Background: an optimization exercise with open tools, aiming at small area, a short achievable clock period and few clock cycles per item. Do not read the settings as production practice. Only simulation tests tie the RTL to the original design; equivalence was not proved. Some runs may be left out. An edit can pass the tests and still lose a function that they never use.

<file path="design/flow/run.sh">
#!/bin/bash
# synth_recipe.tcl (not shown) runs the flow's synth.tcl, then flattens the netlist and writes it again
# the make line also repeats each setting of config.mk as NAME=value (left out here)
make -C /OpenROAD-flow-scripts/flow DESIGN_CONFIG=/design/flow/config.mk WORK_HOME=/design/flow/orfs CLKGATE_MAP_FILE= SYNTH_SCRIPT=/design/flow/synth_recipe.tcl finish
</file>
<file path="design/flow/config.mk">
export PLATFORM = sky130hd
export DESIGN_NAME = top
export DESIGN_NICKNAME = top
export VERILOG_FILES = /design/flow/design.v
export SDC_FILE = /design/flow/constraint.sdc
export NUM_CORES = 4
export LEC_CHECK = 0
export CAP_MARGIN = 20
export CORE_MARGIN = 2
export CORE_UTILIZATION = 40
export SLEW_MARGIN = 20
</file>
<file path="design/flow/constraint.sdc">
create_clock -name core_clock -period 6.0 [get_ports {clk}]
set_input_delay 1.2000 -clock core_clock [delete_from_list [all_inputs] [get_ports {clk}]]
set_output_delay 1.2000 -clock core_clock [all_outputs]
set_load 0.01 [all_outputs]
</file>
<file path="design/flow/design.v">
module Reg_0 (
    input wire clk,
    input wire rst,
    input wire en_0,
    input wire [15:0] d_in,
    output reg [15:0] d_out
);
    always @(posedge clk or posedge rst) begin
        if (rst) begin
            d_out <= 16'b0;
        end else if (en_0) begin
            d_out <= d_in;
        end
    end
endmodule
module mux (
    input [3:0] sel,          
    input [15:0] d_out_0,     
    input [15:0] d_out_1,     
    input [15:0] d_out_2,     
    input [15:0] d_out_3,     
    input [15:0] d_out_4,     
    input [15:0] d_out_5,     
    input [15:0] d_out_6,     
    input [15:0] d_out_7,     
    input [15:0] immediate_value,
    output reg [15:0] out     
);
  always @(*) begin
    case (sel)
        4'b0000: out = d_out_0;
        4'b0001: out = d_out_1;
        4'b0010: out = d_out_2;
        4'b0011: out = d_out_3;
        4'b0100: out = d_out_4;
        4'b0101: out = d_out_5;
        4'b0110: out = d_out_6;
        4'b0111: out = d_out_7;
        4'b1000: out = immediate_value;
        default: out = 16'hFFFF;
    endcase
  end
endmodule
module ARITHM(
  input wire [15:0] in_a,
  input wire [15:0] in_b,
  input wire [2:0] select,
  output reg [15:0] alu_out
);
  reg [15:0] temp_result;
always @(*) begin      
    temp_result = 16'b0;
case (select)
    3'b000: temp_result = (in_a) + (in_b);
    3'b001: temp_result = (in_a) - (in_b);
    3'b010: temp_result = (in_a) & (in_b);
    3'b011: temp_result = (in_a) | (in_b);
    3'b100: temp_result = (in_a) ^ (in_b);
    3'b101: temp_result = (in_a) << (in_b);
    3'b110: temp_result = (in_a) >> (in_b);
    3'b111: begin
    if (in_a == in_b) temp_result = 16'd0;
    else if (in_a > in_b) temp_result = 16'd1;
    else if (in_a < in_b) temp_result = 16'd2;
    end
    default: temp_result = 16'b0;
    endcase
    alu_out = temp_result;
end
  endmodule
module Control_Unit(
    input clk,
    input rst,
    input [15:0] instruction,
    output reg [2:0] alu_sel,
    output reg [3:0] mux_sel,
    output reg ctrl_enable_0,
    output reg ctrl_enable_1,
    output reg ctrl_enable_2,
    output reg ctrl_enable_3,
    output reg ctrl_enable_4,
    output reg ctrl_enable_5,
    output reg ctrl_enable_6,
    output reg ctrl_enable_7,
    output reg ctrl_enable_i,
    output reg ctrl_enable_s,
    output reg ctrl_enable_c,
    output reg [15:0] immediate_value,
    output reg ctrl_done_out
);
	wire run;
    parameter STATE_0 = 2'b00;
    parameter STATE_1 = 2'b01;
    parameter STATE_2 = 2'b10;
    parameter STATE_3 = 2'b11;
    reg [1:0] current_state, next_state;
    reg [3:0] mux_sel_rx;  
    assign run = instruction[1:0]!=2'b10;
    always @(posedge clk or posedge rst) begin
        if (rst) begin
            current_state <= STATE_0;
        end else begin
            current_state <= next_state;
        end
    end
    always @(*) begin
    case (current_state)
        STATE_0: begin
            if (run)
                next_state = STATE_1;
            else
                next_state = STATE_0;  
        end
        STATE_1: next_state = STATE_2;
        STATE_2: next_state = STATE_3;
        STATE_3: next_state = STATE_0;
        default: next_state = STATE_0;
    endcase
end
    always @(*) begin
        ctrl_done_out = 1'b0;
        ctrl_enable_0 = 1'b0;
        ctrl_enable_1 = 1'b0;
        ctrl_enable_2 = 1'b0;
        ctrl_enable_3 = 1'b0;
        ctrl_enable_4 = 1'b0;
        ctrl_enable_5 = 1'b0;
        ctrl_enable_6 = 1'b0;
        ctrl_enable_7 = 1'b0;
        ctrl_enable_s = 1'b0;
        ctrl_enable_c = 1'b0;
        ctrl_enable_i = 1'b0;
        immediate_value = 16'b0;
        mux_sel_rx = 4'b0000;
        mux_sel = 4'b0000;
        alu_sel = 3'b000;
        case (current_state)
            STATE_0: begin
            if (run) begin
                ctrl_enable_i = 1'b1;
                ctrl_enable_s = 1'b1;
                mux_sel = {1'b0, instruction[15:13]};
                end
            end
            STATE_1: begin
                ctrl_enable_c = 1'b1;
                alu_sel = instruction[4:2];
                if (instruction[1:0] == 2'b01) begin
                    immediate_value[15:0] = {{8{1'b0}}, instruction[12:5]};
                    mux_sel = 4'b1000;
                end else if (instruction[1:0] == 2'b10) begin
                    immediate_value[15:0] = {8'b0, instruction[11:4]};
                end else begin
                    mux_sel = {1'b0, instruction[12:10]};
                end
            end
            STATE_2: begin
                mux_sel_rx = instruction[15:13];
                case (mux_sel_rx)
                    4'b0000: ctrl_enable_0 = 1'b1;
                    4'b0001: ctrl_enable_1 = 1'b1;
                    4'b0010: ctrl_enable_2 = 1'b1;
                    4'b0011: ctrl_enable_3 = 1'b1;
                    4'b0100: ctrl_enable_4 = 1'b1;
                    4'b0101: ctrl_enable_5 = 1'b1;
                    4'b0110: ctrl_enable_6 = 1'b1;
                    4'b0111: ctrl_enable_7 = 1'b1;
                endcase
            end
            STATE_3: begin
                ctrl_done_out = 1'b1;
            end
            default: begin
                ctrl_done_out = 1'b0;  
            end
        endcase
    end
endmodule
module top (
  input wire clk,        
  input wire reset,             
  input wire [15:0] instruction, 
  output done,
  	output wire [15:0] d_out_c,
	 output wire [15:0] d_out_0,
   	 output wire [15:0] d_out_1,
   	 output wire [15:0] d_out_2,
   	 output wire [15:0] d_out_3,
   	 output wire [15:0] d_out_4,
   	 output wire [15:0] d_out_5,
   	 output wire [15:0] d_out_6,
  	 output wire [15:0] d_out_7
);
	wire [15:0] immediate_value;
	wire [15:0] d_out_i;
   	wire [15:0] mux_out_rx;
   	wire [2:0] alu_sel;
   	wire [3:0] mux_sel;
 	wire [15:0] d_out_s;
	wire [15:0] alu_out;
  	wire ctrl_enable_0, ctrl_enable_7;
   	wire ctrl_enable_i, ctrl_enable_s, ctrl_enable_c;
	wire ctrl_enable_1, ctrl_enable_2, ctrl_enable_3, ctrl_enable_4, ctrl_enable_5, ctrl_enable_6;
Control_Unit control_unit (
    .clk(clk),
    .rst(reset),
    .immediate_value(immediate_value),
    .ctrl_done_out(done),
    .instruction(instruction),
    .mux_sel(mux_sel),
    .alu_sel(alu_sel),
    .ctrl_enable_0(ctrl_enable_0),
    .ctrl_enable_1(ctrl_enable_1),
    .ctrl_enable_2(ctrl_enable_2),
    .ctrl_enable_3(ctrl_enable_3),
    .ctrl_enable_4(ctrl_enable_4),
    .ctrl_enable_5(ctrl_enable_5),
    .ctrl_enable_6(ctrl_enable_6),
    .ctrl_enable_7(ctrl_enable_7),   
    .ctrl_enable_i(ctrl_enable_i),
    .ctrl_enable_s(ctrl_enable_s),
    .ctrl_enable_c(ctrl_enable_c)
);
  Reg_0 reg0 (.clk(clk), .rst(reset), .en_0(ctrl_enable_0), .d_in(d_out_c), .d_out(d_out_0));
  Reg_0 reg1 (.clk(clk), .rst(reset), .en_0(ctrl_enable_1), .d_in(d_out_c), .d_out(d_out_1));
  Reg_0 reg2 (.clk(clk), .rst(reset), .en_0(ctrl_enable_2), .d_in(d_out_c), .d_out(d_out_2));
  Reg_0 reg3 (.clk(clk), .rst(reset), .en_0(ctrl_enable_3), .d_in(d_out_c), .d_out(d_out_3));
  Reg_0 reg4 (.clk(clk), .rst(reset), .en_0(ctrl_enable_4), .d_in(d_out_c), .d_out(d_out_4));
  Reg_0 reg5 (.clk(clk), .rst(reset), .en_0(ctrl_enable_5), .d_in(d_out_c), .d_out(d_out_5));
  Reg_0 reg6 (.clk(clk), .rst(reset), .en_0(ctrl_enable_6), .d_in(d_out_c), .d_out(d_out_6));
  Reg_0 reg7 (.clk(clk), .rst(reset), .en_0(ctrl_enable_7), .d_in(d_out_c), .d_out(d_out_7));
  Reg_0 regS (.clk(clk), .rst(reset), .en_0(ctrl_enable_s), .d_in(mux_out_rx), .d_out(d_out_s));
  Reg_0 regC (.clk(clk), .rst(reset), .en_0(ctrl_enable_c), .d_in(alu_out), .d_out(d_out_c));
  Reg_0 regi (.clk(clk), .rst(reset), .en_0(ctrl_enable_i), .d_in(instruction), .d_out(d_out_i));
  mux my_mux_rx (
    .sel(mux_sel),
    .d_out_0(d_out_0),
    .d_out_1(d_out_1),
    .d_out_2(d_out_2),
    .d_out_3(d_out_3),
    .d_out_4(d_out_4),
    .d_out_5(d_out_5),
    .d_out_6(d_out_6),
    .d_out_7(d_out_7),
    .immediate_value(immediate_value),
    .out(mux_out_rx)
);
ARITHM my_alu (
    .in_a(d_out_s),      
    .in_b(mux_out_rx),       
    .select(alu_sel),     
    .alu_out(alu_out)
);
endmodule
</file>
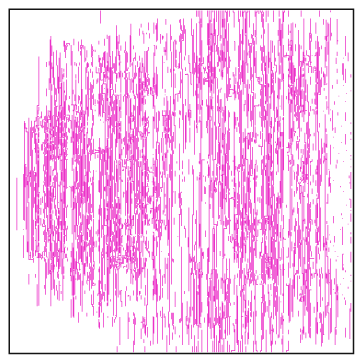
run_1/m2.png
(2 px per um)
The layer holds 46% of the routed length. The wires run mostly vertical. The longest straight run is 102 um. 1,271 nets have wire on it. The layer carries 21.1 mm of wire.
post-detailed-routing wire length: 46,000 um
grt met2 use: 50.2%
routed via count: 11,200

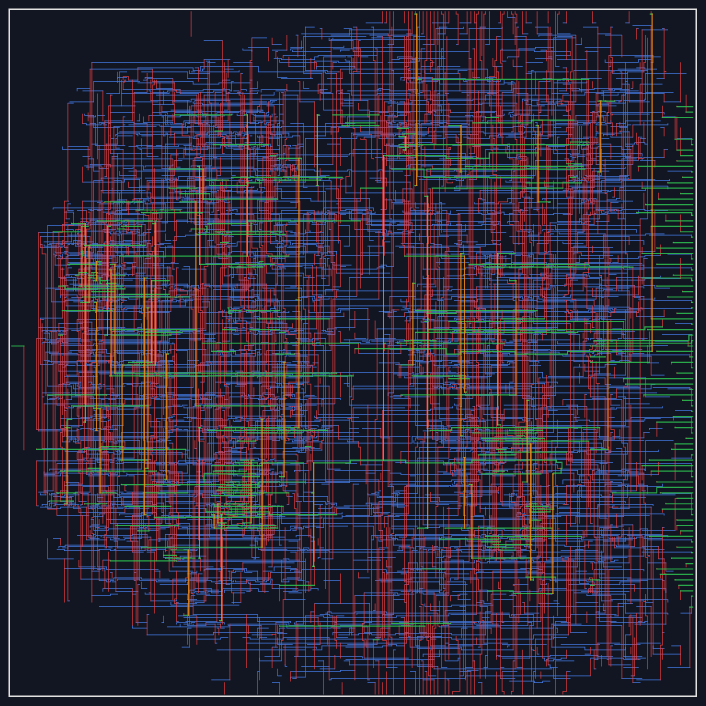
run_1/layers.png
(4 px per um)
M1: marked blue, wire length 20.2 mm. M4: marked orange, wire length 1,500 um. M3: marked green, wire length 3,260 um. M2: marked red, wire length 21.1 mm.

==> impl_metrics.json, run 1 <==
{
  "met2_length_um": 21100,
  "synthXorXnorAreaFrac_pct": 1.41,
  "dieWidth_um": 171,
  "synth_compound_area_share_pct": 23.6,
  "fill_cells": 2623,
  "start_util_pct": 40.4,
  "met1_length_um": 20200,
  "highest_layer": "met4",
  "finalHoldViolCount": 0,
  "critPathKind": "input port to register",
  "status": "complete, no violations",
  "yosys-mux-area-fraction_pct": 15.8,
  "crit_chain": "clkdlybuf4s50_1 > nand2_1 > o21ai_1 > buf_4 > nand3_1 > a21oi_1 > o32a_1 > nor2_4 > ha_1 > o21bai_1 > a21oi_1 > o21bai_1 > a21oi_1 > and2_1 > o32a_1 > o32ai_1 > buf_4 > nand3_1 > a31oi_2 > xnor2_1 > a221oi_1 > a21oi_1",
  "synthAdderAreaFrac_pct": 5.27,
  "drv_slew": 0,
  "pin_count": 163,
  "seqCellArea_sq_um": 4050,
  "finClkSkew_ns": 0.0123,
  "syn_inst": 1209,
  "layoutNonFillerInstCount": 1830,
  "fin_util_pct": 52.9,
  "first_iter_violations": 1080,
  "wl_met3_um": 3260,
  "crit_fanout": 6,
  "grt_max_degree": 100,
  "yosys.area_share.simple_pct": 13.1,
  "row_count": 61,
  "synthArstFlopShare_pct": 100,
  "ant_nets": 0,
  "synth_top_family_by_area": "compound AO/OA/AOI/OAI gates",
  "setup_viol": 0,
  "layout.nets": 1502,
  "routedWlPerCell_um": 25.2,
  "fin_crit_sh_pct": 95.4,
  "max_stage_delay_ns": 0.71,
  "ys_seq_area_share_pct": 36.2,
  "final_layout_size_suffix_gt1_share_pct": 23.2,
  "multi_input_area_sq_um": 6700,
  "placedCellCount": 1797,
  "synth.area.top_cells": "dfrtp_1 (36%), mux2_2 (13%), ha_1 (4.9%)",
  "dpl-instance-area_sq_um": 14000,
  "vias_per_cell": 6.15,
  "htreeDepth": 4,
  "synth-seq-cells": 162,
  "synth.top_cell.area_share_pct": 36.2,
  "crit_family": "compound AO/OA/AOI/OAI gates",
  "slew_headroom_pct": 21.9,
  "drc_errors": 0,
  "cts_tree": "built",
  "numPortBuffers": 162,
  "yosys_warnings": 4,
  "synth.cell_area_sq_um": 11200,
  "ys.flop_type": "dfrtp_1",
  "die_h_um": 171,
  "yosys.area.top_type": "dfrtp_1",
  "globalRouteOverflowTotal": 0,
  "dp_hpwl_um": 34600,
  "cp.required_ns": 6.31,
  "synth_edf_count": 0,
  "numCtsBuffers": 17,
  "min_path_type": "register to register",
  "yosys.cell_types.count": 87,
  "area_growth_syn_to_layout_pct": 30.7,
  "end_kind": "register",
  "fmax_mhz": 175,
  "grt_pass1_wl_um": 68900,
  "core_area_sq_um": 27700,
  "rsz0062_at_grt": "no",
  "final_area_sq_um": 14600,
  "tightest_slew_ns": 1.17,
  "finalCriticalPeriod_ns": 5.72,
  "arrival_ns": 6.03,
  "antenna_found_initial": 0,
  "grt_pass1_vias": 10800,
  "clk_pin_slew_worst_paths_ns": 0.07,
  "gp_congestion": 1.02,
  "slowest_stage": "clkdlybuf4s50_1",
  "drt-pass1-iter-count": 7
}
Testbench counts for the RTL of run 1, summed over its fixed seeds: cycles 12,800, insns 3,200.
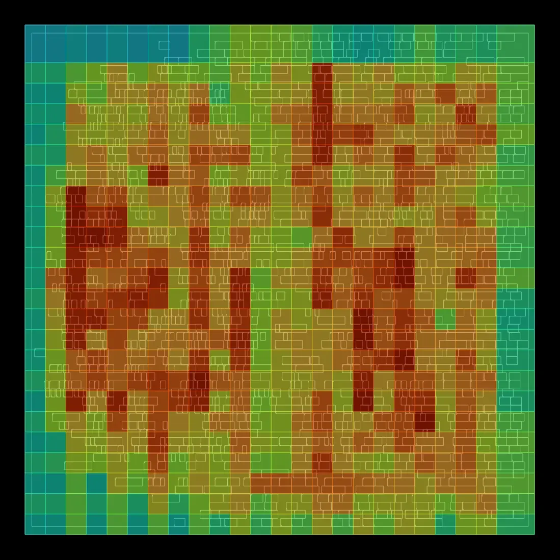
run_1/congestion_map.png
GRT met1 Usage: 43.6%
GR Util All Layers: 31.5%
met3 Use GR: 4.83%

==> run 1: state kept, by name (all words and copies together) (netlist names) <==
name	flops
reg0.d_out	16
reg1.d_out	16
reg2.d_out	16
reg3.d_out	16
reg4.d_out	16
reg5.d_out	16
reg6.d_out	16
reg7.d_out	16
regC.d_out	16
regS.d_out	16
control_unit.current_state	2
==> run 1: final cells by class <==
| type | instances | share of cell area (%) |
|---|---|---|
| well taps | 378 | 3.23 |
| multi-input cells | 916 | 45.8 |
| clock inverters | 14 | 1.18 |
| diodes | 1 | 0.0171 |
| clock buffers | 18 | 2.93 |
| repair buffers | 285 | 17.7 |
| flip-flops and latches | 162 | 27.7 |
| inverters | 56 | 1.47 |
==> run 1: layout by cell type, fill, tap and decap left out, types with 10 or more instances in the layout <==
cell type,synthesis,final
nor3_1,17,13
nand3_1,40,40
o21ai_1,11,10
and3_1,13,13
clkbuf_16,0,17
a22oi_1,21,21
nor2b_1,10,10
dfrtp_1,162,162
nand2_1,91,91
clkdlybuf4s50_1,0,162
inv_1,51,50
o22ai_1,11,11
buf_4,2,119
a31oi_1,21,19
xnor2_1,15,15
o21ai_0,87,87
o211ai_1,15,15
a211oi_1,12,11
a221oi_1,10,10
a21oi_1,87,86
mux2i_1,18,18
ha_1,44,43
nor2_1,79,76
a22o_1,11,11
mux2_2,131,131
==> run 1: metal layers <==
metal	GRT usage, %	vias up
li1	-	4988
met1	43.6	5597
met4	11.1	0
met3	4.83	109
met2	50.2	555
met5	0	-
==> run 1: synth_stat cells, types with 8 or more instances <==
cell type	instances
dfrtp_1	162
a211oi_1	12
mux2i_1	18
o221ai_1	9
nand3_1	40
o22ai_1	11
a31oi_1	21
nand2_1	91
ha_1	44
o211ai_1	15
and3_1	13
and2_1	8
o21ai_1	11
a22oi_1	21
a221oi_1	10
clkbuf_1	50
a22o_1	11
or3_1	8
nor3_1	17
mux2_2	131
nor2_1	79
a21o_1	8
o21ai_0	87
nand4_1	8
buf_2	14
buf_1	8
nor2b_1	10
o21bai_1	8
a32o_1	9
inv_1	51
xnor2_1	15
a21oi_1	87
==> run 1: timing repair <==
item / 4_1_cts / 5_1_grt
hold buffers: 0 / 0
resized for setup: 0 / 8
buffers inserted: 0 / 0
setup endpoints to repair: 0 / 4
==> run 1: final timing paths <==
check	startpoint	to	slack, ns	cells past startpoint
setup reg to reg	control_unit.current_state[1]	regC.d_out[15]	0.68	24
min in group asynchronous	reset	reg3.d_out[7]	1.23	2
hold reg to reg	reg7.d_out[3]	reg7.d_out[3]	0.53	1
setup / recovery	instruction[12]	regC.d_out[15]	0.28	22
max in group asynchronous	reset	reg0.d_out[14]	3.80	3
hold / removal	reg7.d_out[3]	reg7.d_out[3]	0.53	1
==> run 1: stage by stage <==
stage | setup slack, ns | setup TNS [ns] | hold WS (ns)
4_1_cts | 0.277 | 0 | 0.534
3_3_place_gp | -0.162 | -0.420 | 0.514
3_5_place_dp | -0.158 | -0.475 | 0.519
6_report | 0.278 | 0 | 0.534
2_1_floorplan | 0.104 | 0 | 0.521
5_1_grt | 0.00979 | 0 | 0.551
==> run 1: cells by family (layout without fill, tap and decap cells) <==
| logic type | count (synthesis) | count (layout) |
|---|---|---|
| mux | 154 | 154 |
| flops | 162 | 162 |
| buf+inv | 131 | 373 |
| other cells | 0 | 1 |
| simple gates | 306 | 306 |
| fa+ha+maj | 46 | 46 |
| xor+xnor | 18 | 18 |
| compound gates | 392 | 392 |
run_1/port_trees.png
(3 px per um)
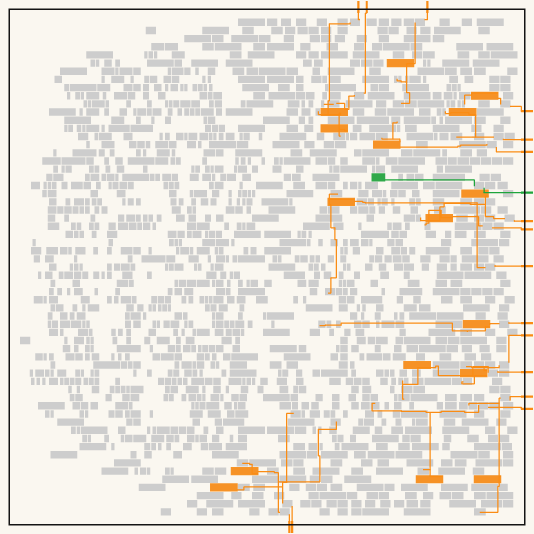

==> inputs of run 2 (changes only) <==
==> design/flow/design.v (replaced) <==
module Reg_0 (
  input  wire        clk,
  input  wire        rst,
  input  wire        en_0,
  input  wire [15:0] d_in,
  output reg  [15:0] q,
  output wire [15:0] d_out
);
  assign d_out = en_0 ? d_in : q;
  always @(posedge clk or posedge rst) begin
    if (rst)
      q <= 16'b0;
    else
      q <= d_out;
  end
endmodule
module mux (
  input  wire [2:0]  sel,
  input  wire        imm_sel,
  input  wire [7:0]  imm,
  input  wire [15:0] d0, d1, d2, d3, d4, d5, d6, d7,
  output reg  [15:0] out
);
  always @(*) begin
    if (imm_sel)
      out = {8'b0, imm};
    else
      case (sel)
        3'd0: out = d0;
        3'd1: out = d1;
        3'd2: out = d2;
        3'd3: out = d3;
        3'd4: out = d4;
        3'd5: out = d5;
        3'd6: out = d6;
        default: out = d7;
      endcase
  end
endmodule
module ARITHM (
  input  wire [15:0] in_a,
  input  wire [15:0] in_b,
  input  wire [2:0]  select,
  output reg  [15:0] alu_out
);
  always @(*) begin
    case (select)
      3'd0: alu_out = in_a + in_b;
      3'd1: alu_out = in_a - in_b;
      3'd2: alu_out = in_a & in_b;
      3'd3: alu_out = in_a | in_b;
      3'd4: alu_out = in_a ^ in_b;
      3'd5: alu_out = in_a << in_b;
      3'd6: alu_out = in_a >> in_b;
      default: alu_out = (in_a == in_b) ? 16'd0 : ((in_a > in_b) ? 16'd1 : 16'd2);
    endcase
  end
endmodule
module Control_Unit (
  input  wire        rst,
  input  wire [15:0] instruction,
  output wire [7:0]  wr_en,
  output wire        wr_c,
  output wire        use_imm,
  output wire [2:0]  alu_sel,
  output wire        done
);
  wire run = (instruction[1:0] != 2'b10) & ~rst;
  assign done    = run;
  assign wr_c    = run;
  assign wr_en   = {8{run}} & (8'b1 << instruction[15:13]);
  assign use_imm = instruction[0] & ~instruction[1];
  assign alu_sel = instruction[4:2];
endmodule
module top (
  input  wire        clk,
  input  wire        reset,
  input  wire [15:0] instruction,
  output wire        done,
  output wire [15:0] d_out_c,
  output wire [15:0] d_out_0,
  output wire [15:0] d_out_1,
  output wire [15:0] d_out_2,
  output wire [15:0] d_out_3,
  output wire [15:0] d_out_4,
  output wire [15:0] d_out_5,
  output wire [15:0] d_out_6,
  output wire [15:0] d_out_7
);
  wire [7:0]  wr_en;
  wire        wr_c;
  wire        use_imm;
  wire [2:0]  alu_sel;
  wire [15:0] q0, q1, q2, q3, q4, q5, q6, q7, qc;
  wire [15:0] a, b, alu_out;
  Control_Unit control_unit (
    .rst(reset), .instruction(instruction),
    .wr_en(wr_en), .wr_c(wr_c), .use_imm(use_imm), .alu_sel(alu_sel),
    .done(done)
  );
  mux mux_a (.sel(instruction[15:13]), .imm_sel(1'b0), .imm(8'b0),
             .d0(q0), .d1(q1), .d2(q2), .d3(q3), .d4(q4), .d5(q5), .d6(q6), .d7(q7),
             .out(a));
  mux mux_b (.sel(instruction[12:10]), .imm_sel(use_imm), .imm(instruction[12:5]),
             .d0(q0), .d1(q1), .d2(q2), .d3(q3), .d4(q4), .d5(q5), .d6(q6), .d7(q7),
             .out(b));
  ARITHM my_alu (.in_a(a), .in_b(b), .select(alu_sel), .alu_out(alu_out));
  Reg_0 reg0 (.clk(clk), .rst(reset), .en_0(wr_en[0]), .d_in(alu_out), .q(q0), .d_out(d_out_0));
  Reg_0 reg1 (.clk(clk), .rst(reset), .en_0(wr_en[1]), .d_in(alu_out), .q(q1), .d_out(d_out_1));
  Reg_0 reg2 (.clk(clk), .rst(reset), .en_0(wr_en[2]), .d_in(alu_out), .q(q2), .d_out(d_out_2));
  Reg_0 reg3 (.clk(clk), .rst(reset), .en_0(wr_en[3]), .d_in(alu_out), .q(q3), .d_out(d_out_3));
  Reg_0 reg4 (.clk(clk), .rst(reset), .en_0(wr_en[4]), .d_in(alu_out), .q(q4), .d_out(d_out_4));
  Reg_0 reg5 (.clk(clk), .rst(reset), .en_0(wr_en[5]), .d_in(alu_out), .q(q5), .d_out(d_out_5));
  Reg_0 reg6 (.clk(clk), .rst(reset), .en_0(wr_en[6]), .d_in(alu_out), .q(q6), .d_out(d_out_6));
  Reg_0 reg7 (.clk(clk), .rst(reset), .en_0(wr_en[7]), .d_in(alu_out), .q(q7), .d_out(d_out_7));
  Reg_0 regC (.clk(clk), .rst(reset), .en_0(wr_c),     .d_in(alu_out), .q(qc), .d_out(d_out_c));
endmodule
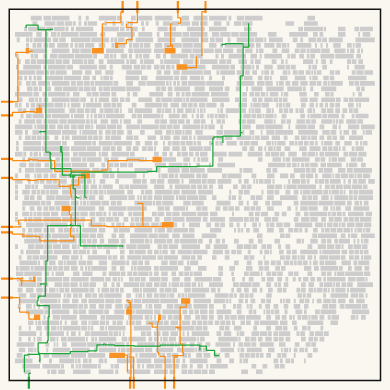
run_2/port_trees.png
(2 px per um)
`d_out_4`: marked orange, bits 16, direction output, edge 8 left, 4 bottom, 4 top, end cells 16, wire 686 um. `done`: marked green, bits 1, direction output, edge bottom, end cells 1, wire 621 um.
I/O pin count: 163
Buffers on Ports: 162

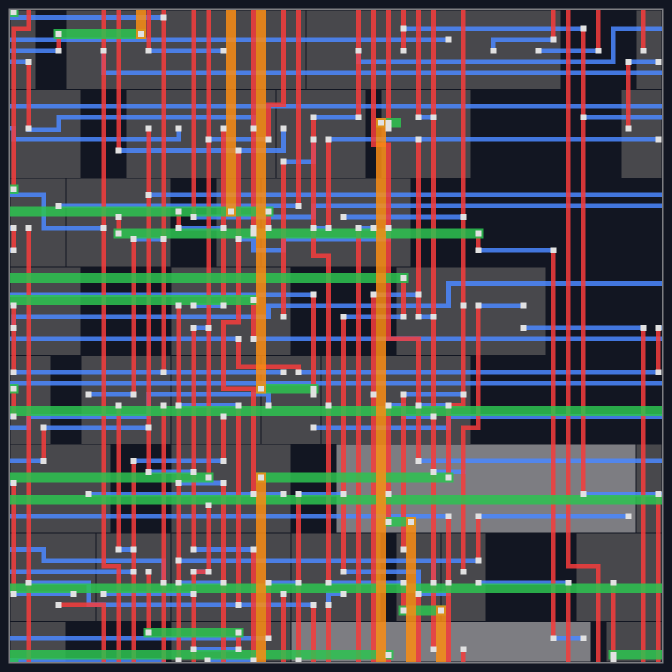
run_2/closeup.png
Region (82, 45) to (102, 65) um. Cells in grey, sequential cells in the stronger grey; small squares are vias.
M4: marked orange. M3: marked green. M1: marked blue. M2: marked red.
Sequential cells in the window: 1. Most frequent: buf_4 (4). Netlist names of flops here include `reg0.q` (1). 23 logic cells have their middle in the window.

==> run 2 against run 1 <==
Now fails the layout checks on negative setup slack; first-iteration DRC count up 94%; die area increased by 16%; cell count up 51%; critical path type is now input port to output pin; largest cell class unchanged; count of clock-buffer cells in the layout grew 3; area after synthesis is 17% higher.
==> impl_metrics.json, run 2 <==
{
  "finClkSkew_ns": 0.00784,
  "postRouteWirelength_um": 75300,
  "setup_viol": 123,
  "min_path_type": "register to register",
  "drv_slew": 0,
  "syn_area_per_cell_sq_um": 8.26,
  "arrival_ns": 5.14,
  "dieWidth_um": 185,
  "vias_per_cell": 6.42,
  "row_count": 66,
  "routedWlPerCell_um": 27.2,
  "slew_headroom_pct": 17.4,
  "yosys.area.top_type": "dfrtp_1",
  "critPathKind": "input port to output pin",
  "worst_setup_path_start_kind": "input port",
  "core_area_sq_um": 32400,
  "globalRouteOverflowTotal": 0,
  "final_common_cell": "buf_4",
  "finalHoldViolCount": 0,
  "rsz0062_at_grt": "yes",
  "final_area_sq_um": 24000,
  "timing.hold.ws_ns": 0.491,
  "synth.top_cell.area_share_pct": 27.5,
  "drc_errors": 0,
  "drt-pass1-iter-count": 6,
  "finalCriticalPeriod_ns": 6.34,
  "so_faults": "negative setup slack",
  "ant_nets": 0,
  "synth.area.top_cells": "dfrtp_1 (28%), mux2i_1 (8.5%), ha_1 (4.8%)",
  "syn_inst": 1586,
  "antenna_found_initial": 1,
  "htreeDepth": 4,
  "grt_pass1_vias": 16800,
  "clk_root_buffer_cell": "clkbuf_16",
  "yosys.cell_types.count": 92,
  "ys.flop_type": "dfrtp_1",
  "synthArstFlopShare_pct": 100,
  "yosys_warnings": 3,
  "num_vias": 17800,
  "finalWorstSetupSlack_ns": -0.337,
  "synth-seq-cells": 144,
  "fin_crit_sh_pct": 106,
  "die_h_um": 185,
  "area_growth_syn_to_layout_pct": 83.0,
  "yosysMostFrequentCell": "nor2_1",
  "first_iter_violations": 2092,
  "dpl-instance-area_sq_um": 18500,
  "dp_hpwl_um": 49300,
  "gp_congestion": 0.987,
  "grt_pass1_wl_um": 106000,
  "cts_tree": "built",
  "start_util_pct": 40.5,
  "synth_edf_count": 0,
  "dp_slack_ns": -1.25,
  "layoutNonFillerInstCount": 2764,
  "final_layout_size_suffix_gt1_share_pct": 57.3,
  "layout_common_cells": "buf_4 (508), dfrtp_1 (144), buf_6 (130)",
  "layout.nets": 2379,
  "die-area_sq_um": 34200,
  "synth_common_cells": "nor2_1 (166), dfrtp_1 (144), mux2i_1 (111), a21oi_1 (102), nand2_1 (101)",
  "status": "complete, but fails checks",
  "crit_fanout": 7,
  "track_usage_pct": 41.7,
  "fmax_mhz": 158,
  "drv_cap": 0,
  "end_kind": "output pin",
  "placedCellCount": 2499,
  "cts_max_path_buffers": 2,
  "tightest_slew_ns": 1.24,
  "cp.required_ns": 4.80,
  "grt_max_degree": 108,
  "syn-num-nets": 1656,
  "synth.cell_area_sq_um": 13100,
  "ys_seq_area_share_pct": 27.5,
  "clk_pin_slew_worst_paths_ns": 0.06
}
Testbench counts for the RTL of run 2, summed over its fixed seeds: cycles 3,200, insns 3,200.
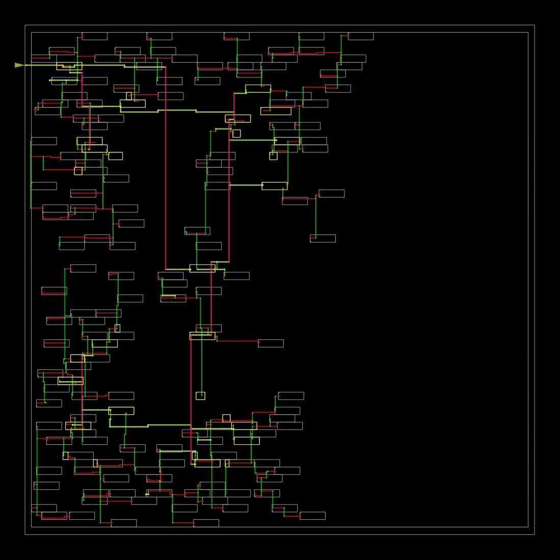
run_2/clock_nets.png
clock network latency to the later pin of the worst-skew pair: 0.44 ns
Sink Count: 144
cts bufs inserted: 17
Seq cells: 144

## run 2: cell count changes in the layout (fill, tap and decap cells not counted), moves of 63 or more
cell and change:
buf_4 +389, clkdlybuf4s50_1 -152, buf_6 +130, mux2_2 -124
buf_2 +96, mux2i_1 +81, a21oi_2 +63
## run 2: logic make-up after synthesis
family | after synthesis | share of synthesized area (%)
AO/OA/AOI/OAI | 539 | 29.8
flip-flops | 144 | 27.5
XOR/XNOR | 6 | 0.401
multiplexers | 148 | 12.4
AND/OR/NAND/NOR | 505 | 18.5
buffers and inverters | 192 | 6.31
adder cells (fa/ha/maj) | 52 | 5.08
## run 2: path summary, 6_finish.rpt
| check | startpoint | to | slack, ns | cells after the start |
|---|---|---|---|---|
| max | instruction[15] | d_out_4[12] | -0.34 | 23 |
| max reg2reg | reg7.q[3] | reg2.q[7] | 0.51 | 33 |
| min | regC.q[4] | regC.q[4] | 0.49 | 2 |
| max in group asynchronous | reset | reg6.q[7] | 3.82 | 3 |
| min reg2reg | regC.q[4] | regC.q[4] | 0.49 | 2 |
| min in group asynchronous | reset | reg2.q[9] | 1.22 | 2 |
## run 2: area by class of cell
class	instances	area (sq um)
fill	2306	8400
tap	442	553
timing repair buffer	820	7110
sequential	144	3600
antenna	1	2.50
clock inverter	10	88.8
multi-input combinational	1254	11900
clock buffer	21	460
inverter	72	292
## run 2: what timing repair did
action                                   CTS  global route
pin swaps                                157           127
gates resized for setup                 1025           271
gates cloned                              18             2
buffers inserted                         155            94
hold buffers                               0             0
endpoints found under the setup margin   144           146
## run 2: worst max-delay path: stages
cell and delay (ns):
buf_8 0.11, buf_12 0.14, a21boi_1 0.13, a211o_1 0.24
a31oi_1 0.19, buf_4 0.19, buf_6 0.11, ha_4 0.12
inv_2 0.03, fa_2 0.35, o21ba_4 0.25, nor4_4 0.24
o311ai_4 0.15, a211oi_2 0.24, buf_4 0.15, nor2_1 0.04
o211a_1 0.23, o31ai_4 0.22, buf_6 0.15, o31ai_4 0.11
buf_4 0.16, mux2_4 0.26, buf_6 0.12
## run 2: metrics by stage
stage | util, % | TNS, ns
3_3_place_gp | 57.3 | -133.02
6_report | 74.0 | -20.41
2_1_floorplan | - | -2.30
4_1_cts | 68.6 | -12.70
3_5_place_dp | 57.3 | -138.04
5_1_grt | 74.0 | -30.14
## run 2: routing by layer
metal | GRT usage [%] | wire length [um] | share of wire, % | up-vias
met2 | 65.1 | 34500 | 46 | 1288
met1 | 53.0 | 28500 | 38 | 8644
met3 | 9.26 | 7520 | 10 | 357
met4 | 24.0 | 4820 | 6.4 | 0
li1 | - | - | - | 7464
met5 | 0 | 0 | 0 | -
run_2/layers.png
(4 px per um)
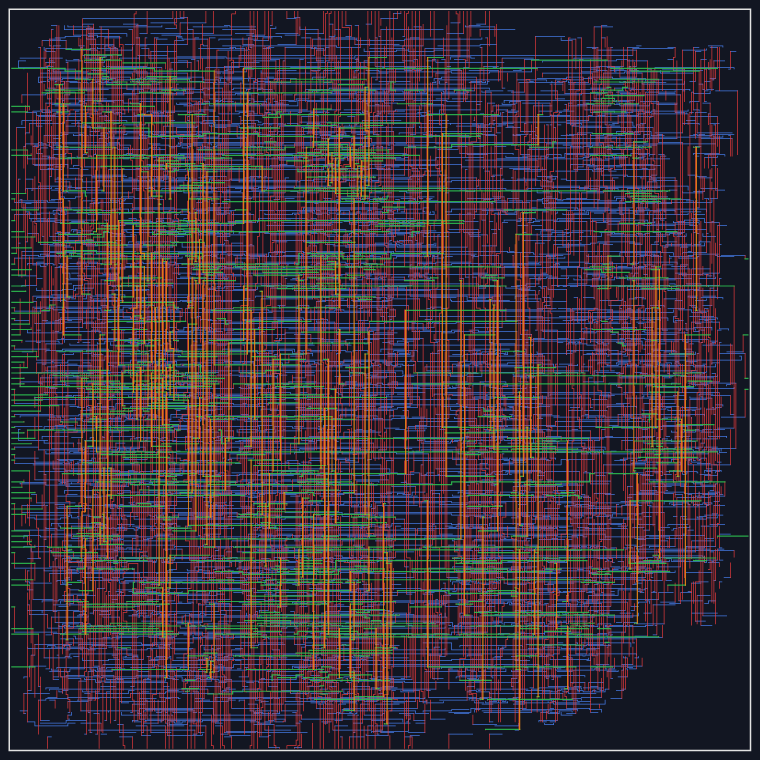

==> inputs of run 3 (changes only) <==
--- a/design/flow/design.v
+++ b/design/flow/design.v
@@ -19,42 +19,73 @@
   input  wire        imm_sel,
   input  wire [7:0]  imm,
   input  wire [15:0] d0, d1, d2, d3, d4, d5, d6, d7,
-  output reg  [15:0] out
+  output wire [15:0] out
 );
-  always @(*) begin
-    if (imm_sel)
-      out = {8'b0, imm};
-    else
-      case (sel)
-        3'd0: out = d0;
-        3'd1: out = d1;
-        3'd2: out = d2;
-        3'd3: out = d3;
-        3'd4: out = d4;
-        3'd5: out = d5;
-        3'd6: out = d6;
-        default: out = d7;
-      endcase
-  end
+  wire [7:0] oh = imm_sel ? 8'b0 : (8'b1 << sel);
+  assign out = ({16{oh[0]}} & d0) | ({16{oh[1]}} & d1) | ({16{oh[2]}} & d2) |
+               ({16{oh[3]}} & d3) | ({16{oh[4]}} & d4) | ({16{oh[5]}} & d5) |
+               ({16{oh[6]}} & d6) | ({16{oh[7]}} & d7) |
+               {8'b0, imm_sel ? imm : 8'b0};
 endmodule
 module ARITHM (
   input  wire [15:0] in_a,
   input  wire [15:0] in_b,
   input  wire [2:0]  select,
-  output reg  [15:0] alu_out
+  output wire [15:0] alu_out
 );
+  wire op_add = select == 3'd0;
+  wire op_sub = select == 3'd1;
+  wire op_and = select == 3'd2;
+  wire op_or  = select == 3'd3;
+  wire op_xor = select == 3'd4;
+  wire op_shl = select == 3'd5;
+  wire op_shr = select == 3'd6;
+  wire op_cmp = select == 3'd7;
+  wire        sub = op_sub | op_cmp;
+  wire [15:0] bx  = in_b ^ {16{sub}};
+  wire [15:0] g0  = in_a & bx;
+  wire [15:0] p0  = in_a ^ bx;
+  reg [15:0] g, p, gn, pn;
+  integer i, l;
   always @(*) begin
-    case (select)
-      3'd0: alu_out = in_a + in_b;
-      3'd1: alu_out = in_a - in_b;
-      3'd2: alu_out = in_a & in_b;
-      3'd3: alu_out = in_a | in_b;
-      3'd4: alu_out = in_a ^ in_b;
-      3'd5: alu_out = in_a << in_b;
-      3'd6: alu_out = in_a >> in_b;
-      default: alu_out = (in_a == in_b) ? 16'd0 : ((in_a > in_b) ? 16'd1 : 16'd2);
-    endcase
+    g = g0; p = p0;
+    for (l = 0; l < 4; l = l + 1) begin
+      gn = g; pn = p;
+      for (i = 0; i < 16; i = i + 1)
+        if ((i >> l) & 1) begin
+          gn[i] = g[i] | (p[i] & g[((i >> l) << l) - 1]);
+          pn[i] = p[i] & p[((i >> l) << l) - 1];
+        end
+      g = gn; p = pn;
+    end
   end
+  wire [15:0] c   = {g[14:0] | (p[14:0] & {15{sub}}), sub};
+  wire [15:0] sum = p0 ^ c;
+  wire        gt  = g[15];               
+  wire        eq  = p[15];               
+  wire        lt  = ~(g[15] | p[15]);
+  wire [15:0] ar;
+  wire [15:0] sr;
+  genvar k;
+  generate
+    for (k = 0; k < 16; k = k + 1) begin : rev
+      assign ar[k] = op_shl ? in_a[15-k] : in_a[k];
+    end
+  endgenerate
+  assign sr = ar >> in_b[3:0];
+  wire big = |in_b[15:4];
+  wire [15:0] srl;
+  generate
+    for (k = 0; k < 16; k = k + 1) begin : rev2
+      assign srl[k] = sr[15-k];
+    end
+  endgenerate
+  assign alu_out = ({16{op_add | op_sub}} & sum) |
+                   ({16{op_and | op_or}} & g0) |
+                   ({16{op_or | op_xor}} & p0) |
+                   ({16{op_shr & ~big}} & sr) |
+                   ({16{op_shl & ~big}} & srl) |
+                   {14'b0, op_cmp & lt, op_cmp & gt};
 endmodule
 module Control_Unit (
   input  wire        rst,
==> design/flow/flow/run.sh (new file) <==
#!/bin/bash
set -euo pipefail
export BUFFER_PORTS_ARGS="-buffer_cell sky130_fd_sc_hd__buf_1"
bash standard.sh > flow_standard.log 2>&1
==> design/flow/standard.sh (new file) <==
#!/bin/bash
# synth_recipe.tcl (not shown) runs the flow's synth.tcl, then flattens the netlist and writes it again
# the make line also repeats each setting of config.mk as NAME=value (left out here)
make -C /OpenROAD-flow-scripts/flow DESIGN_CONFIG=/design/flow/config.mk WORK_HOME=/design/flow/orfs CLKGATE_MAP_FILE= SYNTH_SCRIPT=/design/flow/synth_recipe.tcl "${@:-finish}"
removed: design/flow/run.sh
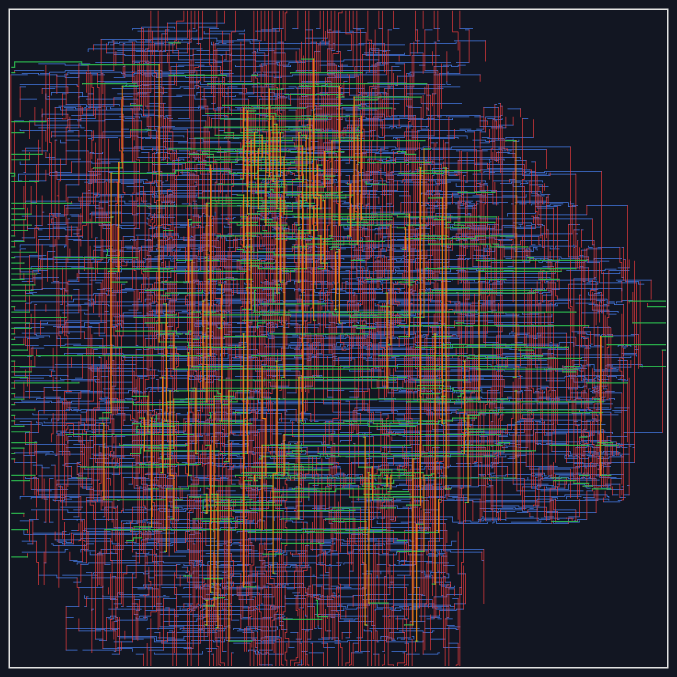
run_3/layers.png
(4 px per um)
M1: marked blue, wire length 18,400 um. M3: marked green, wire length 4,510 um. M4: marked orange, wire length 2,630 um. M2: marked red, wire length 21.6 mm.

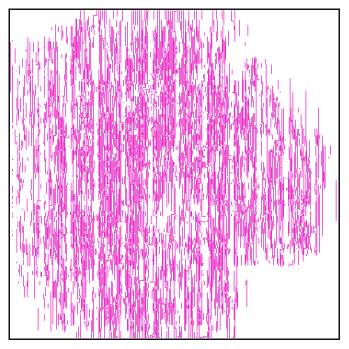
run_3/m2.png
(2 px per um)
The longest straight run is 61.5 um. 1,336 nets have wire on it.

==> run 3 against run 2 <==
The layout still fails its checks (negative setup slack); area after synthesis decreased by 22%; largest cell class unchanged; critical path type unchanged; critical endpoint is now d_out_7[1]; hold slack worse by 0.013 ns.
==> impl_metrics.json, run 3 <==
{
  "status": "complete, but fails checks",
  "so_faults": "negative setup slack",
  "syn_area_per_cell_sq_um": 10.0,
  "max_stage_delay_ns": 0.48,
  "numPortBuffers": 162,
  "dp_hpwl_um": 32500,
  "cts_tree": "built",
  "drc_errors": 0,
  "fin_crit_sh_pct": 109,
  "drv_slew": 0,
  "finalCriticalPeriod_ns": 6.51,
  "clock_latency_ns": 0.45,
  "yosys.area_share.simple_pct": 14.1,
  "dieWidth_um": 164,
  "ant_nets": 0,
  "synth.area.top_cells": "dfrtp_1 (35%), mux2_2 (12%), mux4_2 (8.5%)",
  "track_usage_pct": 33.6,
  "synth_common_cells": "dfrtp_1 (144), mux2_2 (109), a21oi_1 (93), nor2_1 (85), nand2_1 (66)",
  "arrival_ns": 5.31,
  "placedCellCount": 1664,
  "drv_cap": 0,
  "clk_pin_slew_worst_paths_ns": 0.07,
  "grt_max_degree": 95,
  "crit_chain": "clkbuf_16 > buf_12 > buf_6 > mux2_4 > a32oi_1 > nor2_1 > a211o_1 > xnor2_2 > ha_1 > nand4_1 > or2_4 > or4_4 > nor4b_4 > a2111oi_4 > buf_4 > o31ai_4 > a211oi_4 > buf_12 > a21oi_4 > buf_2",
  "synth_compound_area_share_pct": 17.9,
  "syn-num-nets": 1061,
  "cts_max_path_buffers": 2,
  "synth-seq-cells": 144,
  "syn_inst": 1027,
  "final_area_sq_um": 16100,
  "first_iter_violations": 1282,
  "die-area_sq_um": 27000,
  "vias_per_cell": 6.39,
  "min_path_type": "register to register",
  "dp_slack_ns": -0.813,
  "cpMostUsedCell": "buf_12",
  "ys.flop_type": "dfrtp_1",
  "critPathKind": "input port to output pin",
  "synth_edf_count": 0,
  "finClkSkew_ns": 0.0191,
  "synth.top_cell.area_share_pct": 35.1,
  "finalHoldViolCount": 0,
  "slowest_stage": "or4_4",
  "setup_tns_ns": -42.17,
  "gp_congestion": 0.998,
  "htreeDepth": 4,
  "layoutNonFillerInstCount": 1770,
  "synthAdderAreaFrac_pct": 1.95,
  "antenna_cells": 0,
  "synthArstFlopShare_pct": 100,
  "yosysMostFrequentCell": "dfrtp_1",
  "start_util_pct": 40.8,
  "final_common_cell": "buf_4",
  "area_growth_syn_to_layout_pct": 56.4,
  "crit_fanout": 6,
  "holdBufCountCts": 0,
  "grt_pass1_wl_um": 67300,
  "layout_common_cells": "buf_4 (244), dfrtp_1 (144), buf_6 (84)",
  "fmax_mhz": 154,
  "core_area_sq_um": 25200,
  "slew_headroom_pct": 30.7,
  "finalWorstSetupSlack_ns": -0.512,
  "final_layout_size_suffix_gt1_share_pct": 54.1,
  "synth_top_family_by_area": "multiplexers",
  "routedWlPerCell_um": 26.7,
  "clk_root_buffer_cell": "clkbuf_16",
  "yosys.area.top_type": "dfrtp_1",
  "die_h_um": 164,
  "yosys-mux-area-fraction_pct": 24.8,
  "num_vias": 11300,
  "cp.required_ns": 4.80,
  "globalRouteOverflowTotal": 0,
  "rsz0062_at_grt": "yes",
  "drt-pass1-iter-count": 5,
  "layout.nets": 1461,
  "dpl-instance-area_sq_um": 13200,
  "pin_count": 163,
  "setup_viol": 144,
  "yosys_warnings": 2,
  "postRouteWirelength_um": 47200,
  "tightest_slew_ns": 1.04,
  "ys_seq_area_share_pct": 35.1,
  "row_count": 58,
  "antenna_found_initial": 0,
  "end_kind": "output pin",
  "cts_sinks": 144,
  "grt_pass1_vias": 11000,
  "synthXorXnorAreaFrac_pct": 2.39,
  "worst_setup_path_start_kind": "input port",
  "synth.cell_area_sq_um": 10300,
  "numCtsBuffers": 17,
  "yosys.cell_types.count": 82
}
Testbench counts for the RTL of run 3, summed over its fixed seeds: cycles 3,200, insns 3,200.
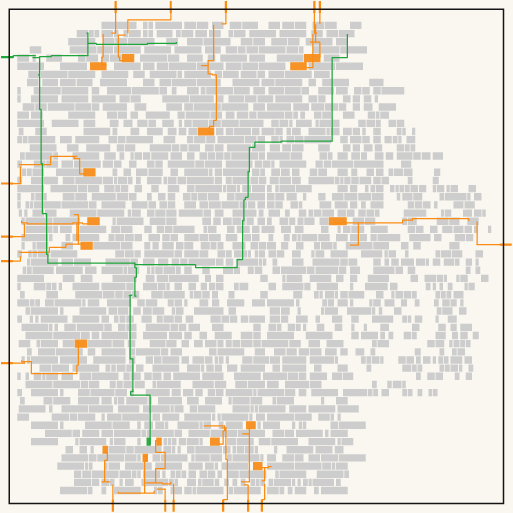
run_3/port_trees.png
(3 px per um)
`done`: marked green, bits 1, direction output, edge left, end cells 1, wire 388 um. `d_out_4`: marked orange, bits 16, direction output, edge 6 bottom, 5 top, 4 left, 1 right, end cells 16, wire 559 um.

==> run 3: cell count changes in the layout (fill, tap and decap cells not counted), sizes merged, moves of 45 or more <==
cell | previous run | this run
o21ai | 94 | 38
mux2i | 111 | 44
nand3 | 67 | 22
inv | 69 | 18
mux2 | 29 | 109
o211ai | 76 | 13
buf | 787 | 424
nor2 | 167 | 86
==> run 3: cells by family after synthesis <==
logic type	after synthesis
adder cells (fa/ha/maj)	16
XOR/XNOR	28
flip-flops	144
multiplexers	192
AND/OR/NAND/NOR	286
buffers and inverters	90
AO/OA/AOI/OAI	271
==> run 3: area by class of cell <==
class                      instances  area (sq um)
clock buffer                      17           425
clock inverter                    15           183
fill                            1906          9110
inverter                           7          31.3
multi-input combinational        795          7560
sequential                       144          3600
tap                              330           413
timing repair buffer             462          3850
==> run 3: timing repair <==
action,in CTS,in global routing
hold endpoints to repair,0,0
gates resized for setup,191,278
pin swaps,57,66
setup buffers,43,22
cloned,8,6
endpoints found under the setup margin,144,144
==> run 3: critical path: cells and delay by family <==
family,cells,cell delay [ns]
AND/OR/NAND/NOR,5,1.16
XOR/XNOR,1,0.17
multiplexers,1,0.30
adder cells (fa/ha/maj),1,0.32
AO/OA/AOI/OAI,6,1.20
buffers and inverters,6,0.93
==> run 3: metal layers <==
layer / track usage [%] / vias up / wire length [um]
met5: 0 / - / 0
met4: 15.6 / 0 / 2630
met3: 5.51 / 214 / 4510
met2: 52.6 / 749 / 21600
met1: 45.5 / 5595 / 18400
li1: - / 4750 / -
==> run 3: path summary, 6_finish.rpt <==
check,start,to,slack (ns),cells after the start
hold reg to reg,regC.q[7],regC.q[7],0.48,2
min in group asynchronous,reset,regC.q[7],0.98,2
setup reg to reg,reg4.q[4],reg7.q[10],1.54,18
max in group asynchronous,reset,reg0.q[2],3.79,3
setup / recovery,instruction[12],d_out_7[1],-0.51,20
hold / removal,regC.q[7],regC.q[7],0.48,2
==> run 3: stage by stage <==
| step | utilization [%] | hold slack [ns] |
|---|---|---|
| 2_1_floorplan | - | 0.477 |
| 4_1_cts | 59.5 | 0.477 |
| 3_3_place_gp | 52.2 | 0.447 |
| 3_5_place_dp | 52.2 | 0.455 |
| 6_report | 63.8 | 0.478 |
| 5_1_grt | 63.8 | 0.500 |
run_3/congestion_map.png
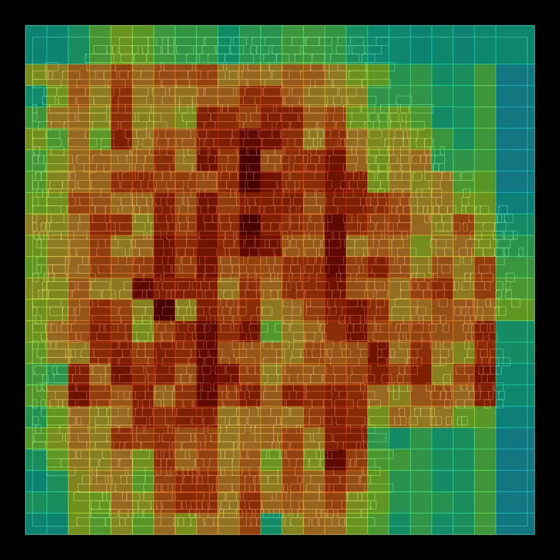

==> inputs of run 4 (changes only) <==
--- a/design/flow/config.mk
+++ b/design/flow/config.mk
@@ -5,7 +5,9 @@
 export SDC_FILE = /design/flow/constraint.sdc
 export NUM_CORES = 4
 export LEC_CHECK = 0
+export ABC_AREA = 1
 export CAP_MARGIN = 20
 export CORE_MARGIN = 2
 export CORE_UTILIZATION = 40
+export SETUP_SLACK_MARGIN = 0.5
 export SLEW_MARGIN = 20
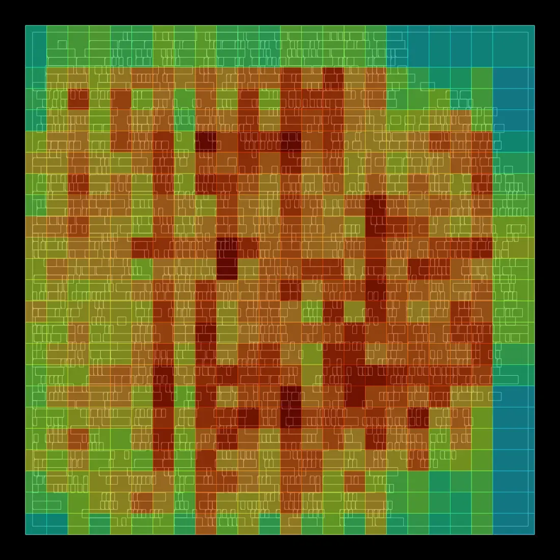
run_4/congestion_map.png
GRT met1 Usage: 47.0%
grt met2 use: 54.1%
Top Usage Layer GRT: met2

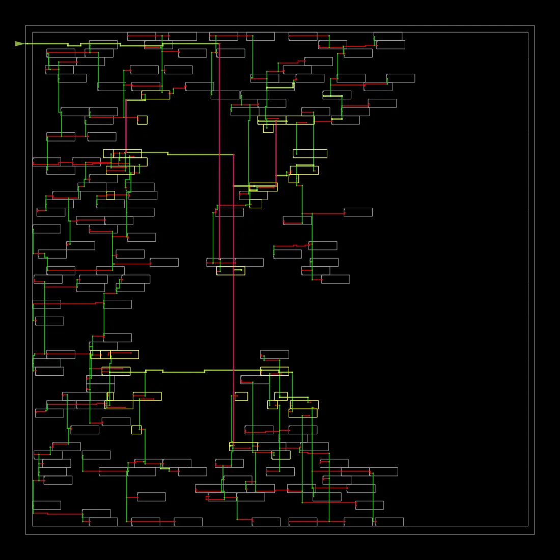
run_4/clock_nets.png
clock skew: 0.0106 ns
layout clock buffer count: 17
clock network latency to the later pin of the worst-skew pair: 0.43 ns

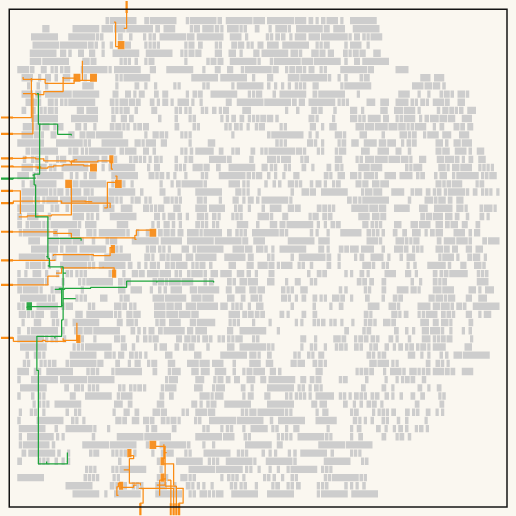
run_4/port_trees.png
(3 px per um)
`done`: marked green, bits 1, direction output, edge left, end cells 1, wire 276 um. `d_out_4`: marked orange, bits 16, direction output, edge 10 left, 5 bottom, 1 top, end cells 16, wire 573 um.

==> run 4 against run 3 <==
The run now finishes clean; sequential share of layout area increased by 2.8 points; count of clock-buffer cells in the layout unchanged; final area decreased by 11%; highest routed layer unchanged; area after synthesis increased by 1.4%; global-route usage increased by 0.56 points; non-clock buffer count decreased by 174.
==> impl_metrics.json, run 4 <==
{
  "htreeDepth": 4,
  "critPathKind": "input port to output pin",
  "numPortBuffers": 162,
  "dp_hpwl_um": 34300,
  "worst-path-buf-inv": 8,
  "min_path_cells": 2,
  "postRouteWirelength_um": 48000,
  "cp.depth": 29,
  "cp-endpoint": "d_out_6[14]",
  "final_common_cell": "nand2_1",
  "drv_cap": 0,
  "slew_headroom_pct": 43.5,
  "fill_cells": 2639,
  "slowest_stage": "ha_1",
  "drt-pass1-iter-count": 5,
  "worst_setup_path_start_kind": "input port",
  "die-area_sq_um": 27400,
  "setup_tns_ns": 0,
  "drv_slew": 0,
  "startpoint": "instruction[1]",
  "vias_per_cell": 5.64,
  "cts_max_path_buffers": 2,
  "max_stage_delay_ns": 0.31,
  "layout.nets": 1951,
  "routedWlPerCell_um": 21.2,
  "synth.top_cell.area_share_pct": 34.6,
  "reg2reg_depth": 21,
  "r2r-start": "reg2.q[3]",
  "globalRouteOverflowTotal": 0,
  "antenna_cells": 0,
  "row_count": 59,
  "pin_count": 163,
  "layoutNonFillerInstCount": 2265,
  "setup_viol": 0,
  "antenna_found_initial": 0,
  "num_vias": 12800,
  "grt_pass1_vias": 11400,
  "drc_errors": 0,
  "start_util_pct": 40.3,
  "dieWidth_um": 165,
  "clk_pin_slew_worst_paths_ns": 0.07,
  "synth-seq-cells": 144,
  "finalHoldViolCount": 0,
  "fin_crit_sh_pct": 95.2,
  "dp_slack_ns": -0.0246,
  "yosys.area.top_type": "dfrtp_1",
  "ys_seq_area_share_pct": 34.6,
  "finalWorstSetupSlack_ns": 0.285,
  "track_usage_pct": 34.1,
  "ff2ff_setup_slack_ns": 2.66,
  "die_h_um": 165,
  "synth.area.top_cells": "dfrtp_1 (35%), nand2_1 (29%), nand3_1 (8.0%)",
  "synth.cell_area_sq_um": 10400,
  "status": "complete, no violations",
  "core_area_sq_um": 25800,
  "cts_tree": "built",
  "rsz0062_at_grt": "yes",
  "synth_edf_count": 0,
  "syn_inst": 1674,
  "numCtsBuffers": 17
}
## run 4: worst register-to-register path, delay by kind of cell, from the launching register on
family	cells	cell delay, ns
xor+xnor	1	0.20
compound gates	6	0.64
buf+inv	4	0.55
fa+ha+maj	1	0.38
flops	1	0.39
simple gates	9	1.06
## run 4: cell type report
class	instances	area [sq um]	area share, %
multi-input cells	1363	7250	50.7
flip-flops and latches	144	3600	25.2
repair buffers	288	2030	14.2
clock buffers	17	425	2.97
well taps	335	419	2.93
inverters	103	418	2.92
clock inverters	15	163	1.14
## run 4: logic make-up after synthesis
kind of cell,count (synthesis),synth area share (%)
AND/OR/NAND/NOR,1210,48.9
buffers and inverters,176,7.22
adder cells (fa/ha/maj),16,1.92
flip-flops,144,34.6
XOR/XNOR,15,1.26
AO/OA/AOI/OAI,113,6.10
## run 4: worst min-delay path by stage
| stage | slack, ns | start | end |
|---|---|---|---|
| floorplan | 0.51 | regC.q[7] | regC.q[7] |
| global placement | 0.46 | regC.q[4] | regC.q[4] |
| detailed placement | 0.46 | regC.q[11] | regC.q[11] |
| CTS | 0.48 | regC.q[4] | regC.q[4] |
| global route | 0.49 | regC.q[11] | regC.q[11] |
| finish | 0.48 | regC.q[11] | regC.q[11] |
## run 4: metal layers
metal	share of wire, %	vias up
met4	3.3	0
met1	42	6135
met2	46	665
li1	-	5885
met3	9.1	91
met5	0	-
## run 4: stage by stage
stage | area, sq um | hold WS, ns
global route | 14300 | 0.492
global placement | 11700 | 0.458
CTS | 13200 | 0.480
floorplan | 10400 | 0.506
finish | 14300 | 0.478
detailed placement | 11700 | 0.462
## run 4: repair_timing
item / CTS / global route
pin swaps: 56 / 95
setup buffers: 25 / 21
setup endpoints to repair: 144 / 144
resized for setup: 207 / 307
gates cloned: 6 / 3
run_4/closeup.png
Region (73, 40) to (93, 60) um. Cells in grey, sequential cells in the stronger grey; small squares are vias.
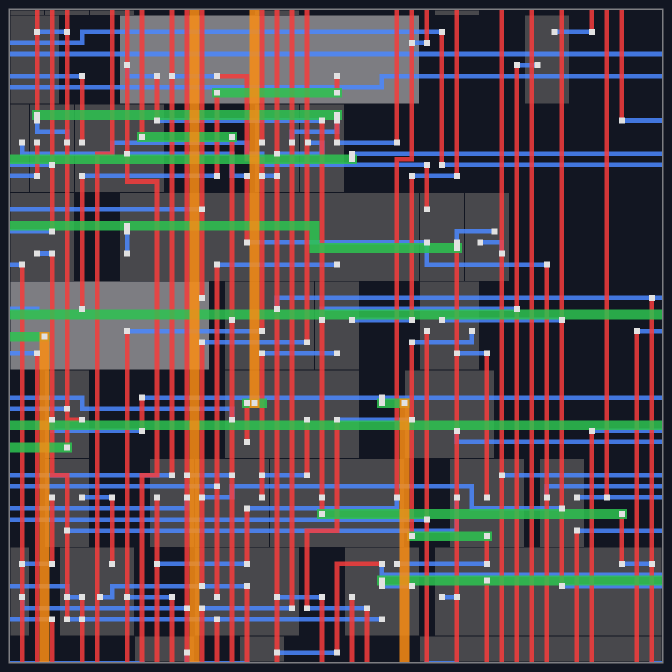

==> inputs of run 5 (changes only) <==
--- a/design/flow/config.mk
+++ b/design/flow/config.mk
@@ -8,6 +8,6 @@
 export ABC_AREA = 1
 export CAP_MARGIN = 20
 export CORE_MARGIN = 2
-export CORE_UTILIZATION = 40
-export SETUP_SLACK_MARGIN = 0.5
+export CORE_UTILIZATION = 50
+export SETUP_SLACK_MARGIN = 0.3
 export SLEW_MARGIN = 20
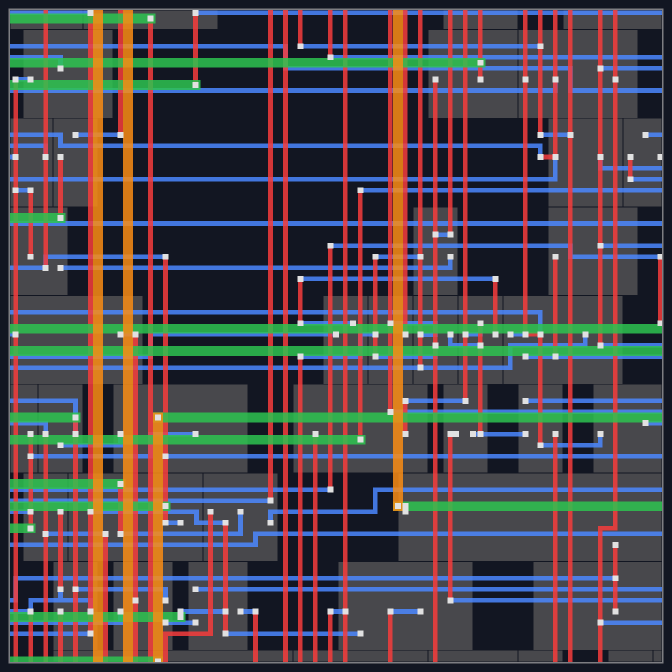
run_5/closeup.png
Region (64, 35) to (84, 55) um. Cells in grey, sequential cells in the stronger grey; small squares are vias.
M1: marked blue. M4: marked orange. M3: marked green. M2: marked red.
Sequential cells in the window: 0. 32 logic cells have their middle in the window. Most frequent: nor2_1 (6), nand2_1 (5), buf_4 (4).

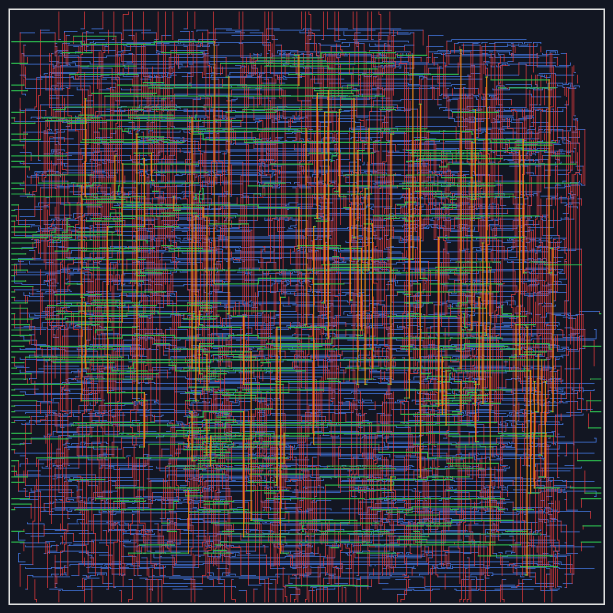
run_5/layers.png
(4 px per um)
M1: marked blue, wire length 18,500 um. M4: marked orange, wire length 2,460 um. M2: marked red, wire length 19,700 um. M3: marked green, wire length 5,500 um.
post-detailed-routing wire length: 46,100 um
GR Util All Layers: 40.4%
drt wl/cell: 21.5 um
routed via count: 12,800

==> run 5 against run 4 <==
Critical path depth fell by 7; still clean on timing, DRC and antenna; synthesized cell count unchanged; flip-flop and latch count stayed put; count of clock-buffer cells in the layout is the same; cell count fell by 5.3%; core utilization grew 8.2 points; die area down 20%.
==> impl_metrics.json, run 5 <==
{
  "grt_pass1_wl_um": 68100,
  "synthArstFlopShare_pct": 100,
  "synthXorXnorAreaFrac_pct": 1.26,
  "holdBufCountCts": 0,
  "final_common_cell": "nand2_1",
  "synth.area.top_cells": "dfrtp_1 (35%), nand2_1 (29%), nand3_1 (8.0%)",
  "slew_headroom_pct": 43.7,
  "dp_hpwl_um": 33700,
  "ys.flop_type": "dfrtp_1",
  "drv_slew": 0,
  "syn-num-nets": 1708,
  "tightest_slew_ns": 0.845,
  "fin_crit_sh_pct": 94.0,
  "synth_top_family_by_area": "simple AND/OR/NAND/NOR gates",
  "drc_errors": 0,
  "core_area_sq_um": 20400,
  "drv_cap": 0,
  "crit_fanout": 24,
  "busiest_layer": "met2",
  "dp_slack_ns": 0.0125,
  "grt_max_degree": 93,
  "cts_max_path_buffers": 2,
  "ys_seq_area_share_pct": 34.6,
  "syn_area_per_cell_sq_um": 6.22,
  "layout.nets": 1896,
  "row_count": 52,
  "finalWorstSetupSlack_ns": 0.360,
  "first_iter_violations": 1467,
  "fmax_mhz": 177,
  "layout_common_cells": "nand2_1 (767), nand3_1 (157), dfrtp_1 (144)",
  "numCtsBuffers": 17,
  "synth_compound_area_share_pct": 6.10,
  "start_util_pct": 51.2,
  "end_kind": "output pin",
  "syn_inst": 1674,
  "status": "complete, no violations",
  "cts_sinks": 144,
  "synth_common_cells": "nand2_1 (797), nand3_1 (166), dfrtp_1 (144), nor2_1 (129), inv_1 (89)",
  "yosys_warnings": 2,
  "cp.required_ns": 4.80,
  "drt-pass1-iter-count": 5,
  "finalCriticalPeriod_ns": 5.64,
  "use_met3_pct": 7.91,
  "pin_count": 163,
  "cts_tree": "built",
  "dieWidth_um": 148,
  "min_path_type": "register to register",
  "synthAdderAreaFrac_pct": 1.92,
  "die_h_um": 148,
  "yosys-mux-area-fraction_pct": 0,
  "grt_pass1_vias": 11800,
  "yosysMostFrequentCell": "nand2_1",
  "met2_usage_pct": 60.2,
  "area_growth_syn_to_layout_pct": 24.3,
  "synth-seq-cells": 144,
  "ant_nets": 0,
  "rsz0062_at_grt": "yes",
  "yosys.area.top_type": "dfrtp_1",
  "gp_congestion": 1.09,
  "worst_setup_path_start_kind": "input port",
  "synth_edf_count": 0,
  "critPathKind": "input port to output pin",
  "die-area_sq_um": 22000,
  "clk_pin_slew_worst_paths_ns": 0.08,
  "yosys.cell_types.count": 40,
  "vias_per_cell": 5.99,
  "clk_root_buffer_cell": "clkbuf_16",
  "globalRouteOverflowTotal": 0,
  "met1_usage_pct": 56.3,
  "synth.top_cell.area_share_pct": 34.6,
  "finalHoldViolCount": 0,
  "arrival_ns": 4.44,
  "setup_viol": 0,
  "antenna_found_initial": 0,
  "fill_cells": 1944,
  "numPortBuffers": 162,
  "yosys.area_share.simple_pct": 48.9,
  "setup_tns_ns": 0,
  "antenna_cells": 0,
  "synth.cell_area_sq_um": 10400,
  "htreeDepth": 4,
  "final_layout_size_suffix_gt1_share_pct": 15.7
}
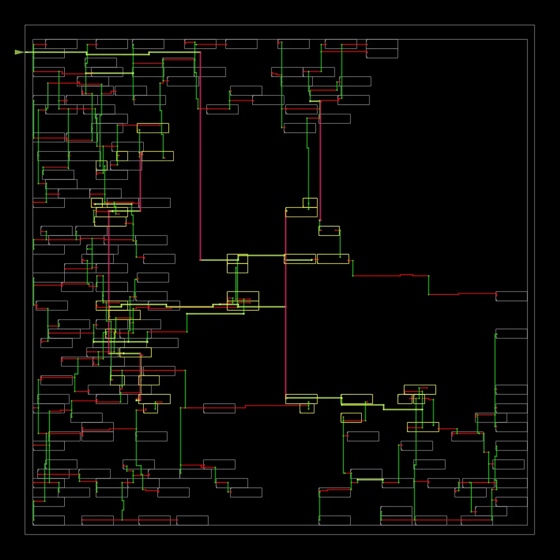
run_5/clock_nets.png
clock network latency to the later pin of the worst-skew pair: 0.44 ns
clock skew: 0.0158 ns

[run 5: cell counts after synthesis]
No cell type changed its count.
[run 5: repair_timing]
| action | 4_1_cts | 5_1_grt |
|---|---|---|
| endpoints found under the setup margin | 111 | 135 |
| endpoints found under the hold margin | 0 | 0 |
| resized for setup | 36 | 186 |
| buffers inserted | 4 | 21 |
| pin swaps | 7 | 48 |
| cloned | 2 | 4 |
[run 5: final cells by class]
cell class                      instances  area, sq um  share of cell area [%]
Timing Repair Buffer                  237         1330                    10.2
Multi-Input combinational cell       1359         6650                    51.4
Tap cell                              270          338                    2.61
Clock inverter                         15          180                    1.39
Clock buffer                           17          425                    3.28
Inverter                              103          425                    3.28
Sequential cell                       144         3600                    27.8
[run 5: worst paths after layout]
kind / from / depth (start not counted) / slack [ns] / end
max: instruction[13] / 22 / 0.36 / d_out_0[8]
min: regC.q[1] / 2 / 0.48 / regC.q[1]
max reg2reg: reg4.q[7] / 19 / 2.75 / reg4.q[14]
min reg2reg: regC.q[1] / 2 / 0.48 / regC.q[1]
max in group asynchronous: reset / 3 / 3.75 / reg6.q[14]
min in group asynchronous: reset / 2 / 0.99 / reg4.q[3]
[run 5: worst max-delay path, cell delays in order]
cell and delay [ns]:
buf_2 0.24, nor2_2 0.14, buf_12 0.18, nand3_1 0.08, nand2_1 0.06, nor2_2 0.27
nand2_1 0.12, ha_1 0.37, a21oi_2 0.24, o21ai_4 0.10, inv_1 0.06, o21ai_1 0.06
buf_4 0.17, a21o_1 0.19, nand2_1 0.08, nand2_1 0.07, o21ai_2 0.17, inv_2 0.10
nand3_4 0.16, nand2_1 0.08, nand2_1 0.13, buf_1 0.16
[run 5: kinds of logic (layout without fill, tap and decap cells)]
kind of cell | after synthesis | in the layout
buffers and inverters | 176 | 372
adders and majority gates | 16 | 16
DFF | 144 | 144
AOI/OAI and AO/OA | 113 | 113
and+or+nand+nor | 1210 | 1215
xor gates and xnor gates | 15 | 15
[run 5: metal layers]
metal / vias to the layer above / wire length (um)
met3: 162 / 5500
met4: 0 / 2460
li1: 5777 / -
met5: - / 0
met2: 924 / 19700
met1: 5976 / 18500
[run 5: per-stage QoR]
stage	utilization [%]	hold slack, ns	instances	instance area, sq um
floorplan	-	0.506	1674	10400
global placement	56.0	0.456	2082	11400
detailed placement	56.0	0.460	2082	11400
CTS	59.8	0.478	2120	12200
global route	63.6	0.492	2145	13000
finish	63.6	0.476	2145	13000
run_5/port_trees.png
(3 px per um)
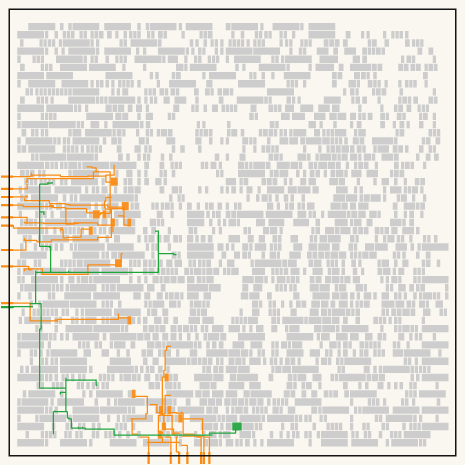

==> inputs of run 6 (changes only) <==
==> design/flow/flow/run.sh (replaced) <==
#!/bin/bash
# The standard layout (standard.sh) with two changes:
#  - no half/full-adder cell extraction in synthesis (ADDER_MAP_FILE empty), so
#    abc maps the adder's generate/propagate logic with the rest of the logic;
#  - the port buffers are plain buf_1 cells (repair may resize them).
# The synthesis script itself is the standard flow's, so the registers are the standard ones.
set -euo pipefail
export ADDER_MAP_FILE=
export BUFFER_PORTS_ARGS="-buffer_cell sky130_fd_sc_hd__buf_1"
bash standard.sh > flow_layout.log 2>&1
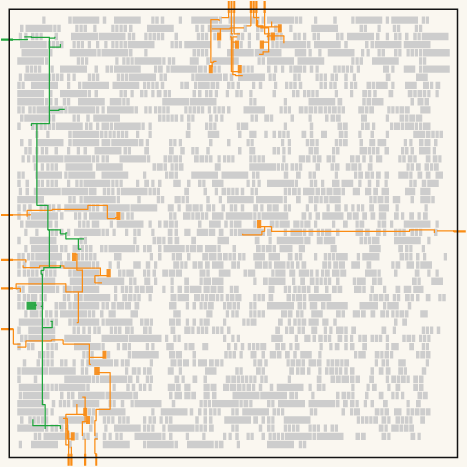
run_6/port_trees.png
(3 px per um)
`d_out_4`: marked orange, bits 16, direction output, edge 7 top, 4 bottom, 4 left, 1 right, end cells 16, wire 532 um. `done`: marked green, bits 1, direction output, edge left, end cells 1, wire 215 um.

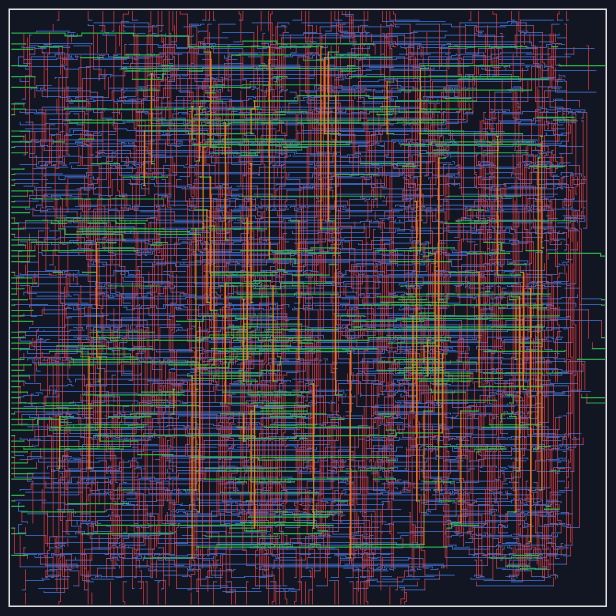
run_6/layers.png
(4 px per um)
M3: marked green, wire length 4,480 um. M2: marked red, wire length 18,900 um. M4: marked orange, wire length 1,820 um. M1: marked blue, wire length 18,800 um.
GR Util All Layers: 39.2%
routed via count: 12,600

==> run 6 against run 5 <==
Still clean on timing, DRC and antenna; worst setup slack gained 0.11 ns; final area is 4.6% lower; register-to-register slack gained 0.20 ns; highest routed layer unchanged; cell count grew 2.2%.
==> impl_metrics.json, run 6 <==
{
  "status": "complete, no violations",
  "dp_hpwl_um": 33100,
  "synth.cell_area_sq_um": 10500,
  "grt_pass1_wl_um": 66000,
  "numPortBuffers": 162,
  "clock_latency_ns": 0.44,
  "slew_headroom_pct": 39.4,
  "drv_slew": 0,
  "synthXorXnorAreaFrac_pct": 0,
  "ant_nets": 0,
  "synth.top_cell.area_share_pct": 34.3,
  "synth_edf_count": 0,
  "synth_common_cells": "nand2_1 (873), nand3_1 (169), dfrtp_1 (144), nor2_1 (107), inv_1 (99)",
  "fill_cells": 2086,
  "finClkSkew_ns": 0.0145,
  "globalRouteOverflowTotal": 0,
  "synthArstFlopShare_pct": 100,
  "fmax_mhz": 181,
  "arrival_ns": 4.33,
  "start_util_pct": 50.4,
  "first_iter_violations": 1542,
  "htreeDepth": 4,
  "numCtsBuffers": 17,
  "min_path_type": "register to register",
  "dieWidth_um": 149,
  "cts_tree": "built",
  "die-area_sq_um": 22200,
  "yosys.area.top_type": "dfrtp_1",
  "ys.flop_type": "dfrtp_1",
  "row_count": 53,
  "layout_common_cells": "nand2_1 (868), nand3_1 (169), buf_1 (160)",
  "synthAdderAreaFrac_pct": 0,
  "yosys-mux-area-fraction_pct": 0,
  "finalHoldViolCount": 0,
  "gp_congestion": 1.05,
  "cp.required_ns": 4.80,
  "vias_per_cell": 5.76,
  "syn-num-nets": 1749,
  "yosys_warnings": 2,
  "seqCellArea_sq_um": 3600,
  "final_common_cell": "nand2_1",
  "crit_fanout": 30,
  "antenna_found_initial": 0,
  "area_growth_syn_to_layout_pct": 17.7,
  "yosys.cell_types.count": 42,
  "ys_seq_area_share_pct": 34.3,
  "antenna_cells": 0,
  "pin_count": 163,
  "synth_compound_area_share_pct": 6.90,
  "critPathKind": "input port to output pin",
  "cts_max_path_buffers": 2,
  "setup_viol": 0,
  "syn_inst": 1731,
  "rsz0062_at_grt": "yes",
  "worst_setup_path_start_kind": "input port",
  "cts_sinks": 144,
  "core_area_sq_um": 20800,
  "placedCellCount": 2148,
  "yosysMostFrequentCell": "nand2_1",
  "synth.area.top_cells": "dfrtp_1 (34%), nand2_1 (31%), nand3_1 (8.1%)",
  "synth_top_family_by_area": "simple AND/OR/NAND/NOR gates",
  "dp_slack_ns": 0.339,
  "yosys.area_share.simple_pct": 51.6,
  "drv_cap": 0,
  "final_layout_size_suffix_gt1_share_pct": 10.3,
  "finalCriticalPeriod_ns": 5.53,
  "clk_root_buffer_cell": "clkbuf_16",
  "layout.nets": 1922,
  "layoutNonFillerInstCount": 2192,
  "multi_input_area_sq_um": 6330,
  "drc_errors": 0,
  "setup_tns_ns": 0,
  "grt_max_degree": 99,
  "postRouteWirelength_um": 44000,
  "finalWorstSetupSlack_ns": 0.470,
  "clk_pin_slew_worst_paths_ns": 0.06,
  "routedWlPerCell_um": 20.1,
  "tightest_slew_ns": 0.909,
  "fin_crit_sh_pct": 92.2,
  "synth-seq-cells": 144,
  "end_kind": "output pin",
  "die_h_um": 149,
  "drt-pass1-iter-count": 6,
  "syn_area_per_cell_sq_um": 6.07,
  "grt_pass1_vias": 11300
}
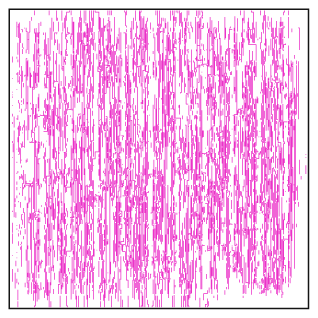
run_6/m2.png
(2 px per um)
The layer carries 18,900 um of wire. The layer holds 43% of the routed length. 1,488 nets have wire on it. The longest straight run is 79.2 um. The wires run mostly vertical.

==> run 6: logic make-up (layout without fill, tap and decap cells) <==
group | count (synthesis) | in the layout
AOI/OAI and AO/OA | 132 | 132
DFF | 144 | 144
and+or+nand+nor | 1274 | 1277
buffers and inverters | 181 | 364
==> run 6: path summary, 6_finish.rpt <==
kind | start | endpoint | slack, ns | cells past startpoint
worst max register to register | reg3.q[0] | reg6.q[1] | 2.95 | 16
worst min-delay path | regC.q[7] | regC.q[7] | 0.48 | 2
max in group asynchronous | reset | reg3.q[2] | 3.90 | 3
min in group asynchronous | reset | reg4.q[4] | 0.97 | 2
worst max-delay path | instruction[3] | d_out_6[1] | 0.47 | 19
worst min register to register | regC.q[7] | regC.q[7] | 0.48 | 2
==> run 6: worst max-delay path, cell delays in order <==
cell     delay, ns
buf_1         0.16
nor2_4        0.30
inv_1         0.18
o21ai_2       0.21
buf_4         0.36
nand2_1       0.10
nand3_1       0.19
nand2_1       0.15
inv_2         0.11
nand2_1       0.08
nor2_1        0.11
nand2_2       0.14
nand2_4       0.15
nand3_2       0.09
nand3_1       0.18
nand3_4       0.23
nand2_1       0.12
nand2_1       0.10
buf_1         0.14
==> run 6: final cells by class <==
| type | instances | share of cell area, % |
|---|---|---|
| repair buffers | 205 | 7.89 |
| multi-input cells | 1409 | 51.2 |
| flip-flops and latches | 144 | 29.2 |
| clock inverters | 15 | 1.58 |
| clock buffers | 17 | 3.44 |
| inverters | 127 | 3.94 |
| well taps | 275 | 2.78 |
==> run 6: timing repair <==
action,CTS,global route
hold endpoints to repair,0,0
hold buffers,0,0
buffers inserted,0,9
gates resized for setup,0,46
setup endpoints to repair,0,144
==> run 6: stage by stage <==
step / cell area (sq um) / util [%] / hold slack, ns
3_5_place_dp: 11500 / 55.0 / 0.459
3_3_place_gp: 11500 / 55.0 / 0.456
6_report: 12400 / 59.3 / 0.476
2_1_floorplan: 10500 / - / 0.506
5_1_grt: 12400 / 59.3 / 0.517
4_1_cts: 12100 / 58.0 / 0.479
==> run 6: metal layers <==
layer	global-route usage [%]	wire length (um)	vias up
li1	-	-	5847
met1	57.7	18800	5868
met2	58.1	18900	782
met3	5.87	4480	125
met4	14.9	1820	0
met5	0	0	-
run_6/congestion_map.png
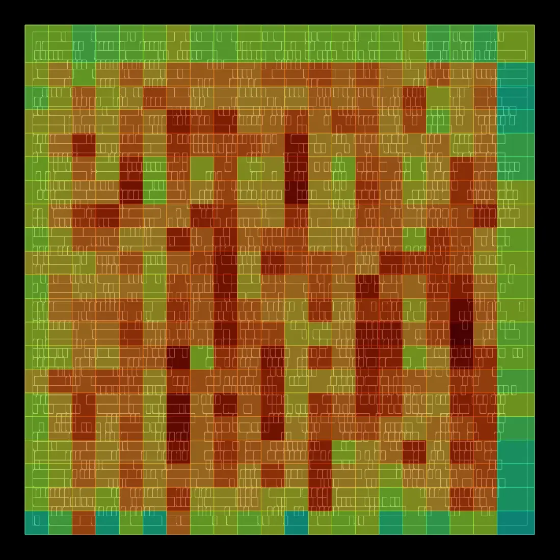

==> inputs of run 7 (changes only) <==
--- a/design/flow/config.mk
+++ b/design/flow/config.mk
@@ -9,5 +9,7 @@
 export CAP_MARGIN = 20
 export CORE_MARGIN = 2
 export CORE_UTILIZATION = 50
+export CTS_BUF_LIST = sky130_fd_sc_hd__clkbuf_8
+export CTS_CLUSTER_SIZE = 10
 export SETUP_SLACK_MARGIN = 0.3
 export SLEW_MARGIN = 20
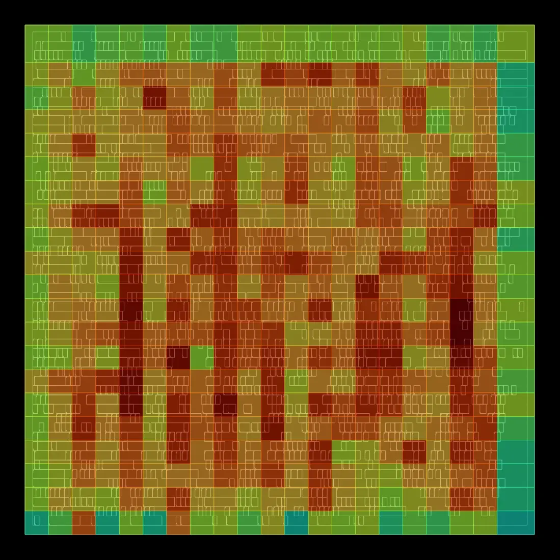
run_7/congestion_map.png
GR Util All Layers: 39.0%
drt wl/cell: 20.1 um
fin util: 58.4%
GRT met1 Usage: 57.5%
grt met2 use: 57.7%

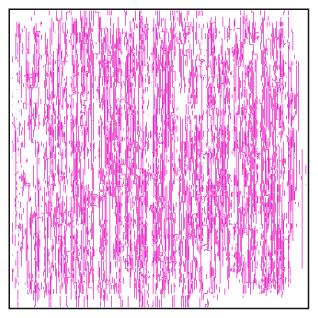
run_7/m2.png
(2 px per um)
1,484 nets have wire on it. The longest straight run is 62.7 um.

==> run 7 against run 6 <==
Still clean; final area down 1.6%; routed wire length about the same; clock skew up 0.0052 ns; critical endpoint is now d_out_0[4].
==> impl_metrics.json, run 7 <==
{
  "status": "complete, no violations",
  "htreeDepth": 4,
  "first_iter_violations": 1503,
  "yosys.area.top_type": "dfrtp_1",
  "synth.top_cell.area_share_pct": 34.3,
  "setup_tns_ns": 0,
  "antenna_cells": 0,
  "die_h_um": 149,
  "placedCellCount": 2148,
  "layoutNonFillerInstCount": 2193,
  "tightest_slew_ns": 0.913,
  "finalCriticalPeriod_ns": 5.52,
  "synth_edf_count": 0,
  "min_path_cells": 2,
  "end_kind": "output pin",
  "ant_nets": 0,
  "yosys.cell_types.count": 42,
  "seqCellArea_sq_um": 3600,
  "cp.required_ns": 4.80,
  "num_vias": 12600,
  "finClkSkew_ns": 0.0197,
  "synthArstFlopShare_pct": 100,
  "clock_latency_ns": 0.48,
  "start_util_pct": 50.4,
  "fmax_mhz": 181,
  "layout.nets": 1923,
  "arrival_ns": 4.32,
  "drc_errors": 0,
  "min_path_type": "register to register",
  "drt-pass1-iter-count": 6,
  "dp_hpwl_um": 33100,
  "critPathKind": "input port to output pin",
  "rr_endpoint": "reg6.q[1]",
  "dieWidth_um": 149,
  "ff2ff_setup_slack_ns": 2.99,
  "reg2reg_depth": 16,
  "synth.cell_area_sq_um": 10500,
  "core_area_sq_um": 20800,
  "globalRouteOverflowTotal": 0,
  "numCtsBuffers": 17,
  "syn_area_per_cell_sq_um": 6.07,
  "die-area_sq_um": 22200,
  "grt_pass1_vias": 11200,
  "rsz0062_at_grt": "yes",
  "numPortBuffers": 162,
  "ys.flop_type": "dfrtp_1",
  "cts_max_path_buffers": 2,
  "clk_pin_slew_worst_paths_ns": 0.09,
  "gp_congestion": 1.05,
  "syn_inst": 1731,
  "synth_common_cells": "nand2_1 (873), nand3_1 (169), dfrtp_1 (144), nor2_1 (107), inv_1 (99)",
  "grt_pass1_wl_um": 65800,
  "drv_cap": 0,
  "setup_viol": 0,
  "worst_setup_path_start_kind": "input port",
  "crit_fanout": 16,
  "antenna_found_initial": 0,
  "pin_count": 163,
  "whs_endpoint": "regC.q[4]",
  "row_count": 53,
  "holdCritStartpoint": "regC.q[4]",
  "drv_slew": 0,
  "holdBufCountCts": 0,
  "syn-num-nets": 1749,
  "layout_common_cells": "nand2_1 (870), nand3_1 (169), buf_1 (159)",
  "synth.area.top_cells": "dfrtp_1 (34%), nand2_1 (31%), nand3_1 (8.1%)",
  "grt_max_degree": 99,
  "r2r-start": "reg3.q[0]",
  "fill_cells": 2121,
  "yosysMostFrequentCell": "nand2_1"
}
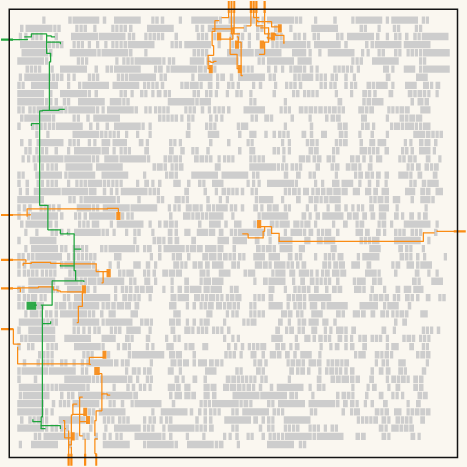
run_7/port_trees.png
(3 px per um)
`done`: marked green, bits 1, direction output, edge left, end cells 1, wire 219 um. `d_out_4`: marked orange, bits 16, direction output, edge 7 top, 4 bottom, 4 left, 1 right, end cells 16, wire 512 um.

==> run 7: changes by cell type in the layout (fill, tap and decap cells not counted) <==
cell / previous run / this run
buf_1: 160 / 159
clkbuf_16: 17 / 0
clkbuf_2: 2 / 3
clkbuf_8: 0 / 17
nand2_1: 868 / 870
nand2_2: 25 / 26
nand2_4: 15 / 13
nor2_1: 105 / 103
nor2_2: 16 / 17
nor2_4: 16 / 17
nor3_1: 9 / 10
nor3_2: 5 / 4
==> run 7: cell families (layout without fill, tap and decap cells) <==
kind of cell | after synthesis | in the layout | share of synthesized area (%)
AOI/OAI and AO/OA | 132 | 132 | 6.90
buffers and inverters | 181 | 364 | 7.17
DFF | 144 | 144 | 34.3
and+or+nand+nor | 1274 | 1278 | 51.6
==> run 7: through the flow <==
step / cell area, sq um / setup WS [ns] / hold WS, ns
floorplan: 10500 / 0.934 / 0.506
global placement: 11500 / 0.401 / 0.456
detailed placement: 11500 / 0.339 / 0.459
CTS: 11900 / 0.336 / 0.484
global route: 12200 / 0.277 / 0.524
finish: 12200 / 0.477 / 0.482
==> run 7: area by class of cell <==
type / instances / share of cell area (%)
multi-input cells: 1410 / 52.0
clock buffers: 17 / 1.92
flip-flops and latches: 144 / 29.6
inverters: 127 / 4.00
repair buffers: 205 / 8.02
clock inverters: 15 / 1.60
well taps: 275 / 2.83
==> run 7: worst max path at each step <==
stage	from	endpoint	slack (ns)	cells past startpoint
global route	instruction[1]	d_out_0[5]	0.28	24
CTS	instruction[4]	d_out_4[15]	0.34	20
detailed placement	instruction[4]	d_out_4[15]	0.34	20
global placement	instruction[10]	d_out_0[8]	0.40	20
finish	instruction[1]	d_out_0[4]	0.48	22
floorplan	reset	reg0.q[0]	0.93	1
==> run 7: metal layers <==
metal	vias to the layer above	track usage, %	share of wire, %
li1	5849	-	-
met1	5913	57.5	43
met2	760	57.7	43
met3	101	6.21	11
met4	0	14.8	3.6
met5	-	0	0
==> run 7: worst max-delay path, cell delays in order <==
cell,delay [ns]
buf_1,0.09
inv_1,0.06
nand2_2,0.10
buf_6,0.18
nand2_4,0.15
nor2_4,0.08
buf_4,0.16
nand2_1,0.08
o21ai_0,0.10
nor2_1,0.24
nand2_1,0.10
nor2_1,0.11
and3_1,0.21
nand2_2,0.13
nor2_4,0.24
inv_2,0.15
o21ai_1,0.24
nor3_4,0.10
nand2_2,0.20
nand2_1,0.08
nand2_1,0.14
buf_1,0.17
==> run 7: timing repair <==
action / CTS / global route
gates resized for setup: 0 / 46
hold endpoints to repair: 0 / 0
buffers inserted: 0 / 9
endpoints found under the setup margin: 0 / 144
run_7/closeup.png
Region (64, 35) to (84, 55) um. Cells in grey, sequential cells in the stronger grey; small squares are vias.
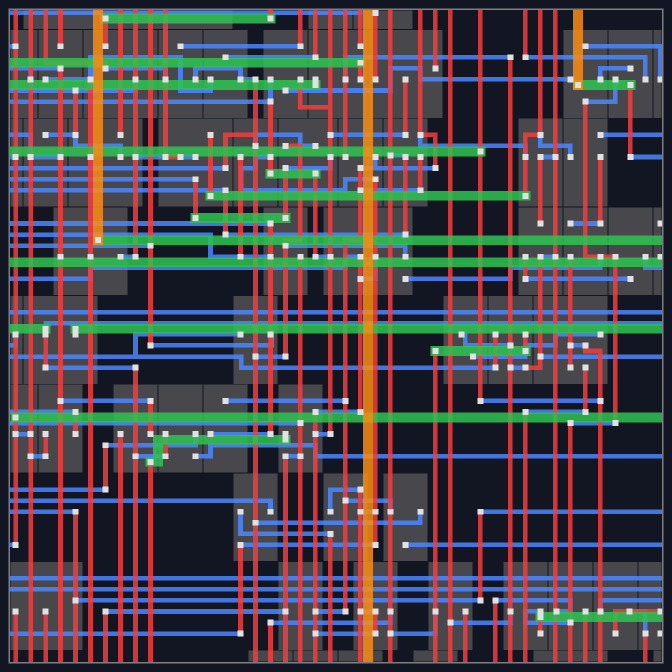

==> inputs of run 8 (changes only) <==
==> design/flow/flow/run.sh (replaced) <==
#!/bin/bash
# The standard layout (standard.sh) with three changes:
#  - no half/full-adder cell extraction in synthesis (ADDER_MAP_FILE empty), so
#    abc maps the adder's generate/propagate logic with the rest of the logic;
#  - the port buffers are plain buf_1 cells (repair may resize them);
#  - clock tree synthesis inserts no dummy load cells (otherwise the same
#    arguments ORFS builds from config.mk's CTS_BUF_LIST and CTS_CLUSTER_SIZE).
# The synthesis script itself is the standard flow's, so the registers are the standard ones.
set -euo pipefail
export ADDER_MAP_FILE=
export BUFFER_PORTS_ARGS="-buffer_cell sky130_fd_sc_hd__buf_1"
export CTS_ARGS="-sink_clustering_enable -repair_clock_nets -sink_clustering_size 10 -buf_list sky130_fd_sc_hd__clkbuf_8 -dont_use_dummy_load"
bash standard.sh > flow_layout.log 2>&1
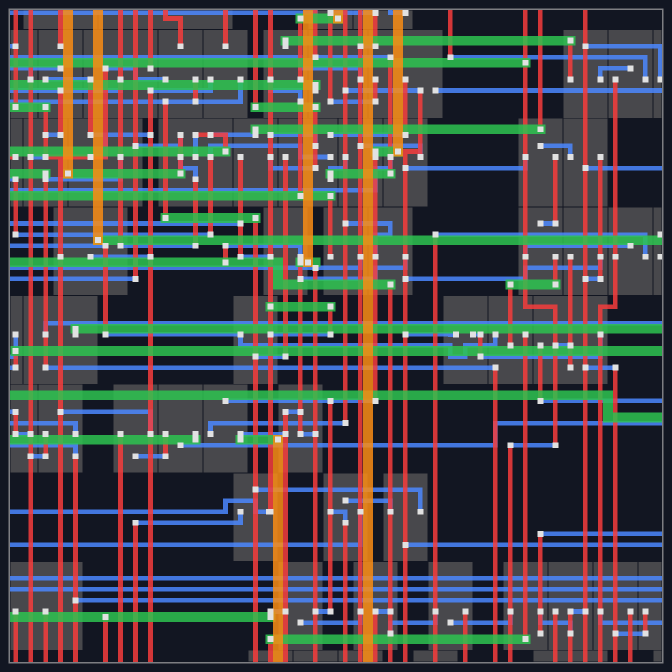
run_8/closeup.png
Region (64, 35) to (84, 55) um. Cells in grey, sequential cells in the stronger grey; small squares are vias.
M4: marked orange. M1: marked blue. M3: marked green. M2: marked red.
47 logic cells have their middle in the window. Sequential cells in the window: 0. Most frequent: nand2_1 (27), nor2_1 (6), nor2_2 (4).

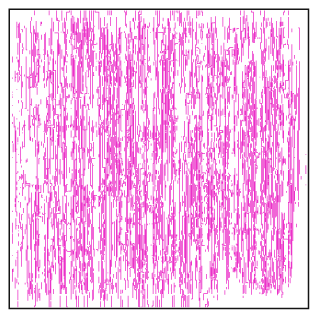
run_8/m2.png
(2 px per um)
The layer carries 18,800 um of wire. The longest straight run is 65.3 um. The layer holds 43% of the routed length. 1,490 nets have wire on it. The wires run mostly vertical.

==> run 8 against run 7 <==
Still clean; final area shrank 1.3%; routed wire length is essentially flat; synthesized cell count is the same; cell count shrank 0.46%; critical path type unchanged; critical endpoint is now d_out_4[15]; largest cell class unchanged.
==> impl_metrics.json, run 8 <==
{
  "placedCellCount": 2148,
  "yosys.area.top_type": "dfrtp_1",
  "grt_max_degree": 99,
  "globalRouteOverflowTotal": 0,
  "numCtsBuffers": 17,
  "max_stage_delay_ns": 0.32,
  "dp_hpwl_um": 33100,
  "drv_cap": 0,
  "finalHoldViolCount": 0,
  "finClkSkew_ns": 0.0445,
  "routedWlPerCell_um": 20.2,
  "cts_max_path_buffers": 2,
  "dp_slack_ns": 0.339,
  "vias_per_cell": 5.81,
  "syn_area_per_cell_sq_um": 6.07,
  "final_layout_size_suffix_gt1_share_pct": 9.91,
  "status": "complete, no violations",
  "slowest_stage": "nor2_1",
  "track_usage_pct": 38.9,
  "row_count": 53,
  "synthArstFlopShare_pct": 100,
  "drt-pass1-iter-count": 6,
  "synth.area.top_cells": "dfrtp_1 (34%), nand2_1 (31%), nand3_1 (8.1%)",
  "arrival_ns": 4.34,
  "synth.cell_area_sq_um": 10500,
  "cp.required_ns": 4.80,
  "critPathKind": "input port to output pin",
  "yosys_warnings": 2,
  "layout_common_cells": "nand2_1 (868), nand3_1 (169), buf_1 (160)",
  "cts_tree": "built",
  "drc_errors": 0,
  "ant_nets": 0,
  "fin_crit_sh_pct": 92.4,
  "slew_headroom_pct": 38.9,
  "r2r-start": "reg3.q[0]",
  "htreeDepth": 4,
  "start_util_pct": 50.4,
  "die_h_um": 149,
  "crit_chain": "buf_1 > inv_1 > nand2_2 > nand2_2 > nor2_4 > nand2_1 > nand2_1 > nor2_1 > nand2_4 > nand2_1 > nand3_1 > a21oi_1 > nand2_1 > nand2_1 > nand2_2 > nand2_4 > nand2_1 > nand4_1 > nand3_1 > nand2_4 > nand2_1 > nand2_1 > buf_1",
  "tightest_slew_ns": 0.917,
  "rsz0062_at_grt": "no",
  "layoutNonFillerInstCount": 2183,
  "finalCriticalPeriod_ns": 5.54,
  "yosysMostFrequentCell": "nand2_1",
  "numPortBuffers": 162,
  "setup_viol": 0,
  "cpMostUsedCell": "nand2_1",
  "holdBufCountCts": 0,
  "fill_cells": 2153,
  "dieWidth_um": 149,
  "holdCritStartpoint": "regC.q[7]",
  "drv_slew": 0,
  "final_common_cell": "nand2_1",
  "synth_common_cells": "nand2_1 (873), nand3_1 (169), dfrtp_1 (144), nor2_1 (107), inv_1 (99)",
  "grt_pass1_wl_um": 65500,
  "synth_edf_count": 0,
  "antenna_found_initial": 0,
  "finalWorstSetupSlack_ns": 0.459,
  "area_growth_syn_to_layout_pct": 14.3,
  "syn_inst": 1731,
  "seqCellArea_sq_um": 3600,
  "clock_latency_ns": 0.47,
  "clk_root_buffer_cell": "clkbuf_8",
  "cts_sinks": 144,
  "gp_congestion": 1.05,
  "end_kind": "output pin",
  "num_vias": 12700,
  "postRouteWirelength_um": 44000,
  "setup_tns_ns": 0,
  "pin_count": 163,
  "syn-num-nets": 1749,
  "fmax_mhz": 180,
  "min_path_type": "register to register",
  "synth.top_cell.area_share_pct": 34.3,
  "grt_pass1_vias": 11200,
  "multi_input_area_sq_um": 6330,
  "crit_fanout": 19,
  "die-area_sq_um": 22200,
  "clk_pin_slew_worst_paths_ns": 0.07,
  "startpoint": "instruction[1]",
  "core_area_sq_um": 20800,
  "fin_util_pct": 57.6,
  "synth-seq-cells": 144,
  "ys.flop_type": "dfrtp_1",
  "worst_setup_path_start_kind": "input port",
  "layout.nets": 1928,
  "yosys.cell_types.count": 42,
  "first_iter_violations": 1451,
  "ys_seq_area_share_pct": 34.3,
  "antenna_cells": 0
}
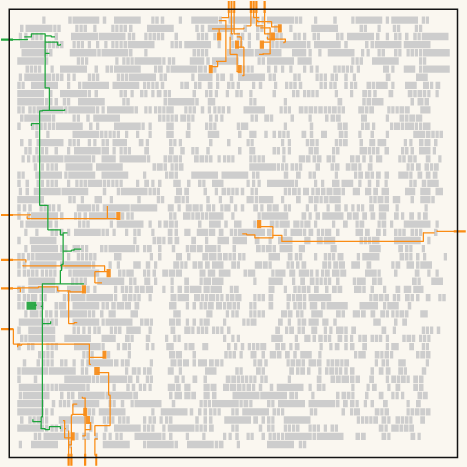
run_8/port_trees.png
(3 px per um)
`done`: marked green, bits 1, direction output, edge left, end cells 1, wire 219 um. `d_out_4`: marked orange, bits 16, direction output, edge 7 top, 4 bottom, 4 left, 1 right, end cells 16, wire 517 um.

==> run 8: repair_timing <==
| action | 4_1_cts | 5_1_grt |
|---|---|---|
| setup buffers | 0 | 14 |
| gates resized for setup | 0 | 47 |
| endpoints found under the setup margin | 0 | 144 |
==> run 8: layout make-up <==
type / count / area share [%]
Inverter: 127 / 4.06
Multi-Input combinational cell: 1410 / 52.8
Timing Repair Buffer: 210 / 8.33
Clock buffer: 17 / 1.95
Tap cell: 275 / 2.87
Sequential cell: 144 / 30.0
==> run 8: worst paths after layout <==
path | end | slack [ns] | depth (start not counted)
setup reg to reg | reg6.q[1] | 2.98 | 16
min in group asynchronous | reg4.q[4] | 0.94 | 2
setup / recovery | d_out_4[15] | 0.46 | 23
max in group asynchronous | reg3.q[4] | 3.88 | 3
hold / removal | regC.q[7] | 0.48 | 2
hold reg to reg | regC.q[7] | 0.48 | 2
==> run 8: logic make-up after synthesis <==
logic type	synth area share [%]
compound gates	6.90
buf+inv	7.17
flops	34.3
simple gates	51.6
==> run 8: layer usage <==
| layer | up-vias | wire length [um] | GRT usage, % |
|---|---|---|---|
| met5 | - | 0 | 0 |
| met4 | 0 | 1770 | 14.8 |
| met3 | 130 | 4680 | 6.02 |
| met2 | 814 | 18800 | 57.6 |
| met1 | 5884 | 18800 | 57.4 |
| li1 | 5848 | - | - |
==> run 8: metrics by stage <==
stage          hold slack (ns)  instance area, sq um
6_report                 0.477                 12000
5_1_grt                  0.520                 12000
4_1_cts                  0.481                 11700
3_5_place_dp             0.459                 11500
3_3_place_gp             0.456                 11500
2_1_floorplan            0.506                 10500
==> run 8: critical path, delay by kind of cell <==
kind            cells  cell delay (ns)
buf+inv             3             0.30
simple gates       19             2.61
compound gates      1             0.20
run_8/clock_nets.png
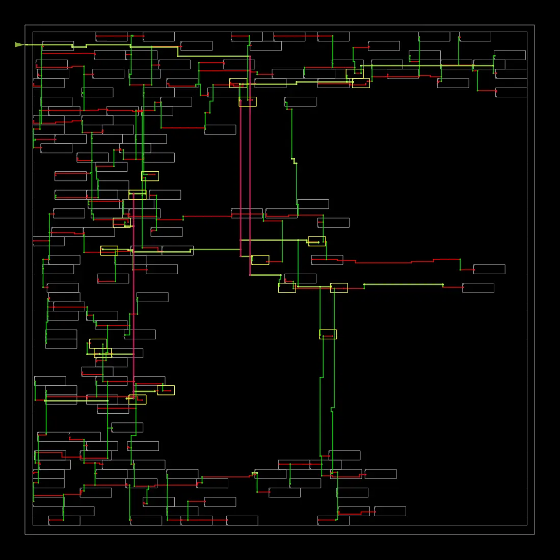

==> inputs of run 9 (changes only) <==
--- a/design/flow/config.mk
+++ b/design/flow/config.mk
@@ -11,5 +11,6 @@
 export CORE_UTILIZATION = 50
 export CTS_BUF_LIST = sky130_fd_sc_hd__clkbuf_8
 export CTS_CLUSTER_SIZE = 10
+export PLACE_DENSITY_LB_ADDON = 0.2
 export SETUP_SLACK_MARGIN = 0.3
 export SLEW_MARGIN = 20
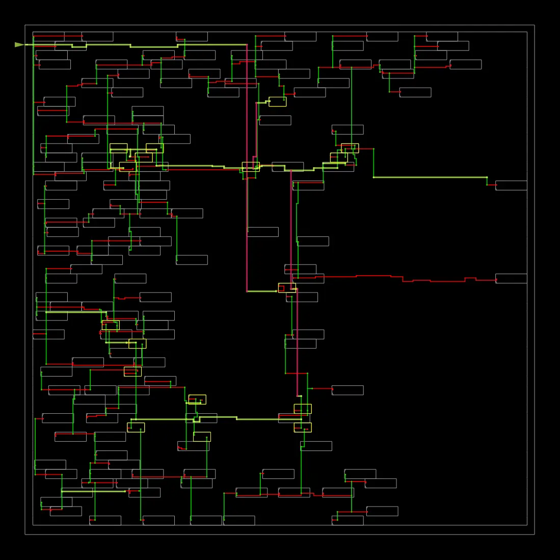
run_9/clock_nets.png
clock network latency to the later pin of the worst-skew pair: 0.46 ns
clock skew: 0.0437 ns

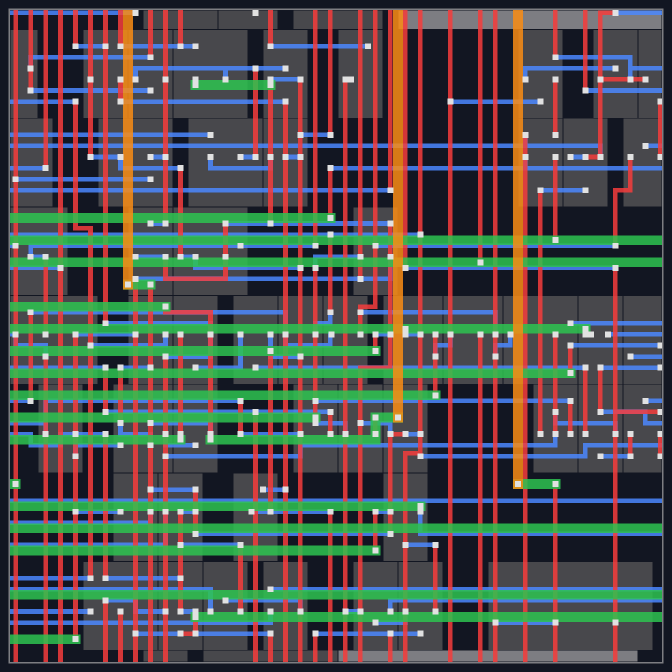
run_9/closeup.png
Region (64, 35) to (84, 55) um. Cells in grey, sequential cells in the stronger grey; small squares are vias.
M3: marked green. M4: marked orange. M1: marked blue. M2: marked red.
Sequential cells in the window: 0. Most frequent: nand2_1 (29), nor2_2 (4). 48 logic cells have their middle in the window.

==> run 9 against run 8 <==
Final area fell by 0.80%; routed wire length down 3.0%; synthesized cell count stayed put; die area unchanged; via count is 1.6% lower; core utilization decreased by 0.46 points; hold slack about the same; flip-flop and latch count unchanged; maximum frequency rose by 0.29%; cell count shrank 0.50%; largest cell class unchanged; critical path depth fell by 4.
==> impl_metrics.json, run 9 <==
{
  "ys.flop_type": "dfrtp_1",
  "crit_fanout": 9,
  "dieWidth_um": 149,
  "layoutNonFillerInstCount": 2172,
  "die-area_sq_um": 22200,
  "grt_pass1_vias": 11100,
  "fin_util_pct": 57.2,
  "slew_headroom_pct": 40.3,
  "syn_area_per_cell_sq_um": 6.07,
  "yosys.cell_types.count": 42,
  "cp-endpoint": "d_out_3[0]",
  "antenna_cells": 0,
  "rr_endpoint": "reg6.q[11]",
  "routedWlPerCell_um": 19.7,
  "yosys.area.top_type": "dfrtp_1",
  "end_kind": "output pin",
  "synth_edf_count": 0,
  "grt_pass1_wl_um": 63800,
  "drv_cap": 0,
  "yosysMostFrequentCell": "nand2_1",
  "arrival_ns": 4.33,
  "tightest_slew_ns": 0.895,
  "clk_root_buffer_cell": "clkbuf_8",
  "fin_crit_sh_pct": 92.1,
  "synth-seq-cells": 144,
  "drv_slew": 0,
  "setup_tns_ns": 0,
  "ys_seq_area_share_pct": 34.3,
  "dp_hpwl_um": 32500,
  "ff2ff_setup_slack_ns": 3.05,
  "fmax_mhz": 181,
  "pin_count": 163,
  "r2r-start": "reg2.q[11]",
  "grt_max_degree": 100,
  "cp.required_ns": 4.80,
  "synth_common_cells": "nand2_1 (873), nand3_1 (169), dfrtp_1 (144), nor2_1 (107), inv_1 (99)",
  "die_h_um": 149,
  "postRouteWirelength_um": 42700,
  "min_path_type": "register to register",
  "ant_nets": 0,
  "first_iter_violations": 1581,
  "gp_congestion": 1.11,
  "synth.top_cell.area_share_pct": 34.3,
  "min_path_cells": 2,
  "cts_sinks": 144,
  "cts_tree": "built",
  "startpoint": "instruction[11]",
  "worst_setup_path_start_kind": "input port",
  "reg2reg_depth": 16,
  "synthArstFlopShare_pct": 100,
  "syn_inst": 1731,
  "track_usage_pct": 37.9,
  "placedCellCount": 2144,
  "vias_per_cell": 5.74,
  "synth.cell_area_sq_um": 10500,
  "yosys_warnings": 2,
  "numCtsBuffers": 17,
  "antenna_found_initial": 0,
  "rsz0062_at_grt": "no",
  "fill_cells": 2151,
  "drc_errors": 0,
  "cts_max_path_buffers": 2,
  "finalCriticalPeriod_ns": 5.53,
  "htreeDepth": 4,
  "status": "complete, no violations",
  "critPathKind": "input port to output pin",
  "area_growth_syn_to_layout_pct": 13.4,
  "start_util_pct": 50.4,
  "final_common_cell": "nand2_1",
  "setup_viol": 0,
  "final_layout_size_suffix_gt1_share_pct": 9.86,
  "layout_common_cells": "nand2_1 (870), nand3_1 (167), buf_1 (156)",
  "syn-num-nets": 1749,
  "row_count": 53,
  "num_vias": 12500,
  "clk_pin_slew_worst_paths_ns": 0.09,
  "finalHoldViolCount": 0,
  "globalRouteOverflowTotal": 0,
  "numPortBuffers": 162,
  "synth.area.top_cells": "dfrtp_1 (34%), nand2_1 (31%), nand3_1 (8.1%)",
  "core_area_sq_um": 20800,
  "dpl-instance-area_sq_um": 11400,
  "final_area_sq_um": 11900,
  "layout.nets": 1917,
  "drt-pass1-iter-count": 6
}
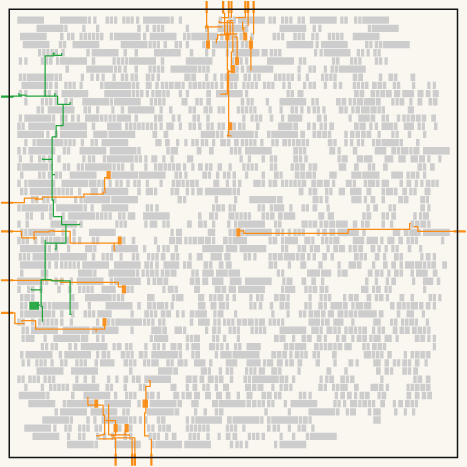
run_9/port_trees.png
(3 px per um)
`d_out_4`: marked orange, bits 16, direction output, edge 7 top, 4 bottom, 4 left, 1 right, end cells 16, wire 528 um. `done`: marked green, bits 1, direction output, edge left, end cells 1, wire 175 um.

==> run 9: changes by cell type in the layout (fill, tap and decap cells not counted), sizes merged <==
cell      before  now
clkinv         4    3
clkinvlp       0    2
inv          123  122
nor2         139  138
clkbuf        19   23
buf          208  194
==> run 9: final cells by class <==
type                            instances  area [sq um]  area share [%]
Sequential cell                       144          3600            30.3
Multi-Input combinational cell       1409          6300            53.0
Timing Repair Buffer                  200           925            7.77
Tap cell                              275           344            2.89
Clock buffer                           17           234            1.97
Inverter                              127           494            4.15
==> run 9: worst max-delay path, stage by stage <==
cell	delay (ns)
clkbuf_2	0.21
inv_2	0.08
nor2_2	0.28
nand3_1	0.27
o21ai_0	0.38
nor2_1	0.10
nand2_1	0.11
nand2_1	0.07
nand3_1	0.17
nand2_1	0.15
inv_1	0.11
nand2_1	0.07
nor2_1	0.18
a21oi_1	0.16
a21o_1	0.19
nand2_2	0.22
nand2_1	0.09
nand2_1	0.09
buf_1	0.16
==> run 9: worst min-delay path by stage <==
stage / startpoint / to / slack (ns)
4_1_cts: regC.q[1] / regC.q[1] / 0.48
2_1_floorplan: regC.q[1] / regC.q[1] / 0.51
6_report: regC.q[9] / regC.q[9] / 0.48
3_3_place_gp: regC.q[7] / regC.q[7] / 0.46
5_1_grt: regC.q[9] / regC.q[9] / 0.50
3_5_place_dp: regC.q[1] / regC.q[1] / 0.46
==> run 9: layer usage <==
metal  vias up  GRT usage (%)  part of all wire, %
met4         0           14.1                  3.8
met5         -              0                    0
met2       789           56.7                   43
met3       100           9.33                   12
met1      5769           53.2                   41
li1       5819              -                    -
==> run 9: metrics by stage <==
step	hold WS (ns)	worst slack [ns]
6_report	0.477	0.475
3_5_place_dp	0.460	0.407
3_3_place_gp	0.455	0.401
2_1_floorplan	0.506	0.934
5_1_grt	0.500	0.300
4_1_cts	0.480	0.405
==> run 9: logic make-up after synthesis <==
family / Yosys count / share of synthesized area, %
compound gates: 132 / 6.90
buf+inv: 181 / 7.17
flops: 144 / 34.3
simple gates: 1274 / 51.6
==> run 9: timing repair <==
item,in CTS,in global routing
buffers inserted,0,8
hold buffers,0,0
resized for setup,0,51
setup endpoints to repair,0,142
run_9/m2.png
(2 px per um)
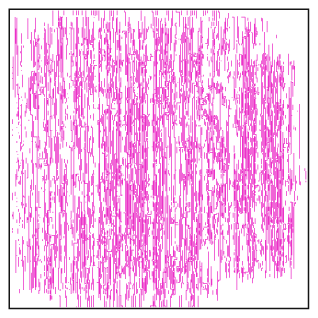

==> inputs of run 10 (changes only) <==
==> design/flow/flow/run.sh (replaced) <==
#!/bin/bash
# The standard layout (standard.sh) with four changes:
#  - no half/full-adder cell extraction in synthesis (ADDER_MAP_FILE empty), so
#    abc maps the adder's generate/propagate logic with the rest of the logic;
#  - abc sizes its gates for a 2 fF load (ABC_LOAD_IN_FF, 5 in the platform);
#  - the port buffers are plain buf_1 cells (repair may resize them);
#  - clock tree synthesis inserts no dummy load cells (otherwise the same
#    arguments ORFS builds from config.mk's CTS_BUF_LIST and CTS_CLUSTER_SIZE).
# The synthesis script itself is the standard flow's, so the registers are the standard ones.
set -euo pipefail
W=$(pwd)
export ADDER_MAP_FILE=
export BUFFER_PORTS_ARGS="-buffer_cell sky130_fd_sc_hd__buf_1"
export CTS_ARGS="-sink_clustering_enable -repair_clock_nets -sink_clustering_size 10 -buf_list sky130_fd_sc_hd__clkbuf_8 -dont_use_dummy_load"
sed "s#CLKGATE_MAP_FILE= #CLKGATE_MAP_FILE= ABC_LOAD_IN_FF=2 #" "$W/standard.sh" > "$W/standard_load.sh"
grep -q "ABC_LOAD_IN_FF=2" "$W/standard_load.sh"
bash "$W/standard_load.sh" > flow_layout.log 2>&1
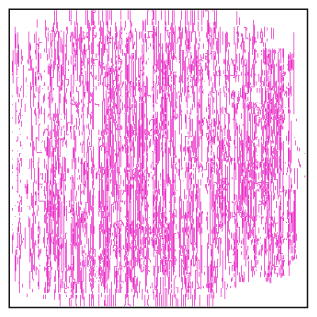
run_10/m2.png
(2 px per um)
1,462 nets have wire on it. The layer carries 18,100 um of wire.

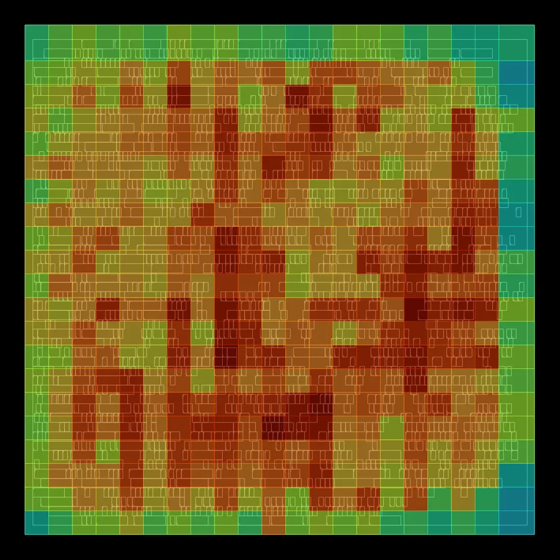
run_10/congestion_map.png
fin util: 58.1%
met3 Use GR: 8.34%
grt met2 use: 56.0%
drt wl/cell: 19.5 um

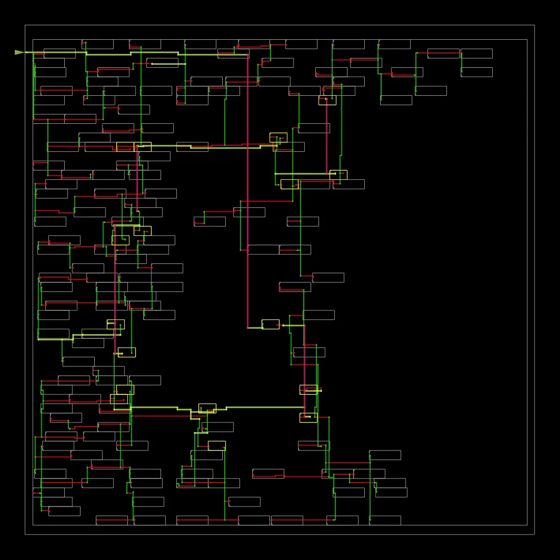
run_10/clock_nets.png
clock network latency to the later pin of the worst-skew pair: 0.48 ns
clock skew: 0.0443 ns

==> run 10 against run 9 <==
Clock skew grew 0.00058 ns; synthesized cell count stayed put; worst setup slack got worse by 0.0045 ns; non-clock buffer count grew 13; hold slack got worse by 0.0020 ns; cell count grew 0.23%; core utilization up 0.92 points; via count increased by 0.44%; area after synthesis fell by 0.70%; critical path depth up 2; critical endpoint is now d_out_7[15]; largest cell class unchanged.
==> impl_metrics.json, run 10 <==
{
  "grt_pass1_wl_um": 64700,
  "syn_area_per_cell_sq_um": 6.02,
  "numCtsBuffers": 17,
  "worst_setup_path_start_kind": "input port",
  "final_area_sq_um": 11800,
  "final_common_cell": "nand2_1",
  "finalWorstSetupSlack_ns": 0.470,
  "dieWidth_um": 148,
  "ys.flop_type": "dfrtp_1",
  "pin_count": 163,
  "ant_nets": 0,
  "ys_seq_area_share_pct": 34.6,
  "r2r-start": "reg2.q[9]",
  "fmax_mhz": 181,
  "yosysMostFrequentCell": "nand2_1",
  "slew_headroom_pct": 39.4,
  "antenna_found_initial": 0,
  "status": "complete, no violations",
  "layout.nets": 1927,
  "synthArstFlopShare_pct": 100,
  "drc_errors": 0,
  "synth-seq-cells": 144,
  "end_kind": "output pin",
  "area_growth_syn_to_layout_pct": 13.5,
  "drt-pass1-iter-count": 9,
  "synth_edf_count": 0,
  "dp_slack_ns": 0.448,
  "cts_max_path_buffers": 2,
  "rsz0062_at_grt": "yes",
  "track_usage_pct": 38.4,
  "synth.cell_area_sq_um": 10400,
  "start_util_pct": 51.2,
  "crit_fanout": 15,
  "holdBufCountCts": 0,
  "core_area_sq_um": 20400,
  "vias_per_cell": 5.76,
  "htreeDepth": 4,
  "dpl-instance-area_sq_um": 11500,
  "cts_sinks": 144,
  "critPathKind": "input port to output pin",
  "syn-num-nets": 1749,
  "cp-endpoint": "d_out_7[15]",
  "grt_pass1_vias": 11200,
  "layout_common_cells": "nand2_1 (880), nand3_1 (164), buf_1 (157)",
  "antenna_cells": 0,
  "setup_viol": 0,
  "drv_slew": 0,
  "clk_root_buffer_cell": "clkbuf_8",
  "final_layout_size_suffix_gt1_share_pct": 8.70,
  "synth.top_cell.area_share_pct": 34.6,
  "tightest_slew_ns": 0.909,
  "arrival_ns": 4.33,
  "yosys.cell_types.count": 38,
  "ff2ff_setup_slack_ns": 3.16,
  "yosys_warnings": 2,
  "first_iter_violations": 1450,
  "min_path_type": "register to register",
  "fill_cells": 2088,
  "die_h_um": 148,
  "finalHoldViolCount": 0,
  "finalCriticalPeriod_ns": 5.53,
  "postRouteWirelength_um": 42500,
  "rr_endpoint": "reg0.q[4]",
  "die-area_sq_um": 22000,
  "fin_crit_sh_pct": 92.2,
  "synth_common_cells": "nand2_1 (881), nand3_1 (165), dfrtp_1 (144), nor2_1 (114), inv_1 (110)",
  "grt_max_degree": 99,
  "cp.required_ns": 4.80,
  "syn_inst": 1731,
  "cts_tree": "built",
  "numPortBuffers": 162,
  "dp_hpwl_um": 33100,
  "reg2reg_depth": 18,
  "clk_pin_slew_worst_paths_ns": 0.06,
  "globalRouteOverflowTotal": 0,
  "gp_congestion": 1.08,
  "num_vias": 12500,
  "setup_tns_ns": 0,
  "row_count": 52,
  "yosys.area.top_type": "dfrtp_1",
  "synth.area.top_cells": "dfrtp_1 (35%), nand2_1 (32%), nand3_1 (7.9%)",
  "startpoint": "instruction[12]",
  "drv_cap": 0
}
==> run 10: cell types whose count changed after synthesis, sizes merged <==
cell    change
clkbuf      +4
buf         -4
==> run 10: critical path: stages <==
cell and delay (ns):
buf_1 0.12, buf_4 0.25, nand2_4 0.12, nor2_2 0.43, nand2_1 0.11, nand3_1 0.11
nor2_1 0.07, nand2_1 0.11, nand2_1 0.07, nand3_1 0.14, nand2_1 0.15, nor2_1 0.12
nand2_1 0.09, nor2_4 0.24, nand3_1 0.16, nand4_1 0.14, nand3_2 0.11, nand2_4 0.19
nand2_1 0.08, nand2_1 0.10, buf_1 0.19
==> run 10: cells by family after synthesis <==
kind of cell | Yosys count | synth area share [%]
AOI/OAI and AO/OA | 132 | 6.88
buffers and inverters | 181 | 7.17
and+or+nand+nor | 1274 | 51.4
DFF | 144 | 34.6
==> run 10: cell type report <==
type	instances	area, sq um	share of cell area [%]
Inverter	127	489	4.14
Multi-Input combinational cell	1406	6160	52.0
Tap cell	270	338	2.86
Timing Repair Buffer	213	1010	8.54
Clock buffer	17	234	1.98
Sequential cell	144	3600	30.5
==> run 10: timing repair <==
item,CTS,global route
endpoints found under the setup margin,0,140
setup buffers,0,4
gates resized for setup,0,29
==> run 10: how the worst min path moves through the flow <==
stage,from,endpoint,slack (ns),depth (start not counted)
floorplan,regC.q[1],regC.q[1],0.51,2
finish,regC.q[0],regC.q[0],0.47,2
global placement,regC.q[6],regC.q[6],0.46,2
CTS,regC.q[0],regC.q[0],0.48,2
global route,regC.q[6],regC.q[6],0.50,2
detailed placement,regC.q[0],regC.q[0],0.46,2
==> run 10: routing by layer <==
metal / vias up / share of wire, % / global-route usage, %
met2: 808 / 43 / 56.0
met3: 124 / 11 / 8.34
met5: - / 0 / 0
met4: 0 / 4.5 / 17.5
met1: 5759 / 42 / 54.7
li1: 5841 / - / -
==> run 10: stage by stage <==
step / cells / hold slack, ns
after floorplan: 1731 / 0.506
after global placement: 2156 / 0.456
after global routing: 2177 / 0.498
final: 2177 / 0.475
after CTS: 2173 / 0.477
after detailed placement: 2156 / 0.460

[what the ideal ports hide]
The flow's constraints put no driver on any port. The routed layouts listed below were extracted and timed again, unchanged, in two steps.
Step 1 (the two cells are an assumption about what drives the block):
set clk [get_ports {clk}]
set_driving_cell -lib_cell sky130_fd_sc_hd__clkbuf_16 $clk
set_driving_cell -lib_cell sky130_fd_sc_hd__buf_2 [delete_from_list [all_inputs] $clk]
Step 2, shift: input delay + t, output delay - t, t = (earliest + latest rising clock arrival at the registers) / 2. This alone moves slack from input paths to output paths.
a / b / c = ideal / step 1 / step 2; a / b = the first two.
run | t (ns) | setup slack, ns | hold WS [ns] | slew at the worst register clock pin (ns) | pins driven straight from the clock port
run 1 | 0.485 | 0.278 / 0.277 / -0.208 | 0.534 / 0.534 / 0.534 | 0.07 / 0.07 | 1
run 2 | 0.491 | -0.337 / -0.381 / -0.635 | 0.491 / 0.491 / 0.491 | 0.06 / 0.06 | 1
run 3 | 0.488 | -0.512 / -0.553 / -0.553 | 0.478 / 0.478 / 0.478 | 0.08 / 0.08 | 1
run 4 | 0.475 | 0.285 / 0.229 / 0.229 | 0.478 / 0.478 / 0.478 | 0.07 / 0.07 | 1
run 5 | 0.482 | 0.360 / 0.337 / 0.337 | 0.476 / 0.476 / 0.476 | 0.08 / 0.08 | 1
run 6 | 0.478 | 0.470 / 0.433 / 0.433 | 0.476 / 0.476 / 0.476 | 0.08 / 0.08 | 1
run 7 | 0.513 | 0.477 / 0.457 / 0.457 | 0.482 / 0.482 / 0.482 | 0.11 / 0.11 | 1
run 8 | 0.491 | 0.459 / 0.415 / 0.415 | 0.477 / 0.477 / 0.477 | 0.10 / 0.10 | 1
run 9 | 0.488 | 0.475 / 0.440 / 0.440 | 0.477 / 0.477 / 0.477 | 0.10 / 0.10 | 1
run 10 | 0.502 | 0.470 / 0.445 / 0.445 | 0.475 / 0.475 / 0.475 | 0.10 / 0.10 | 1
Met with ideal ports but missed after step 2: setup timing in run 1. For run 1, which loses most, drivers alone change the setup slack by -0.001 ns; drivers and shift together by -0.486 ns.
